This is an optimization exercise on Yosys and OpenROAD, whose aim is a short achievable clock period and few clock cycles, not a production implementation. Function was checked by simulation only, so behaviour that the tests miss may differ from the original. Some runs may be left out. An edit can pass the tests and still lose a function that they never use.

**Run 1: zoomed window**

Region (158, 85) to (208, 135) um. Cells in gray, sequential cells in the stronger gray; small squares are vias.
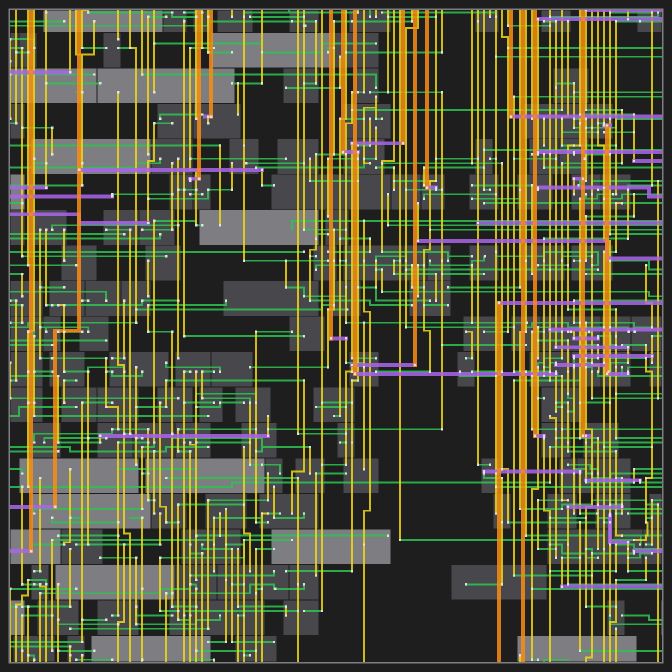
**Run 1: routing congestion**

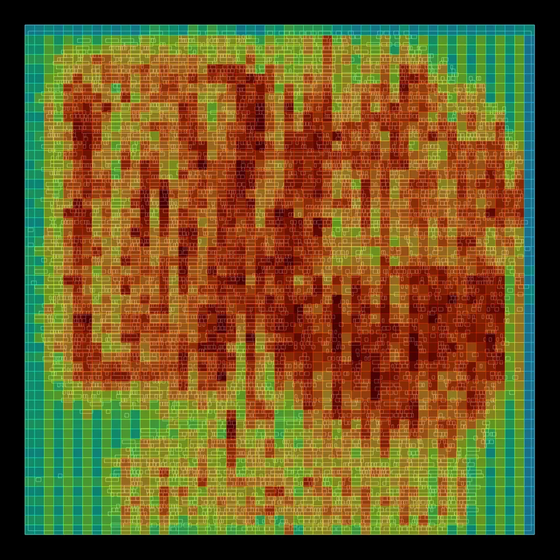
**Run 1: top view of the die**

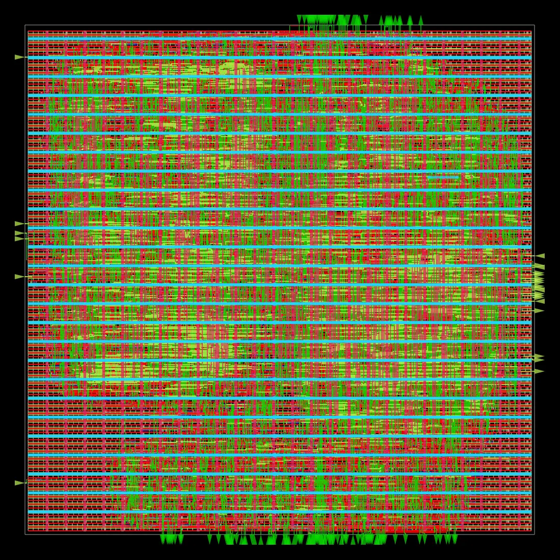
**Run 1: sequential cells grouped by signal name**

Other sequential cells in the stronger gray, the rest of the logic in the fainter gray.
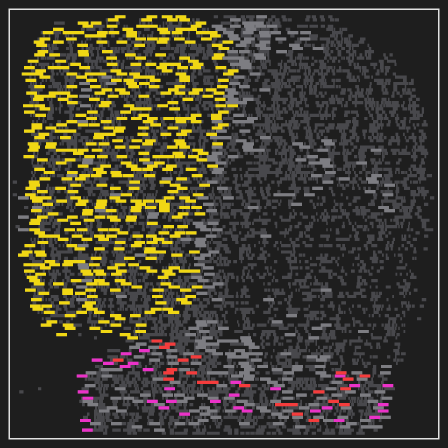
### design/flow/design.v
module ALU (
    input[31:0] input1, input2,
    input carry_in,
    input[3:0] command,
    output reg[31:0] out,
    output reg carry_out, V,
	output N, Z
);
    always @ (input1, input2, carry_in, command) begin
        out = 32'b0;
        carry_out = 1'b0;
        case (command) 
            4'b0001: out = input2;
            4'b1001: out = ~input2;
            4'b0010: {carry_out, out} = input1 + input2;
            4'b0011: {carry_out, out} = input1 + input2 + carry_in;
            4'b0100: {carry_out, out} = input1 - input2;
            4'b0101: {carry_out, out} = input1 - input2 - 1 + carry_in;  
            4'b0110: out = input1 & input2;
            4'b0111: out = input1 | input2;
            4'b1000: out = input1 ^ input2;
            default: {carry_out, out} = 33'b0;
        endcase
    end
    assign N = out[31];
    assign Z = (out == 32'b0);
    always @(command, input1, input2, N) begin
        V = 1'b0;
        case (command)
            4'b0010: V = (input1[31] & input2[31] & (~N)) || ( (~input1[31]) & (~input2[31]) & N);
            4'b0011: V = (input1[31] & input2[31] & (~N)) || ( (~input1[31]) & (~input2[31]) & N);
            4'b0100: V = (input1[31] & (~input2[31]) & (~N)) || ( (~input1[31]) & input2[31] & N);
            4'b0101: V = (input1[31] & (~input2[31]) & (~N)) || ( (~input1[31]) & input2[31] & N);
            default: V = 1'b0;
        endcase
    end
endmodule
module ConditionCheck (
    input [3:0] cond,
    input [3:0] SR,    
    output reg condition_check_result
  );
  always @ (cond, SR)
  case (cond)
    4'b0000:
      condition_check_result = SR[2];
    4'b0001:
      condition_check_result = !SR[2];
    4'b0010:
      condition_check_result = SR[1];
    4'b0011:
      condition_check_result = !SR[1];
    4'b0100:
      condition_check_result = SR[3];
    4'b0101:
      condition_check_result = !SR[3];
    4'b0110:
      condition_check_result = SR[0];
    4'b0111:
      condition_check_result = !SR[0];
    4'b1000:
      condition_check_result = SR[1] && !SR[2];
    4'b1001:
      condition_check_result = !SR[1] || SR[2];
    4'b1010:
      condition_check_result = SR[3] == SR[0];
    4'b1011:
      condition_check_result = SR[3] != SR[0];
    4'b1100:
      condition_check_result = !SR[2] && (SR[3] == SR[0]);
    4'b1101:
      condition_check_result = SR[2] && (SR[3] != SR[0]);
    4'b1110:
      condition_check_result = 1'b1;
    4'b1111:
      condition_check_result = 1'b0;
  endcase
endmodule
module ControlUnit (
    input [3:0] opcode,
    input [1:0] mode,
    input S_IN,
    output reg [3:0] EXE_CMD,
    output reg writeBackEn, MEM_R_en, MEM_W_en, b, S
  );
  always @(mode, opcode, S_IN)
  begin
    {EXE_CMD, writeBackEn, MEM_R_en, MEM_W_en, b, S} = 9'b0;
    case(mode)
      2'b00:
      begin
        S = S_IN;
        case(opcode)
          4'b1101:
          begin
            EXE_CMD = 4'b0001;
            writeBackEn = 1'b1;
          end
          4'b1111:
          begin
            EXE_CMD = 4'b1001;
            writeBackEn = 1'b1;
          end
          4'b0100:
          begin
            EXE_CMD = 4'b0010;
            writeBackEn = 1'b1;
          end
          4'b0101:
          begin
            EXE_CMD = 4'b0011;
            writeBackEn = 1'b1;
          end
          4'b0010:
          begin
            EXE_CMD = 4'b0100;
            writeBackEn = 1'b1;
          end
          4'b0110:
          begin
            EXE_CMD = 4'b0101;
            writeBackEn = 1'b1;
          end
          4'b0000:
          begin
            EXE_CMD = 4'b0110;
            writeBackEn = 1'b1;
          end
          4'b1100:
          begin
            EXE_CMD = 4'b0111;
            writeBackEn = 1'b1;
          end
          4'b0001:
          begin
            EXE_CMD = 4'b1000;
            writeBackEn = 1'b1;
          end
          4'b1010:
          begin
            EXE_CMD = 4'b0100;
          end
          4'b1000:
          begin
            EXE_CMD = 4'b0110;
          end
          default:
            EXE_CMD = 4'b0000;
        endcase
      end
      2'b01:
      begin
        EXE_CMD = 4'b0010;
        MEM_R_en = S_IN;
        MEM_W_en = !S_IN;
        writeBackEn = S_IN;
      end
      2'b10:
      begin
        b = 1'b1;
      end
      default:;
    endcase
  end
endmodule
module EXE_Reg (
    input clk, rst, freeze, WB_en_in, MEM_R_en_in, MEM_W_en_in, 
    input[31:0] ALU_result_in, ST_val_in,
    input[3:0] Dest_in, 
    output reg WB_en, MEM_R_en, MEM_W_en,
    output reg[31:0] address, data, 
    output reg[3:0] Dest
);
    always @(posedge clk, posedge rst) begin
        if (rst) begin
            address <= 32'b0; 
            data <= 32'b0;
            Dest <= 4'b0;
            WB_en <= 1'b0; 
            MEM_R_en <= 1'b0; 
            MEM_W_en <= 1'b0;
        end else if (~freeze) begin
            address <= ALU_result_in; 
            data <= ST_val_in;
            Dest <= Dest_in;
            WB_en <= WB_en_in; 
            MEM_R_en <= MEM_R_en_in; 
            MEM_W_en <= MEM_W_en_in;            
        end
    end
endmodule
module EXE_Stage (
    input clk, rst,
    input[3:0] EXE_CMD,
    input MEM_R_en, MEM_W_en,
    input[31:0] PC_ID_Stage_Reg,
    input[31:0] Val_Rm_in, Val_Rn, ALU_res_f, WB_val_f,
    input imm,
    input[11:0] Shift_operand,
    input[23:0] Signed_imm_24,
    input[3:0] status_IN,
    input [1:0] sel_src1, sel_src2,
    output[31:0] address, Branch_Address, Val_Rm_out,
    output[3:0] status
  );
  wire [31:0] ALU_src_1, Val2_src;
  wire[31:0] Signed_imm_32 = { {6{Signed_imm_24[23]}}, Signed_imm_24, 2'b00};
  wire mem = MEM_R_en || MEM_W_en;
  wire[31:0] Val2;
  assign ALU_src_1 = (sel_src1 == 2'b00) ? Val_Rn :
         (sel_src1 == 2'b01) ? ALU_res_f:
         (sel_src1 == 2'b10) ? WB_val_f:
         Val_Rn;
  assign Val2_src = (sel_src2 == 2'b00) ? Val_Rm_in :
         (sel_src2 == 2'b01) ? ALU_res_f:
         (sel_src2 == 2'b10) ? WB_val_f:
         Val_Rm_in;
  assign Val_Rm_out = Val2_src;
  num2 num2_(
                     .Shift_operand(Shift_operand),
                     .RM_value(Val2_src),
                     .imm(imm),
                     .mem(mem),
                     .Val2(Val2)
                   );
  ALU alu(
        .input1(ALU_src_1),
        .input2(Val2),
        .carry_in(status_IN[1]),
        .command(EXE_CMD),
        .out(address),
        .carry_out(status[1]),
        .V(status[0]),
        .Z(status[2]),
        .N(status[3])
      );
  Adder adder(
          .a(PC_ID_Stage_Reg),
          .b(Signed_imm_32),
          .res(Branch_Address)
        );
endmodule
module Forwarding_unit (input forward_en,
                        input [3:0] src1, 
                        input [3:0] src2,
                        input [3:0] WB_dest, 
                        input [3:0] MEM_dest,
                        input WB_WB_en, 
                        input MEM_WB_en,
                        output reg [1:0] sel_src1, 
                        output reg [1:0] sel_src2
                        );
  always @(forward_en, src1, src2, MEM_WB_en, MEM_dest, WB_WB_en, WB_dest)
  begin
    sel_src1 = 2'b00;
    if (forward_en)
    begin
      if (MEM_WB_en && (src1 == MEM_dest))
      begin
        sel_src1 = 2'b01;
      end
      else if (WB_WB_en && (src1 == WB_dest))
      begin
        sel_src1 = 2'b10;
      end
      else
      begin
        sel_src1 = 2'b00;
      end
    end
  end
  always @(forward_en, src1, src2, MEM_WB_en, MEM_dest, WB_WB_en, WB_dest)
  begin
    sel_src2 = 2'b00;
    if (forward_en)
    begin
      if (MEM_WB_en && (src2 == MEM_dest))
      begin
        sel_src2 = 2'b01;
      end
      else if (WB_WB_en && (src2 == WB_dest))
      begin
        sel_src2 = 2'b10;
      end
      else
      begin
        sel_src2 = 2'b00;
      end
    end
  end
endmodule
module HazardDetector (input [3:0] src1,
                         input [3:0] src2,
                         input [3:0] Exe_Dest,
                         input Exe_WB_EN,
                         input [3:0] Mem_Dest,
                         input Mem_WB_EN,
                         input Two_src,
                         input use_src1,
                         input forward_mode,
                         input Exe_Mem_R_EN,
                         output hazard_Detected
                        );
  assign hazard_Detected = !forward_mode && ((Exe_WB_EN && (use_src1 && src1 == Exe_Dest)) ||
         (Exe_WB_EN && (Two_src  && src2 == Exe_Dest)) ||
         (Mem_WB_EN && (use_src1 && src1 == Mem_Dest)) ||
         (Mem_WB_EN && (Two_src  && src2 == Mem_Dest))) || Exe_Mem_R_EN && (src1 == Exe_Dest || src2 == Exe_Dest);
endmodule
module ID_Stage (
    input clk, rst,
    input hazard, WB_WB_EN,
    input [3:0] Dest_wb, SR,
    input [31:0] Ins, dest_wb,
    output writeBackEn, MEM_R_en, MEM_W_en, b, S, Two_src, imm, use_src1,
    output [3:0] EXE_CMD, Dest, src1, src2,
    output [11:0] Shift_operand,
    output [23:0] Signed_imm_24,
    output [31:0] Val_Rn, Val_Rm
  );
  wire stop, WB_EN_CU, MEM_R_EN_CU, MEM_W_EN_CU, B_CU, S_CU;
  wire [3:0] EXE_CMD_CU;
  wire [3:0] cond = Ins[31:28];
  wire [1:0] mode = Ins[27:26];
  wire I = Ins[25];
  wire [3:0] opcode = Ins[24:21];
  wire S_in = Ins[20];
  wire [3:0] Rn = Ins[19:16];
  wire [3:0] Rd = Ins[15:12];
  wire [3:0] Rm = MEM_W_EN_CU ? Rd : Ins[3:0];
  assign Shift_operand = Ins[11:0];
  assign Signed_imm_24 = Ins[23:0];
  ConditionCheck CC (
                   .cond(cond),
                   .SR(SR),
                   .condition_check_result(Is_Valid)
                 );
  Register_File RF (
                 .clk(clk),
                 .rst(rst),
                 .src_1(Rn),
                 .src_2(Rm),
                 .WB_WB_EN(WB_WB_EN),
                 .Dest_wb(Dest_wb),
                 .dest_wb(dest_wb),
                 .Val_Rn(Val_Rn),
                 .Val_Rm(Val_Rm)
               );
  ControlUnit CU (
                .opcode(opcode),
                .mode(mode),
                .S_IN(S_in),
                .EXE_CMD(EXE_CMD_CU),
                .writeBackEn(WB_EN_CU),
                .MEM_R_en(MEM_R_EN_CU),
                .MEM_W_en(MEM_W_EN_CU),
                .b(B_CU),
                .S(S_CU)
              );
  assign imm = I;
  assign Dest = Rd;
  assign stop = hazard || !Is_Valid;
  assign {EXE_CMD, writeBackEn, MEM_R_en, MEM_W_en, b, S} = stop ? 9'b0 : {EXE_CMD_CU, WB_EN_CU, MEM_R_EN_CU, MEM_W_EN_CU, B_CU, S_CU};
  assign Two_src = MEM_W_EN_CU || (!I && mode == 2'b00);
  assign use_src1 = opcode != 4'b1101 && opcode != 4'b1111 && mode != 2'b10;
  assign src1 = Rn;
  assign src2 = Rm;
endmodule
module ID_Stage_Reg (
    input clk, rst, freeze, flush,
    input WB_en_in, MEM_R_en_in, MEM_W_en_in, B_IN, S_IN, imm_IN,
    input [3:0] EXE_CMD_IN, Dest_in, Status_R_in,
    input [11:0] shift_operand_IN,
    input [23:0] signed_imm_24_IN,
    input [31:0] PC_IF_stage_Reg, Val_Rn_IN, Val_Rm_IN,
    input [3:0] src1_in, src2_in,
    output reg WB_en, MEM_R_en, MEM_W_EN, B, S, imm,
    output reg [3:0] EXE_CMD, Dest, Status_R_out,
    output reg [11:0] Shift_operand,
    output reg [23:0] Signed_imm_24,
    output reg [31:0] PC_out, Val_Rn, Val_Rm,
    output reg [3:0] src1_out, src2_out
  );
  always @(posedge clk, posedge rst)
  begin
    if (rst)
    begin
      PC_out <= 0;
      {WB_en, MEM_R_en, MEM_W_EN, B, S, EXE_CMD, Val_Rn, Val_Rm, imm, Shift_operand, Signed_imm_24, Dest, Status_R_out, src1_out, src2_out} <= 126'b0;
    end
    else if (freeze)
    begin
      PC_out <= PC_out;
      {WB_en, MEM_R_en, MEM_W_EN, B, S, EXE_CMD, Val_Rn, Val_Rm, imm, Shift_operand, Signed_imm_24, Dest, Status_R_out, src1_out, src1_out} <=
      {WB_en, MEM_R_en, MEM_W_EN, B, S, EXE_CMD, Val_Rn, Val_Rm, imm, Shift_operand, Signed_imm_24, Dest, Status_R_out, src1_out, src2_out};
    end
    else if (flush)
    begin
      PC_out <= 0;
      {WB_en, MEM_R_en, MEM_W_EN, B, S, EXE_CMD, Val_Rn, Val_Rm, imm, Shift_operand, Signed_imm_24, Dest, Status_R_out, src1_out, src2_out} <= 126'b0;
    end
    else
    begin
      PC_out <= PC_IF_stage_Reg;
      {WB_en, MEM_R_en, MEM_W_EN, B, S, EXE_CMD, Val_Rn, Val_Rm, imm, Shift_operand, Signed_imm_24, Dest, Status_R_out, src1_out, src2_out} <=
      {WB_en_in, MEM_R_en_in, MEM_W_en_in, B_IN, S_IN, EXE_CMD_IN, Val_Rn_IN, Val_Rm_IN, imm_IN, shift_operand_IN, signed_imm_24_IN, Dest_in, Status_R_in, src1_in, src2_in};
    end
  end
endmodule
module IF_Stage (
    input clk, rst, freeze, Branch_taken,
    input [31:0] Branch_Address,
    input  [31:0] Ins_in,
    output [31:0] PC_ID_Stage_Reg, Ins, PC_out
  );
  wire [31:0] PC_reg_in;
  reg  [31:0] PC_reg_out;
  Mux mux (
        PC_ID_Stage_Reg,
        Branch_Address,
        Branch_taken,
        PC_reg_in
      );
  Adder pcAdder (
          PC_reg_out,
          4,
          PC_ID_Stage_Reg
        );
  assign PC_out = PC_reg_out;
  assign Ins = Ins_in;
  always @(posedge clk, posedge rst)
  begin
    if (rst)
      PC_reg_out <= 0;
    else if (~freeze)
      PC_reg_out <= PC_reg_in;
  end
endmodule
module IF_stage_Reg (
    input clk, rst, freeze, flush,
    input [31:0] PC_IF_stage_Reg, Instruction_in,
    output reg [31:0] PC_out, Ins
  );
  always @(posedge clk, posedge rst)
  begin
    if (rst)
    begin
      PC_out <= 0;
      Ins <= 0;
    end
    else if (flush)
    begin
      PC_out <= 0;
      Ins <= 0;
    end
    else if (~freeze)
    begin
      PC_out <= PC_IF_stage_Reg;
      Ins <= Instruction_in;
    end
  end
endmodule
module MEM_Reg (
    input clk, rst, freeze, WB_en_in, MEM_R_en_in,
    input[31:0] ALU_result_in, Mem_read_value_in,
    input[3:0] Dest_in, 
    output reg WB_en, MEM_R_en, 
    output reg[31:0] address, MEM_result,
    output reg[3:0] Dest
);
    always @(posedge clk, posedge rst) begin
        if (rst) begin
            Dest <= 0;
            WB_en <= 0;
            MEM_R_en <= 0;
            address <= 0;
            MEM_result <= 0;
        end else if(~freeze) begin
            WB_en <= WB_en_in;
            MEM_R_en <= MEM_R_en_in;
            Dest <= Dest_in;
            address <= ALU_result_in;
            MEM_result <= Mem_read_value_in;
        end
    end
endmodule
module Mux (
    input [31:0] a, b,
    input sel,
    output [31:0] c
  );
  assign c = (sel ? b : a);
endmodule
module Adder (
    input  [31:0] a, b,
    output [31:0] res
  );
  assign res = a + b;
endmodule
module Register_File (
    input clk, rst,
    input [3:0] Dest_wb, src_1, src_2,
    input [31:0] dest_wb,
    input WB_WB_EN,
    output [31:0] Val_Rn, Val_Rm
  );
  reg [31:0] RegFile [0:14];
  integer i;
  assign Val_Rn = RegFile[src_1];
  assign Val_Rm = RegFile[src_2];
  always @(negedge clk, posedge rst)
  begin
    if (rst)
      for (i = 0; i < 15 ; i = i + 1 )
        RegFile[i] <= i;
    else if (WB_WB_EN)
      RegFile[Dest_wb] <= dest_wb;
  end
endmodule
module Status_Register (
    input clk, rst,
    input [3:0] status_in,
    input S,
    output reg [3:0] status_out
  );
  always @(negedge clk, posedge rst)
  begin
    if (rst)
      status_out <= 0;
    else if (S)
      status_out <= status_in;
  end
endmodule
module WB_Stage (
    input clk, rst, MEM_R_en,
    input[31:0] address, MEM_result,
    output[31:0] WB_value
);
    Mux mux(
        .a(address),
        .b(MEM_result),
        .sel(MEM_R_en),
        .c(WB_value)
    );
endmodule
module num2 (
    input[11:0] Shift_operand,
    input[31:0] RM_value,
    input imm, mem,
    output reg[31:0] Val2
);
    wire[7:0] immed_8 = Shift_operand[7:0];
    wire[3:0] rotate_imm = Shift_operand[11:8];
    wire[4:0] shift_imm = Shift_operand[11:7];
    wire[1:0] shift = Shift_operand[6:5];
    reg[63:0] temp_64;
    always @ (*) begin
        temp_64 = 64'b0;
        Val2 = 32'b0;
        if (mem)
            Val2 = { {20{Shift_operand[11]}}, Shift_operand };
        else if (imm) begin
            temp_64[39:32] = immed_8;
            temp_64 = temp_64 >> (2*rotate_imm);
            Val2 = temp_64[31:0] | temp_64[63:32];
        end else begin
            temp_64[63:32] = RM_value;
            if (shift == 2'b11) begin
                temp_64[63:32] = RM_value;
                temp_64 = temp_64 >> shift_imm;
                Val2 = temp_64[31:0] | temp_64[63:32];
            end else if (shift == 2'b01) 
                Val2 = RM_value >> shift_imm;
			else if (shift == 2'b10) 
                Val2 = RM_value >>> shift_imm;
            else 
                Val2 = RM_value << shift_imm; 
        end
    end
endmodule
module arm_core (
    input clk,
    input rst,
    output [31:0] imem_addr,
    input  [31:0] imem_data,
    output [31:0] dmem_addr,
    output [31:0] dmem_wdata,
    output        dmem_we,
    input  [31:0] dmem_rdata
  );
  wire branch_taken;
  wire [31:0] branchAddr, PC_IF, inst_IF;
  wire wb_en_ID, mem_r_en_ID, mem_w_en_ID, b_ID, s_ID, imm_ID, hazard;
  wire[3:0] exe_cmd_ID, dest_ID;
  wire[31:0] val_rn_ID, val_rm_ID, PC_ID, inst_ID;
  wire[11:0] shift_operand_ID;
  wire[23:0] signed_imm_24_ID;
  wire two_src, use_src1;
  wire wb_en_EXE, mem_r_en_EXE, mem_w_en_EXE, s_EXE, imm_EXE;
  wire[3:0] exe_cmd_EXE, dest_EXE, src1_ID, src2_ID, src1_EXE, src2_EXE;
  wire[31:0] val_rn_EXE, val_rm_EXE, PC_EXE, ALU_res_EXE, val_rm_EXE_out;
  wire[11:0] shift_operand_EXE;
  wire[23:0] signed_imm_24_EXE;
  wire wb_en_MEM, mem_r_en_MEM, mem_w_en_MEM;
  wire[31:0] ALU_res_MEM, val_rm_MEM, mem_out_MEM;
  wire[3:0] Dest_MEM;
  wire[31:0] WB_value;
  wire[3:0] WB_Dest;
  wire WB_EN_WB, MEM_R_EN_WB;
  wire[31:0] ALU_res_WB, mem_out_WB;
  wire[3:0] status_EXE_in, status_EXE_out, status_ID;
  wire [1:0] sel_src1, sel_src2;
  assign dmem_addr  = ALU_res_MEM;
  assign dmem_wdata = val_rm_MEM;
  assign dmem_we    = mem_w_en_MEM;
  assign mem_out_MEM = dmem_rdata;
  Status_Register status_register (
                   .clk(clk),
                   .rst(rst),
                   .status_in(status_EXE_out),
                   .S(s_EXE),
                   .status_out(status_ID)
                 );
  IF_Stage if_stage (
             .clk(clk),
             .rst(rst),
             .freeze(hazard),
             .Branch_taken(branch_taken),
             .Branch_Address(branchAddr),
             .Ins_in(imem_data),
             .PC_ID_Stage_Reg(PC_IF),
             .Ins(inst_IF),
             .PC_out(imem_addr)
           );
  IF_stage_Reg if_reg (
           .clk(clk),
           .rst(rst),
           .freeze(hazard),
           .flush(branch_taken),
           .PC_IF_stage_Reg(PC_IF),
           .Instruction_in(inst_IF),
           .PC_out(PC_ID),
           .Ins(inst_ID)
         );
  ID_Stage id_stage (
             .clk(clk),
             .rst(rst),
             .hazard(hazard),
             .WB_WB_EN(WB_EN_WB),
             .Dest_wb(WB_Dest),
             .dest_wb(WB_value),
             .SR(status_ID),
             .Ins(inst_ID),
             .writeBackEn(wb_en_ID),
             .MEM_R_en(mem_r_en_ID),
             .MEM_W_en(mem_w_en_ID),
             .b(b_ID),
             .S(s_ID),
             .Two_src(two_src),
             .use_src1(use_src1),
             .imm(imm_ID),
             .EXE_CMD(exe_cmd_ID),
             .Dest(dest_ID),
             .Shift_operand(shift_operand_ID),
             .Signed_imm_24(signed_imm_24_ID),
             .Val_Rn(val_rn_ID),
             .Val_Rm(val_rm_ID),
             .src1(src1_ID),
             .src2(src2_ID)
           );
  ID_Stage_Reg id_reg (
           .clk(clk),
           .rst(rst),
           .freeze(1'b0),
           .flush(branch_taken),
           .WB_en_in(wb_en_ID),
           .MEM_R_en_in(mem_r_en_ID),
           .MEM_W_en_in(mem_w_en_ID),
           .B_IN(b_ID),
           .S_IN(s_ID),
           .EXE_CMD_IN(exe_cmd_ID),
           .PC_IF_stage_Reg(PC_ID),
           .Val_Rn_IN(val_rn_ID),
           .Val_Rm_IN(val_rm_ID),
           .imm_IN(imm_ID),
           .shift_operand_IN(shift_operand_ID),
           .signed_imm_24_IN(signed_imm_24_ID),
           .Dest_in(dest_ID),
           .Status_R_in(status_ID),
           .src1_in(src1_ID),
           .src2_in(src2_ID),
           .WB_en(wb_en_EXE),
           .MEM_R_en(mem_r_en_EXE),
           .MEM_W_EN(mem_w_en_EXE),
           .B(branch_taken),
           .S(s_EXE),
           .EXE_CMD(exe_cmd_EXE),
           .PC_out(PC_EXE),
           .Val_Rn(val_rn_EXE),
           .Val_Rm(val_rm_EXE),
           .imm(imm_EXE),
           .Shift_operand(shift_operand_EXE),
           .Signed_imm_24(signed_imm_24_EXE),
           .Dest(dest_EXE),
           .Status_R_out(status_EXE_in),
           .src1_out(src1_EXE),
           .src2_out(src2_EXE)
         );
  EXE_Stage exe_stage(
              .clk(clk),
              .rst(rst),
              .EXE_CMD(exe_cmd_EXE),
              .MEM_R_en(mem_r_en_EXE),
              .MEM_W_en(mem_w_en_EXE),
              .PC_ID_Stage_Reg(PC_EXE),
              .Val_Rm_in(val_rm_EXE),
              .Val_Rn(val_rn_EXE),
              .ALU_res_f(ALU_res_MEM),
              .WB_val_f(WB_value),
              .imm(imm_EXE),
              .Shift_operand(shift_operand_EXE),
              .Signed_imm_24(signed_imm_24_EXE),
              .status_IN(status_EXE_in),
              .sel_src1(sel_src1),
              .sel_src2(sel_src2),
              .address(ALU_res_EXE),
              .Branch_Address(branchAddr),
              .Val_Rm_out(val_rm_EXE_out),
              .status(status_EXE_out)
            );
  EXE_Reg exe_reg(
            .clk(clk),
            .rst(rst),
            .freeze(1'b0),
            .WB_en_in(wb_en_EXE),
            .MEM_R_en_in(mem_r_en_EXE),
            .MEM_W_en_in(mem_w_en_EXE),
            .ALU_result_in(ALU_res_EXE),
            .ST_val_in(val_rm_EXE_out),
            .Dest_in(dest_EXE),
            .WB_en(wb_en_MEM),
            .MEM_W_en(mem_w_en_MEM),
            .MEM_R_en(mem_r_en_MEM),
            .address(ALU_res_MEM),
            .data(val_rm_MEM),
            .Dest(Dest_MEM)
          );
  MEM_Reg mem_reg(
            .clk(clk),
            .rst(rst),
            .freeze(1'b0),
            .WB_en_in(wb_en_MEM),
            .MEM_R_en_in(mem_r_en_MEM),
            .ALU_result_in(ALU_res_MEM),
            .Mem_read_value_in(mem_out_MEM),
            .Dest_in(Dest_MEM),
            .WB_en(WB_EN_WB),
            .MEM_R_en(MEM_R_EN_WB),
            .address(ALU_res_WB),
            .MEM_result(mem_out_WB),
            .Dest(WB_Dest)
          );
  WB_Stage wb_stage(
             .clk(clk),
             .rst(rst),
             .MEM_R_en(MEM_R_EN_WB),
             .address(ALU_res_WB),
             .MEM_result(mem_out_WB),
             .WB_value(WB_value)
           );
  HazardDetector hazard_unit(
                   .src1(src1_ID),
                   .src2(src2_ID),
                   .Exe_Dest(dest_EXE),
                   .Exe_WB_EN(wb_en_EXE),
                   .Mem_Dest(Dest_MEM),
                   .Mem_WB_EN(wb_en_MEM),
                   .Two_src(two_src),
                   .use_src1(use_src1),
                   .forward_mode(1'b1),
                   .Exe_Mem_R_EN(mem_r_en_EXE),
                   .hazard_Detected(hazard)
                 );
  Forwarding_unit FU (
                   .forward_en(1'b1),
                   .src1(src1_EXE),
                   .src2(src2_EXE),
                   .MEM_WB_en(wb_en_MEM),
                   .MEM_dest(Dest_MEM),
                   .WB_WB_en(WB_EN_WB),
                   .WB_dest(WB_Dest),
                   .sel_src1(sel_src1),
                   .sel_src2(sel_src2)
                 );
endmodule
### design/flow/run.sh
#!/bin/bash
# synth_recipe.tcl (not shown) runs the flow's synth.tcl, then flattens the netlist and writes it again
# the make line also repeats each setting of config.mk as NAME=value (left out here)
make -C /OpenROAD-flow-scripts/flow DESIGN_CONFIG=/design/flow/config.mk WORK_HOME=/design/flow/orfs CLKGATE_MAP_FILE= SYNTH_SCRIPT=/design/flow/synth_recipe.tcl finish
### design/flow/config.mk
export PLATFORM = sky130hd
export DESIGN_NAME = arm_core
export DESIGN_NICKNAME = arm_core
export VERILOG_FILES = /design/flow/design.v
export SDC_FILE = /design/flow/constraint.sdc
export NUM_CORES = 4
export LEC_CHECK = 0
export CAP_MARGIN = 20
export CORE_MARGIN = 2
export CORE_UTILIZATION = 40
export SETUP_SLACK_MARGIN = 1.0
export SLEW_MARGIN = 20
### design/flow/constraint.sdc
create_clock -name core_clock -period 22.0 [get_ports {clk}]
set_input_delay 4.4000 -clock core_clock [delete_from_list [all_inputs] [get_ports {clk}]]
set_output_delay 4.4000 -clock core_clock [all_outputs]
set_load 0.01 [all_outputs]
==> key figures, run 1 <==
Route
  – Total vias in the final route: about 53000

Synthesis
  – Cell count after synthesis: 6051
  – Seq/Total Area, Yosys: 0.409
  – Net Count, Synth: about 6300
  – XOR/XNOR Fraction of Synth Area: 0.0299
  – Cell variety after synth: 106
  – Post-Synth Adder-Cell Area: 0.0336

STA
  – RSZ-0062 raised after global routing: false
  – Hold Fails Final Rpt: 0
  – Hold Slack: ~0.36 ns
  – Worst slew margin: 0.172
  – Final setup margin: 1.23 ns

Final layout
  – Largest register by flop count: id_stage.RF.RegFile
  – FILL cells: 12700
  – Final #Nets: 6238
  – Commonest non-fill, non-tap cell in the layout: a21oi_1
  – Fin cells: 7858

Place
  – Pre-CTS WS: 1.16 ns
  – RePlAce Congestion: approximately 1.1

Run status
  – Status: no timing/DRC/antenna violations

Critical path
  – FF-to-FF path depth: 26
  – Crit-path slowest cell: a222oi_1

GRT
  – Total global routing overflow: 0
  – First-pass GRT wire length: ~360000 um

Clock network
  – CTS buffer count: 94

Hold path
  – Hold Crit Class: register to register
Testbench counts for the RTL of run 1, summed over its fixed seeds: cycles 62,451.
Back to the opening pictures, 'zoomed window':
color	layer
orange	metal 4
purple	metal 3
green	metal 1
yellow	metal 2
sequential cells in the window	13
most frequent	buf_4 (19), nand2_1 (14), o22ai_1 (13)
cells with their middle in the window	139
netlist names of flops here include	`id_reg.src2_out` (3), `id_reg.Val_Rm` (2), `mem_reg.Dest` (2)

Back to the opening pictures, 'routing congestion':
met1 usage: 0.464
Total Routing Usage GR: 0.362
GR peak layer: met2

Back to the opening pictures, 'top view of the die':
Die Area: 134000 sq um
Post-Route Utilization: 0.461
Rows: 132

Back to the opening pictures, 'sequential cells grouped by signal name':
color	signal	placed flops
yellow	`id_stage.RF.RegFile`	480
magenta	`if_reg.PC_out`	32
red	`id_reg.Signed_imm_24`	24
not colored	320

## run 1: worst reg2reg max path, cell delays in order (launching register included)
cell and delay [ns]:
dfrtp_1 0.41, xnor2_1 0.17, and3_1 0.29, and2_4 0.30, buf_4 0.26, o31a_1 0.38, inv_1 0.50, mux2i_1 0.32
a222oi_1 1.12, o221a_2 0.48, nand2_1 0.10, a311oi_1 0.63, o21a_1 0.41, ha_1 0.36, a21oi_1 0.46, nor4b_1 0.64
a21oi_1 0.31, a41o_1 0.31, a31oi_1 0.37, nor4b_1 0.45, nand2_1 0.12, xnor2_1 0.16, a21oi_1 0.19, o211ai_1 0.13
nor2_1 0.10, or4b_1 0.46, o41ai_2 0.31
## run 1: timing repair
action / CTS / global route
setup buffers: 0 / 1
hold buffers: 0 / 0
gates resized for setup: 0 / 19
endpoints found under the setup margin: 0 / 3
## run 1: worst max-delay path by stage
stage	end	depth (start not counted)	slack, ns
after global routing	status_register.status_out[2]	32	1.00
after floorplan	id_stage.RF.RegFile[0][0]	1	-4.81
after global placement	status_register.status_out[2]	31	0.53
after detailed placement	status_register.status_out[2]	26	1.16
after CTS	status_register.status_out[2]	31	1.16
final	status_register.status_out[2]	26	1.23
## run 1: metal layers
| metal | up-vias | routed length (um) | share of wire |
|---|---|---|---|
| met2 | 3426 | 108000 | 0.43 |
| met3 | 1086 | 26800 | 0.11 |
| met4 | 2 | 21000 | 0.083 |
| met1 | 25700 | 95600 | 0.38 |
| li1 | 22400 | - | - |
| met5 | - | 20 | 0.000080 |
## run 1: kinds of logic after synthesis
group / Yosys count
mux: 146
xor+xnor: 179
fa+ha+maj: 139
compound gates: 2142
flops: 856
simple gates: 1926
buf+inv: 663
## run 1: final cells by class
| cell class | instances | share of cell area |
|---|---|---|
| clock buffers | 131 | 0.0459 |
| inverters | 150 | 0.00962 |
| diodes | 2 | 0.0000837 |
| flip-flops and latches | 856 | 0.359 |
| multi-input cells | 4533 | 0.485 |
| clock inverters | 74 | 0.00941 |
| repair buffers | 370 | 0.0545 |
| well taps | 1742 | 0.0364 |
## run 1: synth_stat cells (113+ instances only)
cell type and n:
nand2_1 582, ha_1 136, nor2_1 615, clkbuf_1 446
dfrtn_1 456, o21ai_0 422, nand3_1 181, inv_1 137
a21oi_1 602, a22oi_1 362, dfrtp_1 372, xnor2_1 113
## run 1: metrics by stage
stage,util
global placement,0.434
detailed placement,0.434
global route,0.461
floorplan,-
finish,0.461
CTS,0.460
## Run 2: files that changed since run 1, shown whole
==> design/flow/design.v <==
module arm_core (
    input clk,
    input rst,
    output [31:0] imem_addr,
    input  [31:0] imem_data,
    output [31:0] dmem_addr,
    output [31:0] dmem_wdata,
    output        dmem_we,
    input  [31:0] dmem_rdata
  );
  function cond_ok;
    input [3:0] c;
    input n, z, cy, v;
    case (c)
      4'b0000: cond_ok = z;
      4'b0001: cond_ok = !z;
      4'b0010: cond_ok = cy;
      4'b0011: cond_ok = !cy;
      4'b0100: cond_ok = n;
      4'b0101: cond_ok = !n;
      4'b0110: cond_ok = v;
      4'b0111: cond_ok = !v;
      4'b1000: cond_ok = cy && !z;
      4'b1001: cond_ok = !cy || z;
      4'b1010: cond_ok = n == v;
      4'b1011: cond_ok = n != v;
      4'b1100: cond_ok = !z && (n == v);
      4'b1101: cond_ok = z && (n != v);
      4'b1110: cond_ok = 1'b1;
      default: cond_ok = 1'b0;
    endcase
  endfunction
  reg [31:0] pc;
  reg        x_v;
  reg [31:0] x_ir;
  reg        x_pt;       
  reg [31:0] x_alt;      
  reg [31:0] R [0:14];
  reg        fN, fZ, fC, fV;
  reg        m_we, m_ld;
  reg [3:0]  m_rd;
  reg [31:0] m_addr, m_wdata;
  assign imem_addr  = pc;
  assign dmem_addr  = m_addr;
  assign dmem_wdata = m_wdata;
  assign dmem_we    = m_we;
  wire [3:0] xc   = x_ir[31:28];
  wire [1:0] xmd  = x_ir[27:26];
  wire       xI   = x_ir[25];
  wire [3:0] xop  = x_ir[24:21];
  wire       xS   = x_ir[20];
  wire [3:0] xrn  = x_ir[19:16];
  wire [3:0] xrd  = x_ir[15:12];
  wire [3:0] xrm  = x_ir[3:0];
  wire x_ok  = x_v && cond_ok(xc, fN, fZ, fC, fV);
  wire x_dp  = xmd == 2'b00;
  wire x_mem = xmd == 2'b01;
  wire x_br  = xmd == 2'b10;
  wire x_ld  = x_mem && xS;
  wire x_st  = x_mem && !xS;
  wire op_mov = xop == 4'b1101, op_mvn = xop == 4'b1111;
  wire op_add = xop == 4'b0100, op_adc = xop == 4'b0101;
  wire op_sub = xop == 4'b0010, op_sbc = xop == 4'b0110;
  wire op_and = xop == 4'b0000, op_orr = xop == 4'b1100, op_eor = xop == 4'b0001;
  wire op_cmp = xop == 4'b1010, op_tst = xop == 4'b1000;
  wire op_wr  = op_mov | op_mvn | op_add | op_adc | op_sub | op_sbc | op_and | op_orr | op_eor;
  wire use_rn = (x_dp && !op_mov && !op_mvn) || x_mem;
  wire use_rm = x_dp && !xI;
  wire stall = x_ok && m_ld &&
       ((use_rn && xrn == m_rd) || (use_rm && xrm == m_rd));
  wire x_go = x_ok && !stall;
  wire [31:0] rn_val = R[xrn];
  wire [31:0] rm_val = R[xrm];
  wire [31:0] rd_val = R[xrd];
  reg  [31:0] op2;
  wire [4:0]  sh_amt = x_ir[11:7];
  wire [63:0] ror_imm = {24'b0, x_ir[7:0], 24'b0, x_ir[7:0]} >> {x_ir[11:8], 1'b0};
  wire [63:0] ror_reg = {rm_val, rm_val} >> sh_amt;
  always @(*) begin
    if (xI)
      op2 = ror_imm[31:0];
    else case (x_ir[6:5])
      2'b00: op2 = rm_val << sh_amt;
      2'b11: op2 = ror_reg[31:0];
      default: op2 = rm_val >> sh_amt;
    endcase
  end
  wire        arith = op_add | op_adc | op_sub | op_sbc | op_cmp;
  wire        neg   = op_sub | op_sbc | op_cmp;
  wire        cin   = (op_adc | op_sbc) ? fC : (op_sub | op_cmp);
  wire [31:0] b2    = neg ? ~op2 : op2;
  wire [32:0] sum   = {1'b0, rn_val} + {1'b0, b2} + {32'b0, cin};
  reg  [31:0] res;
  always @(*) begin
    case (1'b1)
      op_mov: res = op2;
      op_mvn: res = ~op2;
      op_and | op_tst: res = rn_val & op2;
      op_orr: res = rn_val | op2;
      op_eor: res = rn_val ^ op2;
      arith:  res = sum[31:0];
      default: res = 32'b0;
    endcase
  end
  wire r_n = res[31];
  wire r_z = res == 32'b0;
  wire r_c = arith ? (sum[32] ^ neg) : 1'b0;
  wire r_v = arith ? ((rn_val[31] & b2[31] & ~r_n) | (~rn_val[31] & ~b2[31] & r_n)) : 1'b0;
  wire x_wr  = x_go && x_dp && op_wr;
  wire x_fl  = x_go && x_dp && xS;
  wire [31:0] ea = rn_val + {{20{x_ir[11]}}, x_ir[11:0]};
  wire [3:0]  fc    = imem_data[31:28];
  wire        f_br  = imem_data[27:26] == 2'b10;
  wire        x_sets_flags = x_ok && x_dp && xS;
  wire        f_now = cond_ok(fc, fN, fZ, fC, fV);
  wire        f_pred = f_br && (fc == 4'b1110 ||
                       (fc != 4'b1111 && (x_sets_flags ? imem_data[23] : f_now)));
  wire [31:0] pc4   = pc + 32'd4;
  wire [31:0] ftgt  = pc4 + {{6{imem_data[23]}}, imem_data[23:0], 2'b00};
  wire redirect = x_ok ? (x_br && !x_pt) : (x_v && x_br && x_pt);
  integer i;
  always @(posedge clk, posedge rst) begin
    if (rst) begin
      pc <= 32'b0;
      x_v <= 1'b0;
      x_ir <= 32'b0;
      x_pt <= 1'b0;
      x_alt <= 32'b0;
    end else if (redirect) begin
      pc <= x_alt;
      x_v <= 1'b0;
    end else if (!stall) begin
      pc <= f_pred ? ftgt : pc4;
      x_v <= 1'b1;
      x_ir <= imem_data;
      x_pt <= f_pred;
      x_alt <= f_pred ? pc4 : ftgt;
    end
  end
  always @(posedge clk, posedge rst) begin
    if (rst) begin
      fN <= 1'b0; fZ <= 1'b0; fC <= 1'b0; fV <= 1'b0;
    end else if (x_fl) begin
      fN <= r_n; fZ <= r_z; fC <= r_c; fV <= r_v;
    end
  end
  always @(posedge clk, posedge rst) begin
    if (rst) begin
      m_we <= 1'b0;
      m_ld <= 1'b0;
      m_rd <= 4'b0;
      m_addr <= 32'b0;
      m_wdata <= 32'b0;
    end else begin
      m_we <= x_go && x_st;
      m_ld <= x_go && x_ld;
      if (x_go && x_mem) begin
        m_rd <= xrd;
        m_addr <= ea;
        m_wdata <= (m_ld && m_rd == xrd) ? dmem_rdata : rd_val;
      end
    end
  end
  always @(posedge clk, posedge rst) begin
    if (rst) begin
      for (i = 0; i < 15; i = i + 1)
        R[i] <= i;
    end else begin
      for (i = 0; i < 15; i = i + 1)
        if (x_wr && xrd == i)
          R[i] <= res;
        else if (m_ld && m_rd == i)
          R[i] <= dmem_rdata;
    end
  end
endmodule
**Run 2: top view of the die**

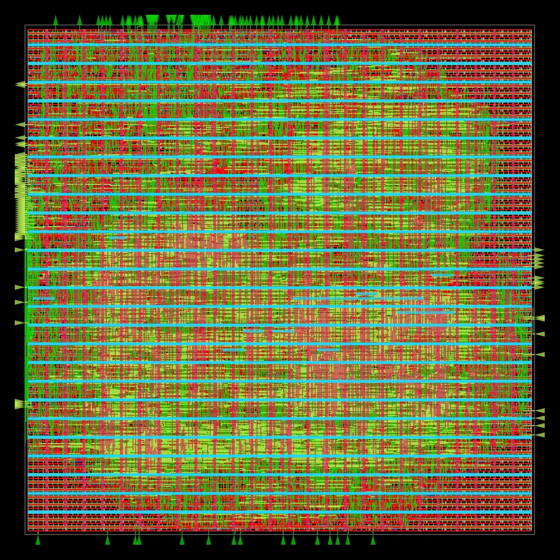
DIE HEIGHT: 371 um
Die W: 371 um

**Run 2: wiring heat map**

Scale bar: 100 um. The die is cut into 37 by 37 equal tiles; white is low, dark blue is high, scaled to the fullest tile. Values are wire area over tile area, all layers added.
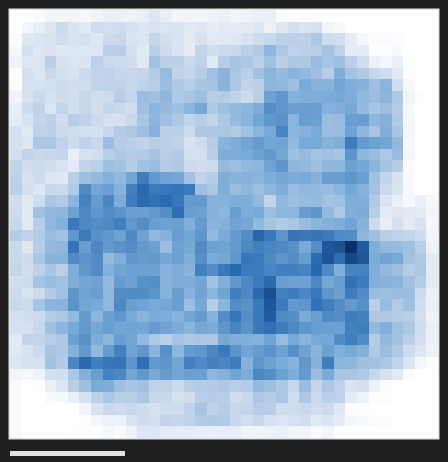
emptiest ninth of the die	top left
fullest tile	1.2
nearly empty tiles	8.5%
tiles over half the peak	26%
mean over tiles	0.41
densest ninth of the die	middle

==> key figures, run 2 <==
STA
  – RSZ-0062 raised after global routing: false
  – Post-layout min period: 11.58 ns
  – Final setup margin: 10.42 ns (+9.19 ns)
  – Hold Fails Final Rpt: 0 (unchanged)
  – Worst slew margin: 0.151 (-0.0212)

GRT
  – First-pass GRT wire length: 427000 um (+19%)
  – Total global routing overflow: 0 (unchanged)

Route
  – Detail-routed net length per standard cell: 37.5 um
  – Total vias in the final route: 58600 (+11%)
  – # DRC: 0

Final layout
  – FILL cells: 13200 (+3.7%)
  – Largest register by flop count: R
  – Layout cells sized above 1: 0.132
  – Commonest non-fill, non-tap cell in the layout: nand2_1
  – Most frequent cells in the layout: nand2_1, dfrtp_1, o21ai_0
  – Final #Nets: 6580 (+5.5%)

Floorplanning
  – Die Area: 137000 sq um (+2.5%)
  – Rows: 134 (+1.5%)

Clock network
  – # hold bufs at CTS: 0 (unchanged)
  – Post_cts resized: 0 (unchanged)
  – CTS buffer count: 79 (-16%)
  – Clock-pin slew on the worst setup and hold paths: 0.07 ns
  – CTS tree: done

Place
  – RePlAce Congestion: 1.12 (+1.7%)

Critical path
  – CP Capture Type: register
  – Crit-path slowest cell: a311oi_1

Run status
  – Status: no timing/DRC/antenna violations

Hold path
  – Hold Crit Class: register to register

Synthesis
  – Most common cell in the synthesized netlist: nand2_1
  – Net Count, Synth: 6727 (+7.5%)
  – Cell count after synthesis: 6500 (+7.4%)
  – Seq/Total Area, Yosys: 0.304 (-0.105)
  – Top cells by count, synth: nand2_1, dfrtp_1, o21ai_0, nor2_1, a21oi_1
Testbench counts for the RTL of run 2, summed over its fixed seeds: cycles 52,046.
**Run 2: routing congestion**

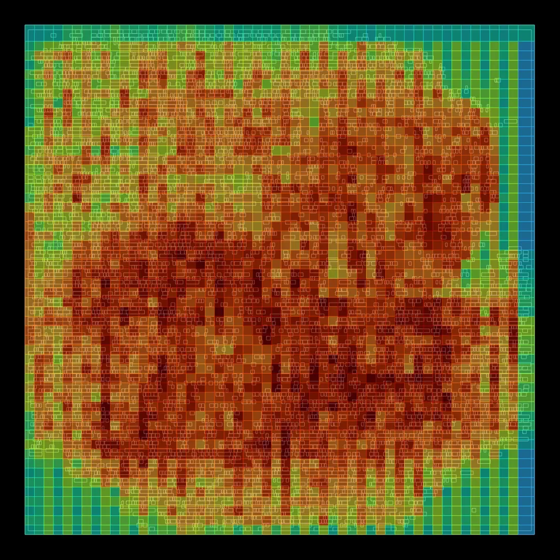
M3 GR Usage: 0.175
Total Routing Usage GR: 0.435

## run 2: cell count changes in the layout (fill, tap and decap cells not counted), sizes merged, moves of 43 or more
| cell | change |
|---|---|
| o21ai | +126 |
| dfrtn | -456 |
| inv | -70 |
| mux2 | +284 |
| a22o | +54 |
| dfrtp | +252 |
| a21oi | -88 |
| mux2i | +254 |
| and3 | -43 |
| nor2 | -78 |
| nand2 | +163 |
| o221a | -65 |
## run 2: cells by family (layout without fill, tap and decap cells)
kind of cell    Yosys count  in the layout  share of synthesized area
mux                     687            687                      0.143
compound gates         2218           2218                      0.274
xor+xnor                168            168                     0.0274
fa+ha+maj               161            161                     0.0380
buf+inv                 704            621                     0.0524
flops                   652            652                      0.304
simple gates           1910           1910                      0.161
other cells               0              7                          0
## run 2: cell type report
type                       count  share of cell area
clock buffer                 112              0.0378
antenna                        7            0.000291
inverter                     110             0.00693
tap                         1768              0.0368
multi-input combinational   5144               0.583
clock inverter                33             0.00866
sequential                   652               0.272
timing repair buffer         366              0.0536
## run 2: worst max-delay path: cells and delay by family (launching register included)
kind / cells / cell delay (ns)
AO/OA/AOI/OAI: 13 / 4.69
XOR/XNOR: 2 / 0.53
adder cells (fa/ha/maj): 1 / 0.30
buffers and inverters: 2 / 1.00
flip-flops: 1 / 0.89
multiplexers: 2 / 0.88
AND/OR/NAND/NOR: 9 / 3.14
## run 2: metrics by stage
| stage | hold slack (ns) | cell area [sq um] | util | std cells |
|---|---|---|---|---|
| after floorplan | 0.440 | 53800 | - | 6500 |
| after global placement | 0.452 | 57200 | 0.429 | 8037 |
| after detailed placement | 0.465 | 57200 | 0.429 | 8037 |
| after CTS | 0.478 | 60000 | 0.449 | 8182 |
| after global routing | 0.500 | 60100 | 0.450 | 8186 |
| final | 0.472 | 60100 | 0.450 | 8192 |
## run 2: final timing paths
kind | startpoint | end | slack (ns) | depth (start not counted)
max | x_ir[1] | fZ | 10.42 | 29
min | m_addr[20] | m_addr[20] | 0.47 | 2
max reg2reg | x_ir[1] | fZ | 10.42 | 29
min reg2reg | m_addr[20] | m_addr[20] | 0.47 | 2
max in group asynchronous | rst | m_wdata[12] | 13.90 | 7
min in group asynchronous | rst | R[8][10] | 4.11 | 2
## run 2: metal layers
layer | GRT usage | vias to the layer above | wire length, um
met5 | 0.00455 | - | 238
met4 | 0.278 | 20 | 24800
met3 | 0.175 | 1353 | 44200
met2 | 0.605 | 4801 | 122000
met1 | 0.553 | 28400 | 116000
li1 | - | 24000 | -
==> run 3: a larger rewrite; changed files in full <==
removed: design/flow/run.sh
==> design/flow/design.v <==
module arm_alu (
    input  [31:0] opn, opm,
    input  [4:0]  rot,
    input  [31:0] msk, imm,
    input         mov, mvn, and_, orr, eor, arith, neg, cfl, cone, fc,
    output [31:0] res,
    output        r_n, r_z, r_c, r_v
  );
  wire [63:0] rotw = {opm, opm} >> rot;
  wire [31:0] op2  = (rotw[31:0] & msk) | imm;
  wire        cin = cfl ? fc : cone;
  wire [31:0] b2  = neg ? ~op2 : op2;
  wire [33:0] s34 = {opn, 1'b1} + {b2, cin};
  wire [32:0] sum = s34[33:1];
  wire [31:0] lres = ({32{mov}} & op2) | ({32{mvn}} & ~op2) |
                     ({32{and_}} & (opn & op2)) | ({32{orr}} & (opn | op2)) |
                     ({32{eor}} & (opn ^ op2));
  assign res = arith ? sum[31:0] : lres;
  wire [31:0] hx = opn ^ b2;
  wire [31:0] hg = opn & b2;
  wire        zsum = (hx[0] == cin) && (hx[31:1] == (hx[30:0] | hg[30:0]));
  assign r_n = res[31];
  assign r_z = arith ? zsum : (lres == 32'b0);
  assign r_c = arith & (sum[32] ^ neg);
  assign r_v = arith & ((opn[31] & b2[31] & ~r_n) | (~opn[31] & ~b2[31] & r_n));
endmodule
module arm_ftgt (
    input  [31:0] pc,
    input  [20:0] hi_p1, hi_m1,
    input  [9:0]  off,       
    output [31:0] tgt
  );
  wire [10:0] lo_s = {1'b0, pc[10:2], 1'b1} + {1'b0, off[8:0], 1'b1};
  wire [20:0] hi   = off[9] ? (lo_s[10] ? pc[31:11] : hi_m1) :
                              (lo_s[10] ? hi_p1 : pc[31:11]);
  assign tgt = {hi, lo_s[9:1], 2'b00};
endmodule
module arm_rfread (
    input  [479:0] r,
    input  [3:0]   sel,
    output reg [31:0] q
  );
  integer i;
  always @(*) begin
    q = 32'b0;
    for (i = 0; i < 15; i = i + 1)
      q = q | ({32{sel == i}} & r[32*i +: 32]);
  end
endmodule
module arm_core (
    input clk,
    input rst,
    output [31:0] imem_addr,
    input  [31:0] imem_data,
    output [31:0] dmem_addr,
    output [31:0] dmem_wdata,
    output        dmem_we,
    input  [31:0] dmem_rdata
  );
  function cond_ok;
    input [3:0] c;
    input n, z, cy, v;
    case (c)
      4'b0000: cond_ok = z;
      4'b0001: cond_ok = !z;
      4'b0010: cond_ok = cy;
      4'b0011: cond_ok = !cy;
      4'b0100: cond_ok = n;
      4'b0101: cond_ok = !n;
      4'b0110: cond_ok = v;
      4'b0111: cond_ok = !v;
      4'b1000: cond_ok = cy && !z;
      4'b1001: cond_ok = !cy || z;
      4'b1010: cond_ok = n == v;
      4'b1011: cond_ok = n != v;
      4'b1100: cond_ok = !z && (n == v);
      4'b1101: cond_ok = z && (n != v);
      4'b1110: cond_ok = 1'b1;
      default: cond_ok = 1'b0;
    endcase
  endfunction
  reg [31:0] pc;
  reg        x_v;
  reg [31:0] x_ir;
  reg        x_pt;       
  reg [31:0] x_pc4;      
  reg [29:0] x_key;      
  reg        x_fb_v, x_fb_pt;
  reg [3:0]  x_fb_c;
  reg [31:0] x_fb_alt;
  reg        p_v, p_pt;
  reg [3:0]  p_c;
  reg [31:0] p_alt;
  localparam BW = 3;      
  localparam BN = 1 << BW;
  reg        bt_v   [0:BN-1];
  reg [29-BW:0] bt_tag [0:BN-1];
  reg [29:0] bt_tgt [0:BN-1];
  reg [3:0]  bt_c   [0:BN-1];
  reg        bt_bwd [0:BN-1];
  reg [14:0] x_rd_oh;
  reg [31:0] x_opn, x_opm, x_opd;   
  reg [4:0]  x_rot;          
  reg [31:0] x_msk, x_imm;   
  reg        x_dp, x_mem, x_br, x_ld, x_st, x_wrop, x_S, x_use_rn, x_use_rm;
  reg        x_mov, x_mvn, x_and, x_orr, x_eor, x_arith, x_neg, x_cfl, x_cone;
  reg [31:0] R [0:14];
  reg [14:0] r_set;
  reg        fN, fZ, fC, fV;
  reg        m_we, m_ld;
  reg [3:0]  m_rd;
  reg [14:0] m_rd_oh;
  reg [31:0] m_addr, m_wdata;
  assign imem_addr  = pc;
  assign dmem_addr  = m_addr;
  assign dmem_wdata = m_wdata;
  assign dmem_we    = m_we;
  integer i;
  wire [3:0] xrn = x_ir[19:16];
  wire [3:0] xrd = x_ir[15:12];
  wire [3:0] xrm = x_ir[3:0];
  wire x_fbok = !x_fb_v || (cond_ok(x_fb_c, fN, fZ, fC, fV) == x_fb_pt);
  wire x_cnd  = cond_ok(x_ir[31:28], fN, fZ, fC, fV);
  wire x_ok   = x_v && x_fbok && x_cnd;
  wire fb_bad = x_v && !x_fbok;
  wire stall = x_ok && m_ld &&
       ((x_use_rn && xrn == m_rd) || (x_use_rm && xrm == m_rd));
  wire x_go = x_ok && !stall;
  wire [31:0] rn_val = x_opn;
  wire [31:0] rm_val = x_opm;
  wire [31:0] res;
  wire        r_n, r_z, r_c, r_v;
  arm_alu alu (
    .opn(rn_val), .opm(rm_val), .rot(x_rot), .msk(x_msk), .imm(x_imm),
    .mov(x_mov), .mvn(x_mvn), .and_(x_and), .orr(x_orr), .eor(x_eor),
    .arith(x_arith), .neg(x_neg), .cfl(x_cfl), .cone(x_cone), .fc(fC),
    .res(res), .r_n(r_n), .r_z(r_z), .r_c(r_c), .r_v(r_v)
  );
  wire x_wr = x_go && x_wrop;
  wire x_fl = x_go && x_S;
  wire [31:0] ea = rn_val + {{20{x_ir[11]}}, x_ir[11:0]};
  wire [31:0] d     = imem_data;
  wire        f_dp  = d[27:26] == 2'b00;
  wire        f_mem = d[27:26] == 2'b01;
  wire [3:0]  fc    = d[31:28];
  wire        f_br  = d[27:26] == 2'b10;
  wire        x_sets_flags = x_ok && x_S;
  wire        f_now = cond_ok(fc, fN, fZ, fC, fV);
  wire        f_pred = f_br && f_short && (fc == 4'b1110 ||
                       (fc != 4'b1111 && (x_sets_flags ? d[23] : f_now)));
  wire [31:0] pc4   = pc + 32'd4;
  wire        f_short = d[23:9] == 15'h0000 || d[23:9] == 15'h7fff;
  wire [20:0] hi_p1   = pc[31:11] + 21'd1;
  wire [20:0] hi_m1   = pc[31:11] - 21'd1;
  wire [31:0] ftgt;
  arm_ftgt ftg (.pc(pc), .hi_p1(hi_p1), .hi_m1(hi_m1), .off({d[23], d[8:0]}), .tgt(ftgt));
  wire [29:0] x_tgt   = x_pc4[31:2] + {{6{x_ir[23]}}, x_ir[23:0]};
  wire br_bad   = x_v && x_fbok && x_br && (x_cnd != x_pt);
  wire redirect = fb_bad || br_bad;
  wire [31:0] redirect_pc = fb_bad ? x_fb_alt : x_pt ? x_pc4 : {x_tgt, 2'b00};
  wire [BW-1:0] bi   = pc[BW+1:2];
  wire        bhit   = bt_v[bi] && bt_tag[bi] == pc[31:BW+2];
  wire [3:0]  bc     = bt_c[bi];
  wire        f_fold = bhit && !f_br;
  wire        f_sets = f_dp && d[20];
  wire        b_now  = cond_ok(bc, fN, fZ, fC, fV);
  wire        b_pred = bc == 4'b1110 ||
                       (bc != 4'b1111 && ((x_sets_flags || f_sets) ? bt_bwd[bi] : b_now));
  wire [31:0] btgt   = {bt_tgt[bi], 2'b00};
  wire [31:0] pc8    = pc + 32'd8;
  wire [31:0] f_next = f_pred ? ftgt : f_fold ? (b_pred ? btgt : pc8) : pc4;
  wire [3:0] f_rn = d[19:16];
  wire [3:0] f_rm = d[3:0];
  wire [3:0] f_rd = d[15:12];
  wire [479:0] rpk;
  genvar gi;
  generate
    for (gi = 0; gi < 15; gi = gi + 1) begin : pk
      assign rpk[32*gi +: 32] = r_set[gi] ? R[gi] : gi;
    end
  endgenerate
  wire [31:0] f_rdn, f_rdm;
  arm_rfread rdn (.r(rpk), .sel(f_rn), .q(f_rdn));
  arm_rfread rdm (.r(rpk), .sel(f_rm), .q(f_rdm));
  wire [31:0] f_rdd;
  arm_rfread rdd (.r(rpk), .sel(f_rd), .q(f_rdd));
  wire [31:0] f_opn = (x_wr && xrd == f_rn) ? res :
                      (m_ld && m_rd == f_rn) ? dmem_rdata : f_rdn;
  wire [31:0] f_opm = (x_wr && xrd == f_rm) ? res :
                      (m_ld && m_rd == f_rm) ? dmem_rdata : f_rdm;
  wire [31:0] f_opd = (x_wr && xrd == f_rd) ? res :
                      (m_ld && m_rd == f_rd) ? dmem_rdata : f_rdd;
  wire [4:0]  f_amt = d[11:7];
  wire [63:0] f_immw = {24'b0, d[7:0], 24'b0, d[7:0]} >> {d[11:8], 1'b0};
  wire [4:0]  f_rot = d[25] ? 5'd0 : (d[6:5] == 2'b00) ? 5'd0 - f_amt : f_amt;
  wire [31:0] f_msk = d[25] ? 32'b0 :
                      (d[6:5] == 2'b00) ? 32'hffffffff << f_amt :
                      (d[6:5] == 2'b11) ? 32'hffffffff : 32'hffffffff >> f_amt;
  wire [31:0] f_imm = d[25] ? f_immw[31:0] : 32'b0;
  wire [3:0] fop   = d[24:21];
  wire f_mov = fop == 4'b1101, f_mvn = fop == 4'b1111;
  wire f_add = fop == 4'b0100, f_adc = fop == 4'b0101;
  wire f_sub = fop == 4'b0010, f_sbc = fop == 4'b0110;
  wire f_and = fop == 4'b0000, f_orr = fop == 4'b1100, f_eor = fop == 4'b0001;
  wire f_cmp = fop == 4'b1010, f_tst = fop == 4'b1000;
  always @(posedge clk, posedge rst) begin
    if (rst) begin
      pc <= 32'b0;
      x_v <= 1'b0;
      p_v <= 1'b0;
    end else if (redirect) begin
      pc <= redirect_pc;
      x_v <= 1'b0;
      p_v <= 1'b0;
    end else if (!stall) begin
      pc <= f_next;
      x_v <= 1'b1;
      p_v <= f_fold;
    end
  end
  always @(posedge clk) begin
    if (!redirect && !stall) begin
      x_ir <= d;
      x_pt <= f_pred;
      x_pc4 <= pc4;
      x_key <= pc[31:2] - 30'd1;
      x_fb_v <= p_v;
      x_fb_c <= p_c;
      x_fb_pt <= p_pt;
      x_fb_alt <= p_alt;
      p_c <= bc;
      p_pt <= b_pred;
      p_alt <= b_pred ? pc8 : btgt;
      for (i = 0; i < 15; i = i + 1)
        x_rd_oh[i] <= d[15:12] == i;
      x_opn <= f_opn;
      x_opm <= f_opm;
      x_opd <= f_opd;
      x_rot <= f_rot;
      x_msk <= f_msk;
      x_imm <= f_imm;
      x_dp <= f_dp;
      x_mem <= f_mem;
      x_br <= f_br;
      x_ld <= f_mem && d[20];
      x_st <= f_mem && !d[20];
      x_wrop <= f_dp && (f_mov | f_mvn | f_add | f_adc | f_sub | f_sbc | f_and | f_orr | f_eor);
      x_S <= f_dp && d[20];
      x_use_rn <= (f_dp && !f_mov && !f_mvn) || f_mem;
      x_use_rm <= f_dp && !d[25];
      x_mov <= f_mov;
      x_mvn <= f_mvn;
      x_and <= f_and | f_tst;
      x_orr <= f_orr;
      x_eor <= f_eor;
      x_arith <= f_add | f_adc | f_sub | f_sbc | f_cmp;
      x_neg <= f_sub | f_sbc | f_cmp;
      x_cfl <= f_adc | f_sbc;
      x_cone <= f_sub | f_cmp;
    end else if (!redirect) begin
      if (m_ld && m_rd == xrn) x_opn <= dmem_rdata;
      if (m_ld && m_rd == xrm) x_opm <= dmem_rdata;
      if (m_ld && m_rd == xrd) x_opd <= dmem_rdata;
    end
  end
  always @(posedge clk, posedge rst) begin
    if (rst) begin
      for (i = 0; i < BN; i = i + 1)
        bt_v[i] <= 1'b0;
    end else if (x_v && x_br) begin
      bt_v[x_key[BW-1:0]] <= 1'b1;
    end
  end
  always @(posedge clk) begin
    if (x_v && x_br) begin
      bt_tag[x_key[BW-1:0]] <= x_key[29:BW];
      bt_tgt[x_key[BW-1:0]] <= x_tgt;
      bt_c[x_key[BW-1:0]] <= x_ir[31:28];
      bt_bwd[x_key[BW-1:0]] <= x_ir[23];
    end
  end
  always @(posedge clk, posedge rst) begin
    if (rst) begin
      fN <= 1'b0; fZ <= 1'b0; fC <= 1'b0; fV <= 1'b0;
    end else if (x_fl) begin
      fN <= r_n; fZ <= r_z; fC <= r_c; fV <= r_v;
    end
  end
  always @(posedge clk, posedge rst) begin
    if (rst) begin
      m_we <= 1'b0;
      m_ld <= 1'b0;
    end else begin
      m_we <= x_go && x_st;
      m_ld <= x_go && x_ld;
    end
  end
  always @(posedge clk) begin
    if (x_go && x_mem) begin
      m_rd <= xrd;
      m_rd_oh <= x_rd_oh;
      m_addr <= ea;
      m_wdata <= (m_ld && m_rd == xrd) ? dmem_rdata : x_opd;
    end
  end
  wire [14:0] r_wx = {15{x_wr}} & x_rd_oh;
  wire [14:0] r_wm = {15{m_ld}} & m_rd_oh;
  always @(posedge clk, posedge rst) begin
    if (rst)
      r_set <= 15'b0;
    else
      r_set <= r_set | r_wx | r_wm;
  end
  always @(posedge clk) begin
    for (i = 0; i < 15; i = i + 1)
      if (r_wx[i])
        R[i] <= res;
      else if (r_wm[i])
        R[i] <= dmem_rdata;
  end
endmodule
==> design/flow/flow/run.sh <==
#!/bin/bash
set -euo pipefail
MARGIN=${MARGIN:-17}
bash standard.sh SETUP_SLACK_MARGIN=$MARGIN TNS_END_PERCENT=0 finish > flow_make.log 2>&1
==> design/flow/standard.sh <==
#!/bin/bash
# synth_recipe.tcl (not shown) runs the flow's synth.tcl, then flattens the netlist and writes it again
# the make line also repeats each setting of config.mk as NAME=value (left out here)
make -C /OpenROAD-flow-scripts/flow DESIGN_CONFIG=/design/flow/config.mk WORK_HOME=/design/flow/orfs CLKGATE_MAP_FILE= SYNTH_SCRIPT=/design/flow/synth_recipe.tcl "${@:-finish}"
==> design/flow/config.mk <==
export PLATFORM = sky130hd
export DESIGN_NAME = arm_core
export DESIGN_NICKNAME = arm_core
export VERILOG_FILES = /design/flow/design.v
export SDC_FILE = /design/flow/constraint.sdc
export NUM_CORES = 4
export LEC_CHECK = 0
export CAP_MARGIN = 30
export CORE_MARGIN = 2
export CORE_UTILIZATION = 40
export SLEW_MARGIN = 30
**Run 3: sequential cells grouped by signal name**

Other sequential cells in the stronger gray, the rest of the logic in the fainter gray.
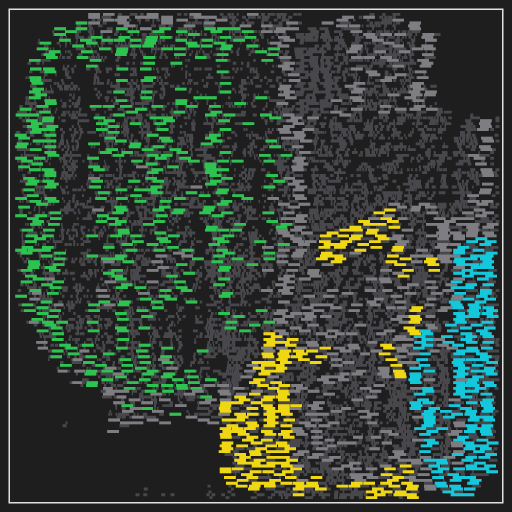
color	signal	placed flops
green	`R`	480
yellow	`bt_tgt`	240
cyan	`bt_tag`	216

**Run 3: routing congestion**

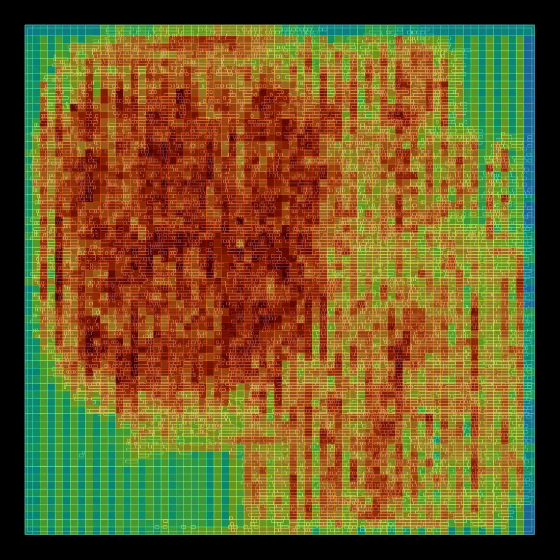
met1 usage: 0.480
M3 GR Usage: 0.117
detail-routed net length per standard cell: 37.7 um
met2 Track Usage GR: 0.548
Post-Route Utilization: 0.470

==> key figures, run 3 <==
Run status
  – Status: no timing/DRC/antenna violations

Floorplanning
  – Die Area: 216000 sq um (+57%)
  – DIE HEIGHT: 465 um (+25%)
  – Die W: 465 um (+25%)
  – Rows: 169 (+26%)

Final layout
  – Commonest non-fill, non-tap cell in the layout: edfxtp_1
  – Most frequent cells in the layout: edfxtp_1, nand2_1, o21ai_0
  – Layout cells sized above 1: 0.157 (+0.0249)
  – Final #Nets: 8369 (+27%)

Critical path
  – Family with the most delay on the worst path: buffers and inverters
  – CP Capture Type: register
  – Critical Path Stages: 12 (-59%)
  – Crit-path slowest cell: a221oi_1
  – Crit path buf inv count: 5 (+3)

Clock network
  – # hold bufs at CTS: 0 (unchanged)
  – Clock-pin slew on the worst setup and hold paths: 0.07 ns (about the same)
  – CTS buffer count: 163 (+110%)

Synthesis
  – Cell count after synthesis: 7962 (+22%)
  – Seq/Total Area, Yosys: 0.520 (+0.216)
  – Largest family of logic cells by synthesized area: compound AO/OA/AOI/OAI gates
  – Complex-gate fraction of the synthesized area: 0.151 (-0.123)
  – Net Count, Synth: 8267 (+23%)
  – Post-Synth Adder-Cell Area: 0.0357 (-0.00230)
  – XOR/XNOR Fraction of Synth Area: 0.0335 (+0.00610)
  – Mux contribution to synthesized area: 0.0902 (-0.0531)
  – Post-Synth Simple-Gate Area: 0.131 (-0.0304)

Route
  – # DRC: 0 (unchanged)
  – Total vias in the final route: 75000 (+28%)

Place
  – RePlAce Congestion: 1.02 (-9.6%)

STA
  – Post-layout min period: 6.68 ns (-4.90 ns)
  – RSZ-0062 raised after global routing: true
  – Hold Fails Final Rpt: 0 (unchanged)

Hold path
  – Hold Crit Class: register to register
  – Worst Hold Depth: 0 (-2)

GRT
  – Total global routing overflow: 0 (unchanged)
  – Total Routing Usage GR: 0.373 (-0.0617)
Testbench counts for the RTL of run 3, summed over its fixed seeds: cycles 48,930.
**Run 3: zoomed window**

Region (208, 115) to (258, 165) um. Cells in gray, sequential cells in the stronger gray; small squares are vias.
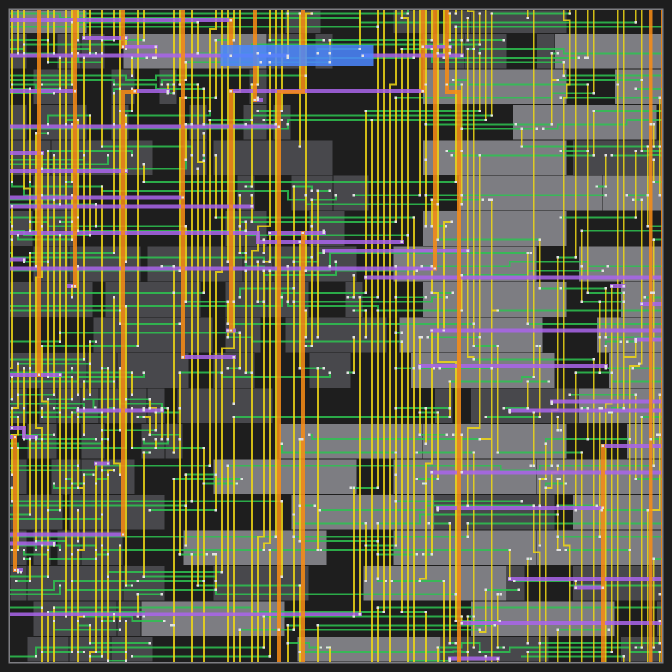
color	layer
blue	metal 5
yellow	metal 2
green	metal 1
purple	metal 3
orange	metal 4
most frequent	edfxtp_1 (28), xor2_1 (13), nand2_1 (12)
sequential cells in the window	28
netlist names of flops here include	`bt_tgt` (18), `m_rd` (4), `R` (2)
cells with their middle in the window	115

==> run 3: cell type report <==
cell class	count	area (sq um)	share of cell area
multi-input cells	5638	39000	0.392
well taps	2821	3530	0.0355
clock inverters	95	1280	0.0128
repair buffers	580	6240	0.0628
flip-flops and latches	1484	44300	0.445
inverters	197	801	0.00805
clock buffers	203	4290	0.0431
diodes	12	30.0	0.000302
==> run 3: repair_timing <==
action | 4_1_cts | 5_1_grt
setup buffers | 87 | 46
setup endpoints to repair | 1267 | 1290
gates cloned | 19 | 3
pin swaps | 43 | 42
resized for setup | 372 | 103
==> run 3: through the flow <==
step | cells | setup slack, ns | util | cell area (sq um) | hold WS (ns)
floorplan | 7962 | 14.86 | - | 85100 | 0.400
global placement | 10600 | 12.84 | 0.426 | 90100 | 0.400
detailed placement | 10600 | 12.83 | 0.426 | 90200 | 0.405
CTS | 11000 | 15.48 | 0.465 | 98500 | 0.400
global route | 11000 | 15.41 | 0.470 | 99400 | 0.414
finish | 11000 | 15.32 | 0.470 | 99500 | 0.408
==> run 3: worst register-to-register path: stages, from the launching register on <==
cell and delay, ns:
edfxtp_1 0.44, buf_12 0.25, mux4_2 0.59, mux2_2 0.29, mux2i_1 0.24, mux2i_1 0.23, a21oi_1 0.23, buf_4 0.24
xnor2_1 0.18, inv_1 0.11, fa_1 0.42, nor2b_1 0.16, o2111ai_1 0.27, a31oi_1 0.33, nor2b_1 0.12, o21ai_0 0.41
xor2_1 0.18, o21ai_4 0.56, inv_1 0.17, o21ai_0 0.54, a21oi_1 0.15
==> run 3: worst paths after layout <==
check / from / to
worst max-delay path: imem_data[0] / x_opm[10]
worst min-delay path: p_alt[7] / x_fb_alt[7]
worst max register to register: x_rot[1] / x_opn[11]
worst min register to register: p_alt[7] / x_fb_alt[7]
max in group asynchronous: rst / r_set[1]
min in group asynchronous: rst / r_set[11]
==> run 3: kinds of logic (layout without fill, tap and decap cells) <==
family,Yosys count,after routing
xor gates and xnor gates,325,325
and+or+nand+nor,2470,2470
muxes,519,519
other,0,12
AOI/OAI and AO/OA,2083,2084
buffers and inverters,841,1075
DFF,1484,1484
adders and majority gates,240,240
==> run 3: metal layers <==
metal | GRT usage | vias up | part of all wire
met1 | 0.480 | 36700 | 0.37
met4 | 0.227 | 22 | 0.079
li1 | - | 30300 | -
met5 | 0 | - | 0.00052
met2 | 0.548 | 6143 | 0.42
met3 | 0.117 | 1800 | 0.13
==> run 3 -> run 4 <==
--- a/design/flow/design.v
+++ b/design/flow/design.v
@@ -1,13 +1,27 @@
 module arm_alu (
     input  [31:0] opn, opm,
-    input  [4:0]  rot,
+    input  [3:0]  rlo,
+    input  [7:0]  rhi,
     input  [31:0] msk, imm,
     input         mov, mvn, and_, orr, eor, arith, neg, cfl, cone, fc,
     output [31:0] res,
     output        r_n, r_z, r_c, r_v
   );
-  wire [63:0] rotw = {opm, opm} >> rot;
-  wire [31:0] op2  = (rotw[31:0] & msk) | imm;
+  reg [31:0] r1, r2;
+  integer j, k;
+  always @(*) begin
+    for (j = 0; j < 32; j = j + 1) begin
+      r1[j] = 1'b0;
+      for (k = 0; k < 4; k = k + 1)
+        r1[j] = r1[j] | (rlo[k] & opm[(j + k) % 32]);
+    end
+    for (j = 0; j < 32; j = j + 1) begin
+      r2[j] = 1'b0;
+      for (k = 0; k < 8; k = k + 1)
+        r2[j] = r2[j] | (rhi[k] & r1[(j + 4 * k) % 32]);
+    end
+  end
+  wire [31:0] op2  = (r2 & msk) | imm;
   wire        cin = cfl ? fc : cone;
   wire [31:0] b2  = neg ? ~op2 : op2;
   wire [33:0] s34 = {opn, 1'b1} + {b2, cin};
@@ -100,12 +114,15 @@
   reg        bt_bwd [0:BN-1];
   reg [14:0] x_rd_oh;
   reg [31:0] x_opn, x_opm, x_opd;   
-  reg [4:0]  x_rot;          
+  reg [3:0]  x_rlo;          
+  reg [7:0]  x_rhi;          
   reg [31:0] x_msk, x_imm;   
   reg        x_dp, x_mem, x_br, x_ld, x_st, x_wrop, x_S, x_use_rn, x_use_rm;
   reg        x_mov, x_mvn, x_and, x_orr, x_eor, x_arith, x_neg, x_cfl, x_cone;
   reg [31:0] R [0:14];
   reg [14:0] r_set;
+  reg [14:0] wb_w;
+  reg [31:0] wb_res;
   reg        fN, fZ, fC, fV;
   reg        m_we, m_ld;
   reg [3:0]  m_rd;
@@ -131,7 +148,7 @@
   wire [31:0] res;
   wire        r_n, r_z, r_c, r_v;
   arm_alu alu (
-    .opn(rn_val), .opm(rm_val), .rot(x_rot), .msk(x_msk), .imm(x_imm),
+    .opn(rn_val), .opm(rm_val), .rlo(x_rlo), .rhi(x_rhi), .msk(x_msk), .imm(x_imm),
     .mov(x_mov), .mvn(x_mvn), .and_(x_and), .orr(x_orr), .eor(x_eor),
     .arith(x_arith), .neg(x_neg), .cfl(x_cfl), .cone(x_cone), .fc(fC),
     .res(res), .r_n(r_n), .r_z(r_z), .r_c(r_c), .r_v(r_v)
@@ -176,7 +193,7 @@
   genvar gi;
   generate
     for (gi = 0; gi < 15; gi = gi + 1) begin : pk
-      assign rpk[32*gi +: 32] = r_set[gi] ? R[gi] : gi;
+      assign rpk[32*gi +: 32] = wb_w[gi] ? wb_res : r_set[gi] ? R[gi] : gi;
     end
   endgenerate
   wire [31:0] f_rdn, f_rdm;
@@ -236,7 +253,10 @@
       x_opn <= f_opn;
       x_opm <= f_opm;
       x_opd <= f_opd;
-      x_rot <= f_rot;
+      for (i = 0; i < 4; i = i + 1)
+        x_rlo[i] <= f_rot[1:0] == i;
+      for (i = 0; i < 8; i = i + 1)
+        x_rhi[i] <= f_rot[4:2] == i;
       x_msk <= f_msk;
       x_imm <= f_imm;
       x_dp <= f_dp;
@@ -303,18 +323,22 @@
       m_wdata <= (m_ld && m_rd == xrd) ? dmem_rdata : x_opd;
     end
   end
-  wire [14:0] r_wx = {15{x_wr}} & x_rd_oh;
+  wire [14:0] r_wx = wb_w;
   wire [14:0] r_wm = {15{m_ld}} & m_rd_oh;
   always @(posedge clk, posedge rst) begin
-    if (rst)
+    if (rst) begin
       r_set <= 15'b0;
-    else
+      wb_w <= 15'b0;
+    end else begin
       r_set <= r_set | r_wx | r_wm;
+      wb_w <= {15{x_wr}} & x_rd_oh;
+    end
   end
   always @(posedge clk) begin
+    wb_res <= res;
     for (i = 0; i < 15; i = i + 1)
       if (r_wx[i])
-        R[i] <= res;
+        R[i] <= wb_res;
       else if (r_wm[i])
         R[i] <= dmem_rdata;
   end
**Run 4: wiring heat map**

Scale bar: 100 um. The die is cut into 24 by 24 equal tiles; white is low, dark blue is high, scaled to the fullest tile. Values are wire area over tile area, all layers added.
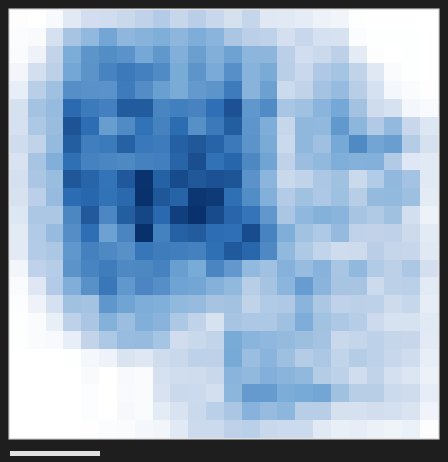
tiles over half the peak	28%
densest ninth of the die	middle
fullest tile	0.97

**Run 4: top view of the die**

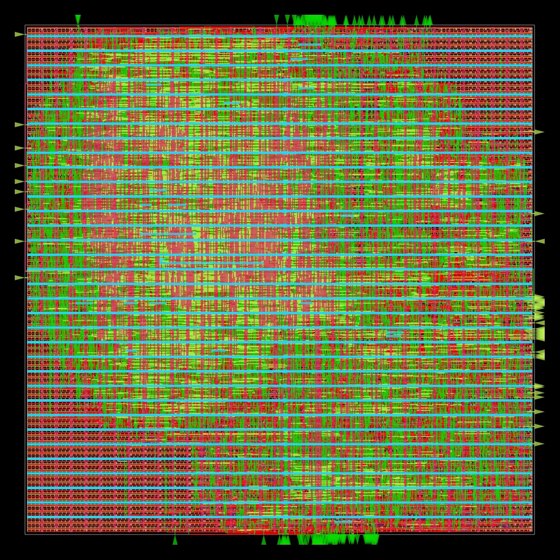
Post-Route Utilization: 0.472
Final Cell Area: 105000 sq um

==> key figures, run 4 <==
Floorplanning
  – Rows: 173 (+2.4%)
  – DIE HEIGHT: 476 um (+2.2%)
  – Die W: 476 um (+2.2%)

Final layout
  – Most frequent cells in the layout: edfxtp_1, a22oi_1, mux2_2
  – Final #Nets: 8120 (-3.0%)
  – Fin cells: 11000 (-0.37%)
  – Commonest non-fill, non-tap cell in the layout: edfxtp_1

Hold path
  – Min-delay src: p_alt[20]
  – Hold Crit Class: register to register
  – Worst Hold Depth: 0 (unchanged)
  – Hold EP: x_fb_alt[20]

Critical path
  – CP Capture Type: register
  – Critical R2R Capture: x_opm[25]
  – R2r startpoint: x_opm[3]
  – Worst Setup SP: imem_data[3]

Place
  – Pre-CTS WS: 13.22 ns (+0.385 ns)
  – Inst Count DP: 10400 (-1.1%)
  – Placed Area: 94600 sq um (+4.9%)
  – RePlAce Congestion: 1.01 (-0.38%)

GRT
  – Total global routing overflow: 0 (unchanged)
  – Total Routing Usage GR: 0.391 (+0.0183)

STA
  – Hold Fails Final Rpt: 0 (unchanged)
  – Final setup margin: 15.46 ns (+0.136 ns)

Route
  – Detail-routed net length per standard cell: 41.4 um (+9.9%)
  – Highest routing layer actually used: met5
  – Met2 Wirelength: 188000 um (+7.0%)
  – Total vias in the final route: 78100 (+4.1%)
  – Met3 WL: 60700 um (+14%)
  – # DRC: 0 (unchanged)
  – Wire length on met1: 172000 um (+12%)

Clock network
  – CTS buffer count: 174 (+6.7%)
  – Clock-pin slew on the worst setup and hold paths: 0.06 ns (about the same)
  – # hold bufs at CTS: 0 (unchanged)

Synthesis
  – Post-Synth Adder-Cell Area: 0.0340 (-0.00167)
  – Cell count after synthesis: 7717 (-3.1%)
  – Mux contribution to synthesized area: 0.118 (+0.0277)
  – XOR/XNOR Fraction of Synth Area: 0.0308 (-0.00264)

Run status
  – Status: no timing/DRC/antenna violations
Testbench counts for the RTL of run 4, summed over its fixed seeds: cycles 48,930.
**Run 4: zoomed window**

Region (213, 118) to (263, 168) um. Cells in gray, sequential cells in the stronger gray; small squares are vias.
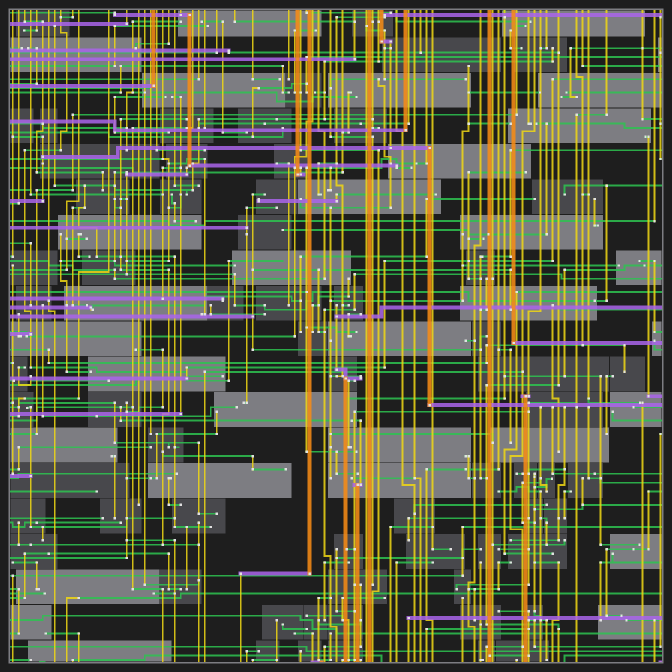
color	layer
purple	metal 3
yellow	metal 2
green	metal 1
orange	metal 4
netlist names of flops here include	`R` (10), `bt_tgt` (2), `m_wdata` (2)
sequential cells in the window	25
most frequent	edfxtp_1 (21), mux2_2 (11)
cells with their middle in the window	87

run 4: cells by family (layout without fill, tap and decap cells):
group,count (synthesis),after routing
AO/OA/AOI/OAI,2292,2292
XOR/XNOR,313,313
adder cells (fa/ha/maj),239,239
buffers and inverters,937,1183
flip-flops,1538,1538
multiplexers,826,826
other,0,48
AND/OR/NAND/NOR,1572,1575
run 4: final cells by class:
class / count / area, sq um
fillers: 20000 / 117000
flip-flops and latches: 1538 / 45600
multi-input cells: 5245 / 41200
repair buffers: 625 / 6870
clock buffers: 225 / 4740
well taps: 2975 / 3720
clock inverters: 102 / 1370
inverters: 231 / 988
diodes: 48 / 120
run 4: what timing repair did:
action / CTS / global route
resized for setup: 516 / 30
setup buffers: 123 / 11
pin swaps: 49 / 18
endpoints found under the hold margin: 0 / 0
gates cloned: 31 / 0
endpoints found under the setup margin: 845 / 779
run 4: worst max-delay path, cell delays in order:
cell and delay, ns:
buf_4 0.17, buf_12 0.17, inv_2 0.10, nor2_1 0.12
nand3_1 0.16, buf_12 0.17, bufbuf_16 0.35, o22ai_1 0.13
a211oi_1 0.60, nand4_1 0.32, mux2i_1 0.25, a21oi_1 0.15
run 4: routing by layer:
metal,global-route usage,vias up
met5,0.00682,-
met2,0.552,6565
met3,0.147,1859
met1,0.506,39200
li1,-,30500
met4,0.238,40
run 4: worst max path at each step:
| stage | to | slack, ns |
|---|---|---|
| 2_1_floorplan | pc[31] | 15.32 |
| 3_3_place_gp | x_opd[5] | 13.20 |
| 3_5_place_dp | x_opd[10] | 13.22 |
| 4_1_cts | x_opm[23] | 15.80 |
| 5_1_grt | x_opm[23] | 15.57 |
| 6_report | x_opm[31] | 15.46 |
==> run 4 -> run 5 <==
--- a/design/flow/design.v
+++ b/design/flow/design.v
@@ -114,6 +114,8 @@
   reg        bt_bwd [0:BN-1];
   reg [14:0] x_rd_oh;
   reg [31:0] x_opn, x_opm, x_opd;   
+  reg [2:0]  x_sx, x_sm;
+  reg [31:0] ld_res;
   reg [3:0]  x_rlo;          
   reg [7:0]  x_rhi;          
   reg [31:0] x_msk, x_imm;   
@@ -143,8 +145,9 @@
   wire stall = x_ok && m_ld &&
        ((x_use_rn && xrn == m_rd) || (x_use_rm && xrm == m_rd));
   wire x_go = x_ok && !stall;
-  wire [31:0] rn_val = x_opn;
-  wire [31:0] rm_val = x_opm;
+  wire [31:0] rn_val = x_sx[0] ? wb_res : x_sm[0] ? ld_res : x_opn;
+  wire [31:0] rm_val = x_sx[1] ? wb_res : x_sm[1] ? ld_res : x_opm;
+  wire [31:0] rd_val = x_sx[2] ? wb_res : x_sm[2] ? ld_res : x_opd;
   wire [31:0] res;
   wire        r_n, r_z, r_c, r_v;
   arm_alu alu (
@@ -201,12 +204,6 @@
   arm_rfread rdm (.r(rpk), .sel(f_rm), .q(f_rdm));
   wire [31:0] f_rdd;
   arm_rfread rdd (.r(rpk), .sel(f_rd), .q(f_rdd));
-  wire [31:0] f_opn = (x_wr && xrd == f_rn) ? res :
-                      (m_ld && m_rd == f_rn) ? dmem_rdata : f_rdn;
-  wire [31:0] f_opm = (x_wr && xrd == f_rm) ? res :
-                      (m_ld && m_rd == f_rm) ? dmem_rdata : f_rdm;
-  wire [31:0] f_opd = (x_wr && xrd == f_rd) ? res :
-                      (m_ld && m_rd == f_rd) ? dmem_rdata : f_rdd;
   wire [4:0]  f_amt = d[11:7];
   wire [63:0] f_immw = {24'b0, d[7:0], 24'b0, d[7:0]} >> {d[11:8], 1'b0};
   wire [4:0]  f_rot = d[25] ? 5'd0 : (d[6:5] == 2'b00) ? 5'd0 - f_amt : f_amt;
@@ -250,9 +247,11 @@
       p_alt <= b_pred ? pc8 : btgt;
       for (i = 0; i < 15; i = i + 1)
         x_rd_oh[i] <= d[15:12] == i;
-      x_opn <= f_opn;
-      x_opm <= f_opm;
-      x_opd <= f_opd;
+      x_opn <= f_rdn;
+      x_opm <= f_rdm;
+      x_opd <= f_rdd;
+      x_sx <= {x_wr && xrd == f_rd, x_wr && xrd == f_rm, x_wr && xrd == f_rn};
+      x_sm <= {m_ld && m_rd == f_rd, m_ld && m_rd == f_rm, m_ld && m_rd == f_rn};
       for (i = 0; i < 4; i = i + 1)
         x_rlo[i] <= f_rot[1:0] == i;
       for (i = 0; i < 8; i = i + 1)
@@ -278,9 +277,11 @@
       x_cfl <= f_adc | f_sbc;
       x_cone <= f_sub | f_cmp;
     end else if (!redirect) begin
-      if (m_ld && m_rd == xrn) x_opn <= dmem_rdata;
-      if (m_ld && m_rd == xrm) x_opm <= dmem_rdata;
-      if (m_ld && m_rd == xrd) x_opd <= dmem_rdata;
+      x_opn <= (m_ld && m_rd == xrn) ? dmem_rdata : rn_val;
+      x_opm <= (m_ld && m_rd == xrm) ? dmem_rdata : rm_val;
+      x_opd <= (m_ld && m_rd == xrd) ? dmem_rdata : rd_val;
+      x_sx <= 3'b0;
+      x_sm <= 3'b0;
     end
   end
   always @(posedge clk, posedge rst) begin
@@ -320,7 +321,7 @@
       m_rd <= xrd;
       m_rd_oh <= x_rd_oh;
       m_addr <= ea;
-      m_wdata <= (m_ld && m_rd == xrd) ? dmem_rdata : x_opd;
+      m_wdata <= (m_ld && m_rd == xrd) ? dmem_rdata : rd_val;
     end
   end
   wire [14:0] r_wx = wb_w;
@@ -336,6 +337,7 @@
   end
   always @(posedge clk) begin
     wb_res <= res;
+    ld_res <= dmem_rdata;
     for (i = 0; i < 15; i = i + 1)
       if (r_wx[i])
         R[i] <= wb_res;
**Run 5: top view of the die**

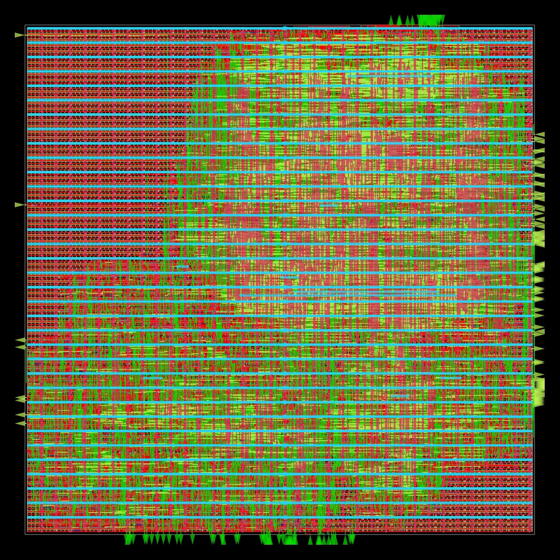
Rows: 175
fin cells: 11200

**Run 5: zoomed window**

Region (216, 120) to (266, 170) um. Cells in gray, sequential cells in the stronger gray; small squares are vias.
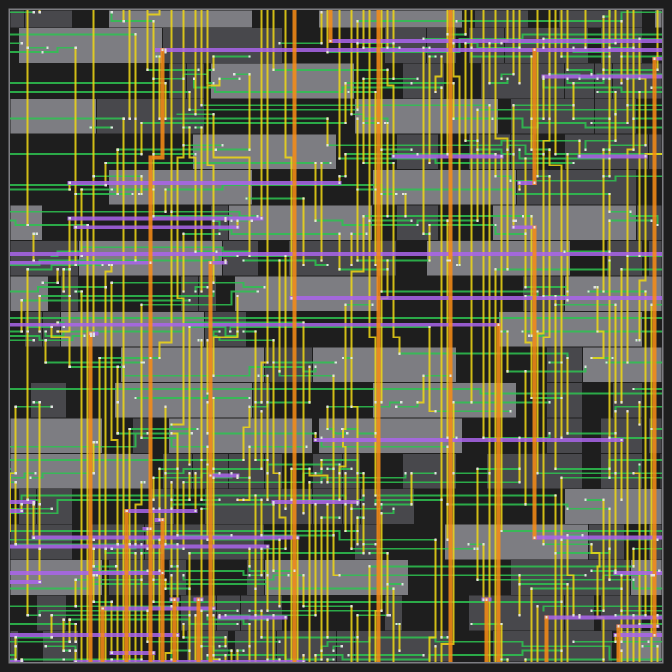
color	layer
green	metal 1
purple	metal 3
orange	metal 4
yellow	metal 2
most frequent	edfxtp_1 (26), xnor2_1 (13), buf_4 (11)
netlist names of flops here include	`bt_tgt` (11), `x_ir` (7), `p_alt` (2)
cells with their middle in the window	115
sequential cells in the window	28

==> key figures, run 5 <==
Critical path
  – Worst path cell trace: buf_4 -> nor2b_2 -> nand3_4 -> o22ai_1 -> nor4_1 -> a31oi_1
  – Critical Path Stages: 6 (-6)
  – Family with the most delay on the worst path: simple AND/OR/NAND/NOR gates
  – Crit-path max FO: 16
  – WP data arrival: 7.20 ns
  – Crit path buf inv count: 1 (-4)
  – Max stage delay on crit path: 0.95 ns (+0.35 ns)
  – Crit-path slowest cell: nor2b_2
  – FF-to-FF path depth: 22
  – CP Capture Type: register
  – Crit path launch type: input port

Synthesis
  – Ys flop type: edfxtp_1
  – Syn avg cell area: 11.4 sq um
  – Net Count, Synth: 8337
  – Async S/R FF share, synth: 0.0495
  – Mapped Area: 91300 sq um
  – Share of the synthesized area in the top cell type: 0.471
  – FF+latch count, synth: 1576
  – Cell count after synthesis: 8032 (+4.1%)

Hold path
  – Worst Hold Depth: 0 (unchanged)
  – Hold Crit Class: register to register

Route
  – Initial DRC Count: 14900
  – Final ANT Viol Nets: 0
  – Iteration count of the initial detailed-routing pass: 14
  – Total vias in the final route: 80200 (+2.7%)
  – # DRC: 0 (unchanged)
  – Detail-routed net length per standard cell: 38.3 um (-7.6%)

STA
  – Total Negative Setup Slacks: 0 ns
  – Worst slew pin tran: around 1.2 ns
  – Hold Fails Final Rpt: 0 (unchanged)
  – Worst slew margin: 0.225
  – Final setup margin: 15.47 ns (+0.0187 ns)

Clock network
  – Clock-pin slew on the worst setup and hold paths: 0.07 ns (about the same)
  – CTS buffer count: 180 (+3.4%)
  – Skew-Pair Late Insertion Delay: 0.92 ns

GRT
  – First-pass GRT wire length: 593000 um
  – Total global routing overflow: 0 (unchanged)
  – Total Routing Usage GR: 0.360 (-0.0310)
  – Largest net degree at the start of global routing: 164

Place
  – Placed Area: 96300 sq um (+1.8%)
  – RePlAce Congestion: 1.01 (+0.30%)
  – Inst Count DP: 10700 (+2.3%)
  – Pre-CTS WS: 12.66 ns (-0.553 ns)

Floorplanning
  – DIE HEIGHT: 482 um (+1.3%)
  – Die W: 482 um (+1.3%)

Final layout
  – Area growth syn-to-layout: 15.4%
  – Final Cell Area: 105000 sq um (+0.84%)
  – Most frequent cells in the layout: edfxtp_1, o22ai_1, a22oi_1
  – Commonest non-fill, non-tap cell in the layout: edfxtp_1
  – FILL cells: 20500 (+2.9%)
  – Final #Nets: 8359 (+2.9%)

Run status
  – Status: no timing/DRC/antenna violations
Testbench counts for the RTL of run 5, summed over its fixed seeds: cycles 48,930.
**Run 5: routing congestion**

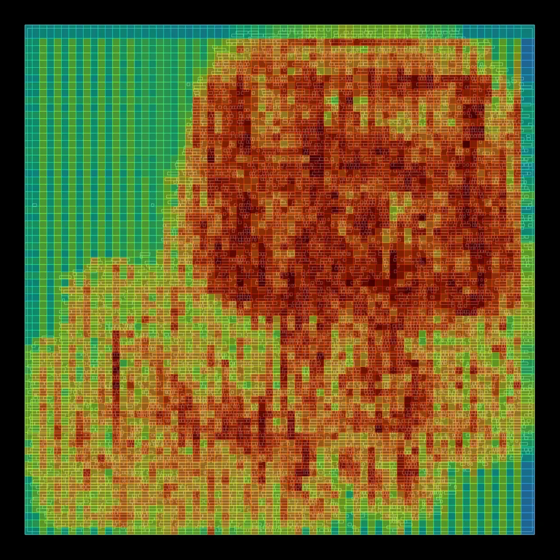
Post-Route Utilization: 0.464
met2 Track Usage GR: 0.518
met1 usage: 0.451

## run 5: timing repair
item	4_1_cts	5_1_grt
endpoints found under the setup margin	752	976
pin swaps	67	16
hold buffers	0	0
buffers inserted	158	5
cloned	20	0
resized for setup	491	9
## run 5: cell type report
cell class,instances,area [sq um],share of cell area
clock inverter,86,1170,0.0111
multi-input combinational,5471,42300,0.401
sequential,1576,46400,0.440
antenna,31,77.6,0.000736
clock buffer,248,4920,0.0467
tap,3009,3760,0.0357
inverter,217,831,0.00788
timing repair buffer,608,5970,0.0566
## run 5: worst paths after layout
path                               startpoint            to  slack [ns]
worst max-delay path            imem_data[19]      x_opn[5]       15.47
worst min-delay path                p_alt[30]  x_fb_alt[30]        0.41
worst max register to register        x_sm[1]            fC       15.75
worst min register to register      p_alt[30]  x_fb_alt[30]        0.41
max in group asynchronous                 rst         pc[3]       16.55
min in group asynchronous                 rst       wb_w[4]        4.02
## run 5: cells by family after synthesis
group / count (synthesis) / synth area share
adders and majority gates: 240 / 0.0333
DFF: 1576 / 0.507
buffers and inverters: 993 / 0.0431
AOI/OAI and AO/OA: 2438 / 0.180
xor gates and xnor gates: 320 / 0.0308
and+or+nand+nor: 1579 / 0.0861
muxes: 886 / 0.120
## run 5: stage by stage
| stage | hold WS [ns] |
|---|---|
| after floorplan | 0.400 |
| after global placement | 0.401 |
| after detailed placement | 0.405 |
| after CTS | 0.411 |
| after global routing | 0.424 |
| final | 0.408 |
## run 5: layer usage
metal,up-vias,track usage,wire length [um]
met5,-,0.0182,506
met4,19,0.235,36900
met3,2128,0.133,59500
met2,6941,0.518,178000
met1,39300,0.451,156000
li1,31800,-,-
==> run 5 -> run 6 <==
--- a/design/flow/design.v
+++ b/design/flow/design.v
@@ -105,7 +105,7 @@
   reg        p_v, p_pt;
   reg [3:0]  p_c;
   reg [31:0] p_alt;
-  localparam BW = 3;      
+  localparam BW = 4;      
   localparam BN = 1 << BW;
   reg        bt_v   [0:BN-1];
   reg [29-BW:0] bt_tag [0:BN-1];
**Run 6: zoomed window**

Region (240, 134) to (290, 184) um. Cells in gray, sequential cells in the stronger gray; small squares are vias.
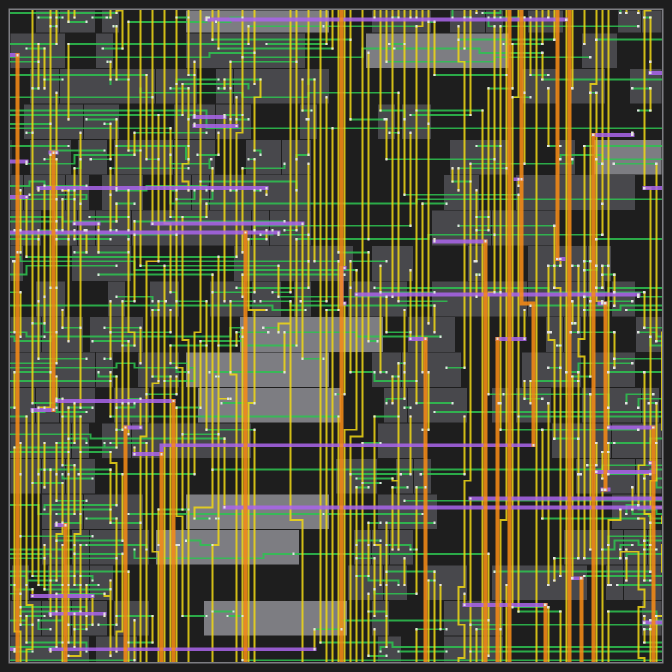
color	layer
green	metal 1
purple	metal 3
orange	metal 4
yellow	metal 2
netlist names of flops here include	`x_ir` (8), `wb_res` (1)
sequential cells in the window	9
cells with their middle in the window	150
most frequent	ha_1 (21), inv_1 (16), nor2_1 (12)

**Run 6: sequential cells grouped by signal name**

Other sequential cells in the stronger gray, the rest of the logic in the fainter gray.
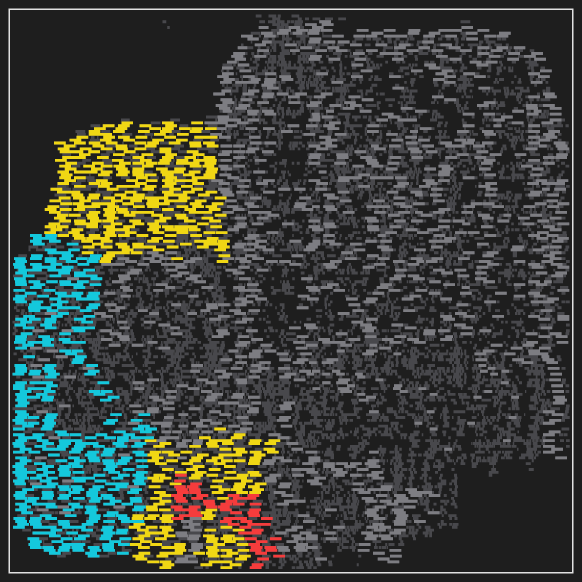
color	signal	placed flops
red	`bt_c`	64
cyan	`bt_tag`	416
yellow	`bt_tgt`	480
not colored	1104

==> key figures, run 6 <==
Critical path
  – R2r startpoint: x_sm[1]
  – Crit path buf inv count: 3 (+2)
  – Crit-path slowest cell: nand4_1
  – FF-to-FF path depth: 20 (-9.1%)
  – Crit-path max FO: 14 (-2)
  – WP data arrival: 7.37 ns (+0.17 ns)
  – Crit path launch type: input port
  – Max stage delay on crit path: 0.66 ns (-0.29 ns)
  – Worst path cell trace: buf_12 -> nand4_1 -> nor4_2 -> o21ai_2 -> nand3b_1 -> a31o_2 -> and3_4 -> inv_12 -> a31oi_4 -> buf_12 -> nand2_8 -> nor2_1 -> a311o_1

GRT
  – Total global routing overflow: 0 (unchanged)
  – Total Routing Usage GR: 0.353 (-0.00686)
  – GR peak layer: met2
  – Largest net degree at the start of global routing: 150 (-8.5%)

Place
  – Pre-CTS WS: 12.40 ns (-0.260 ns)
  – RePlAce Congestion: 0.986 (-2.8%)
  – Placed Area: 117000 sq um (+21%)

STA
  – Final setup margin: 15.47 ns (-0.00630 ns)
  – Hold Slack: 0.413 ns (+0.00522 ns)
  – Worst slew pin tran: 1.16 ns (+0.00186 ns)
  – Hold Fails Final Rpt: 0 (unchanged)
  – Worst slew margin: 0.216 (-0.00944)

Synthesis
  – Syn avg cell area: 12.4 sq um (+9.3%)
  – Share of the synthesized area in the top cell type: 0.521 (+0.0494)
  – Net Count, Synth: 9174 (+10%)

Final layout
  – Fin cells: 12900 (+14%)
  – Commonest non-fill, non-tap cell in the layout: edfxtp_1
  – Final #Nets: 9228 (+10%)
  – Area growth syn-to-layout: 15.1%

Run status
  – Status: no timing/DRC/antenna violations

Clock network
  – Skew-Pair Late Insertion Delay: 0.96 ns (+0.04 ns)
  – CTS buffer count: 232 (+29%)

Route
  – Detail-routed net length per standard cell: 39.5 um (+3.2%)
  – Total vias in the final route: 89800 (+12%)

Hold path
  – Hold Crit Class: register to register
  – Worst Hold Depth: 0 (unchanged)
  – Hold EP: m_rd_oh[4]

Floorplanning
  – Die W: 529 um (+9.8%)
Testbench counts for the RTL of run 6, summed over its fixed seeds: cycles 48,483.
**Run 6: routing congestion**

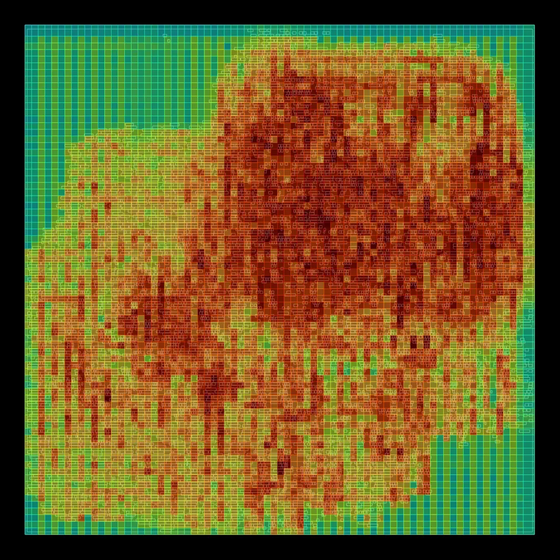
M3 GR Usage: 0.0946
met2 Track Usage GR: 0.529
met1 usage: 0.440
Post-Route Utilization: 0.464

run 6: cell count changes in the layout (fill, tap and decap cells not counted), moves of 29 or more:
cell	previous run	this run
edfxtp_1	1434	1914
mux4_2	107	248
clkdlybuf4s50_1	35	96
clkbuf_16	181	238
mux2i_1	238	181
nor2_1	451	500
o21ai_0	173	216
dlygate4sd2_1	80	44
nor4_1	192	163
run 6: what timing repair did:
| action | in CTS | in global routing |
|---|---|---|
| gates resized for setup | 371 | 28 |
| endpoints found under the setup margin | 1061 | 1171 |
| pin swaps | 44 | 10 |
| setup buffers | 105 | 13 |
| cloned | 19 | 0 |
run 6: logic make-up after synthesis:
| family | share of synthesized area |
|---|---|
| AO/OA/AOI/OAI | 0.158 |
| XOR/XNOR | 0.0247 |
| adder cells (fa/ha/maj) | 0.0269 |
| buffers and inverters | 0.0393 |
| flip-flops | 0.552 |
| multiplexers | 0.127 |
| AND/OR/NAND/NOR | 0.0721 |
run 6: cell type report:
cell class | instances | area, sq um
well taps | 3686 | 4610
repair buffers | 632 | 6230
fillers | 24500 | 147000
clock inverters | 130 | 1300
flip-flops and latches | 2064 | 61000
diodes | 37 | 92.6
inverters | 236 | 921
multi-input cells | 5760 | 46500
repair inverters | 2 | 20.0
clock buffers | 307 | 6360
run 6: worst max-delay path by stage:
stage / from / to / slack (ns) / cells after the start
global placement: imem_data[14] / pc[14] / 12.51 / 16
finish: imem_data[15] / pc[8] / 15.47 / 13
global route: x_sm[1] / fN / 15.47 / 21
detailed placement: imem_data[14] / pc[14] / 12.40 / 16
floorplan: imem_data[1] / pc[28] / 15.34 / 12
CTS: imem_data[6] / pc[17] / 15.72 / 13
run 6: per-layer routing:
metal	wire length (um)	part of all wire
met5	88	0.00017
met4	45000	0.089
met2	221000	0.43
met3	57600	0.11
met1	184000	0.36

-- afterwards: timing with drivers on the ports --
In the flow no input, the clock included, has a driving cell. The finished layouts below were timed again as built, in two steps.
Step 1: set_driving_cell puts a clkbuf_16 on clk and a buf_2 on each other input, an assumption about the parent block.
Step 2 moves the port delays by t, midway between the first and last clock arrival at a register: inputs arrive t later, outputs are due t later. That takes back most of the time a late clock gives input paths.
Three values: no drivers, after step 1, after step 2; two values: the first two.
run | t (ns) | setup slack, ns | worst data-port slew with drivers (ns) | cell pins on the clock port's net
run 2 | 0.804 | 10.418 / 10.418 / 10.418 | 0.08 | 1
run 3 | 0.949 | 15.320 / 15.321 / 14.372 | 0.18 | 1
run 4 | 0.964 | 15.455 / 15.531 / 14.568 | 0.24 | 1
run 5 | 0.952 | 15.474 / 15.517 / 14.565 | 0.26 | 1
run 6 | 1.014 | 15.468 / 15.504 / 14.489 | 0.32 | 1
After both steps every run listed still meets setup and hold. The setup slack of run 6, which loses most, moves by +0.036 ns with the drivers and by -0.979 ns with both steps.
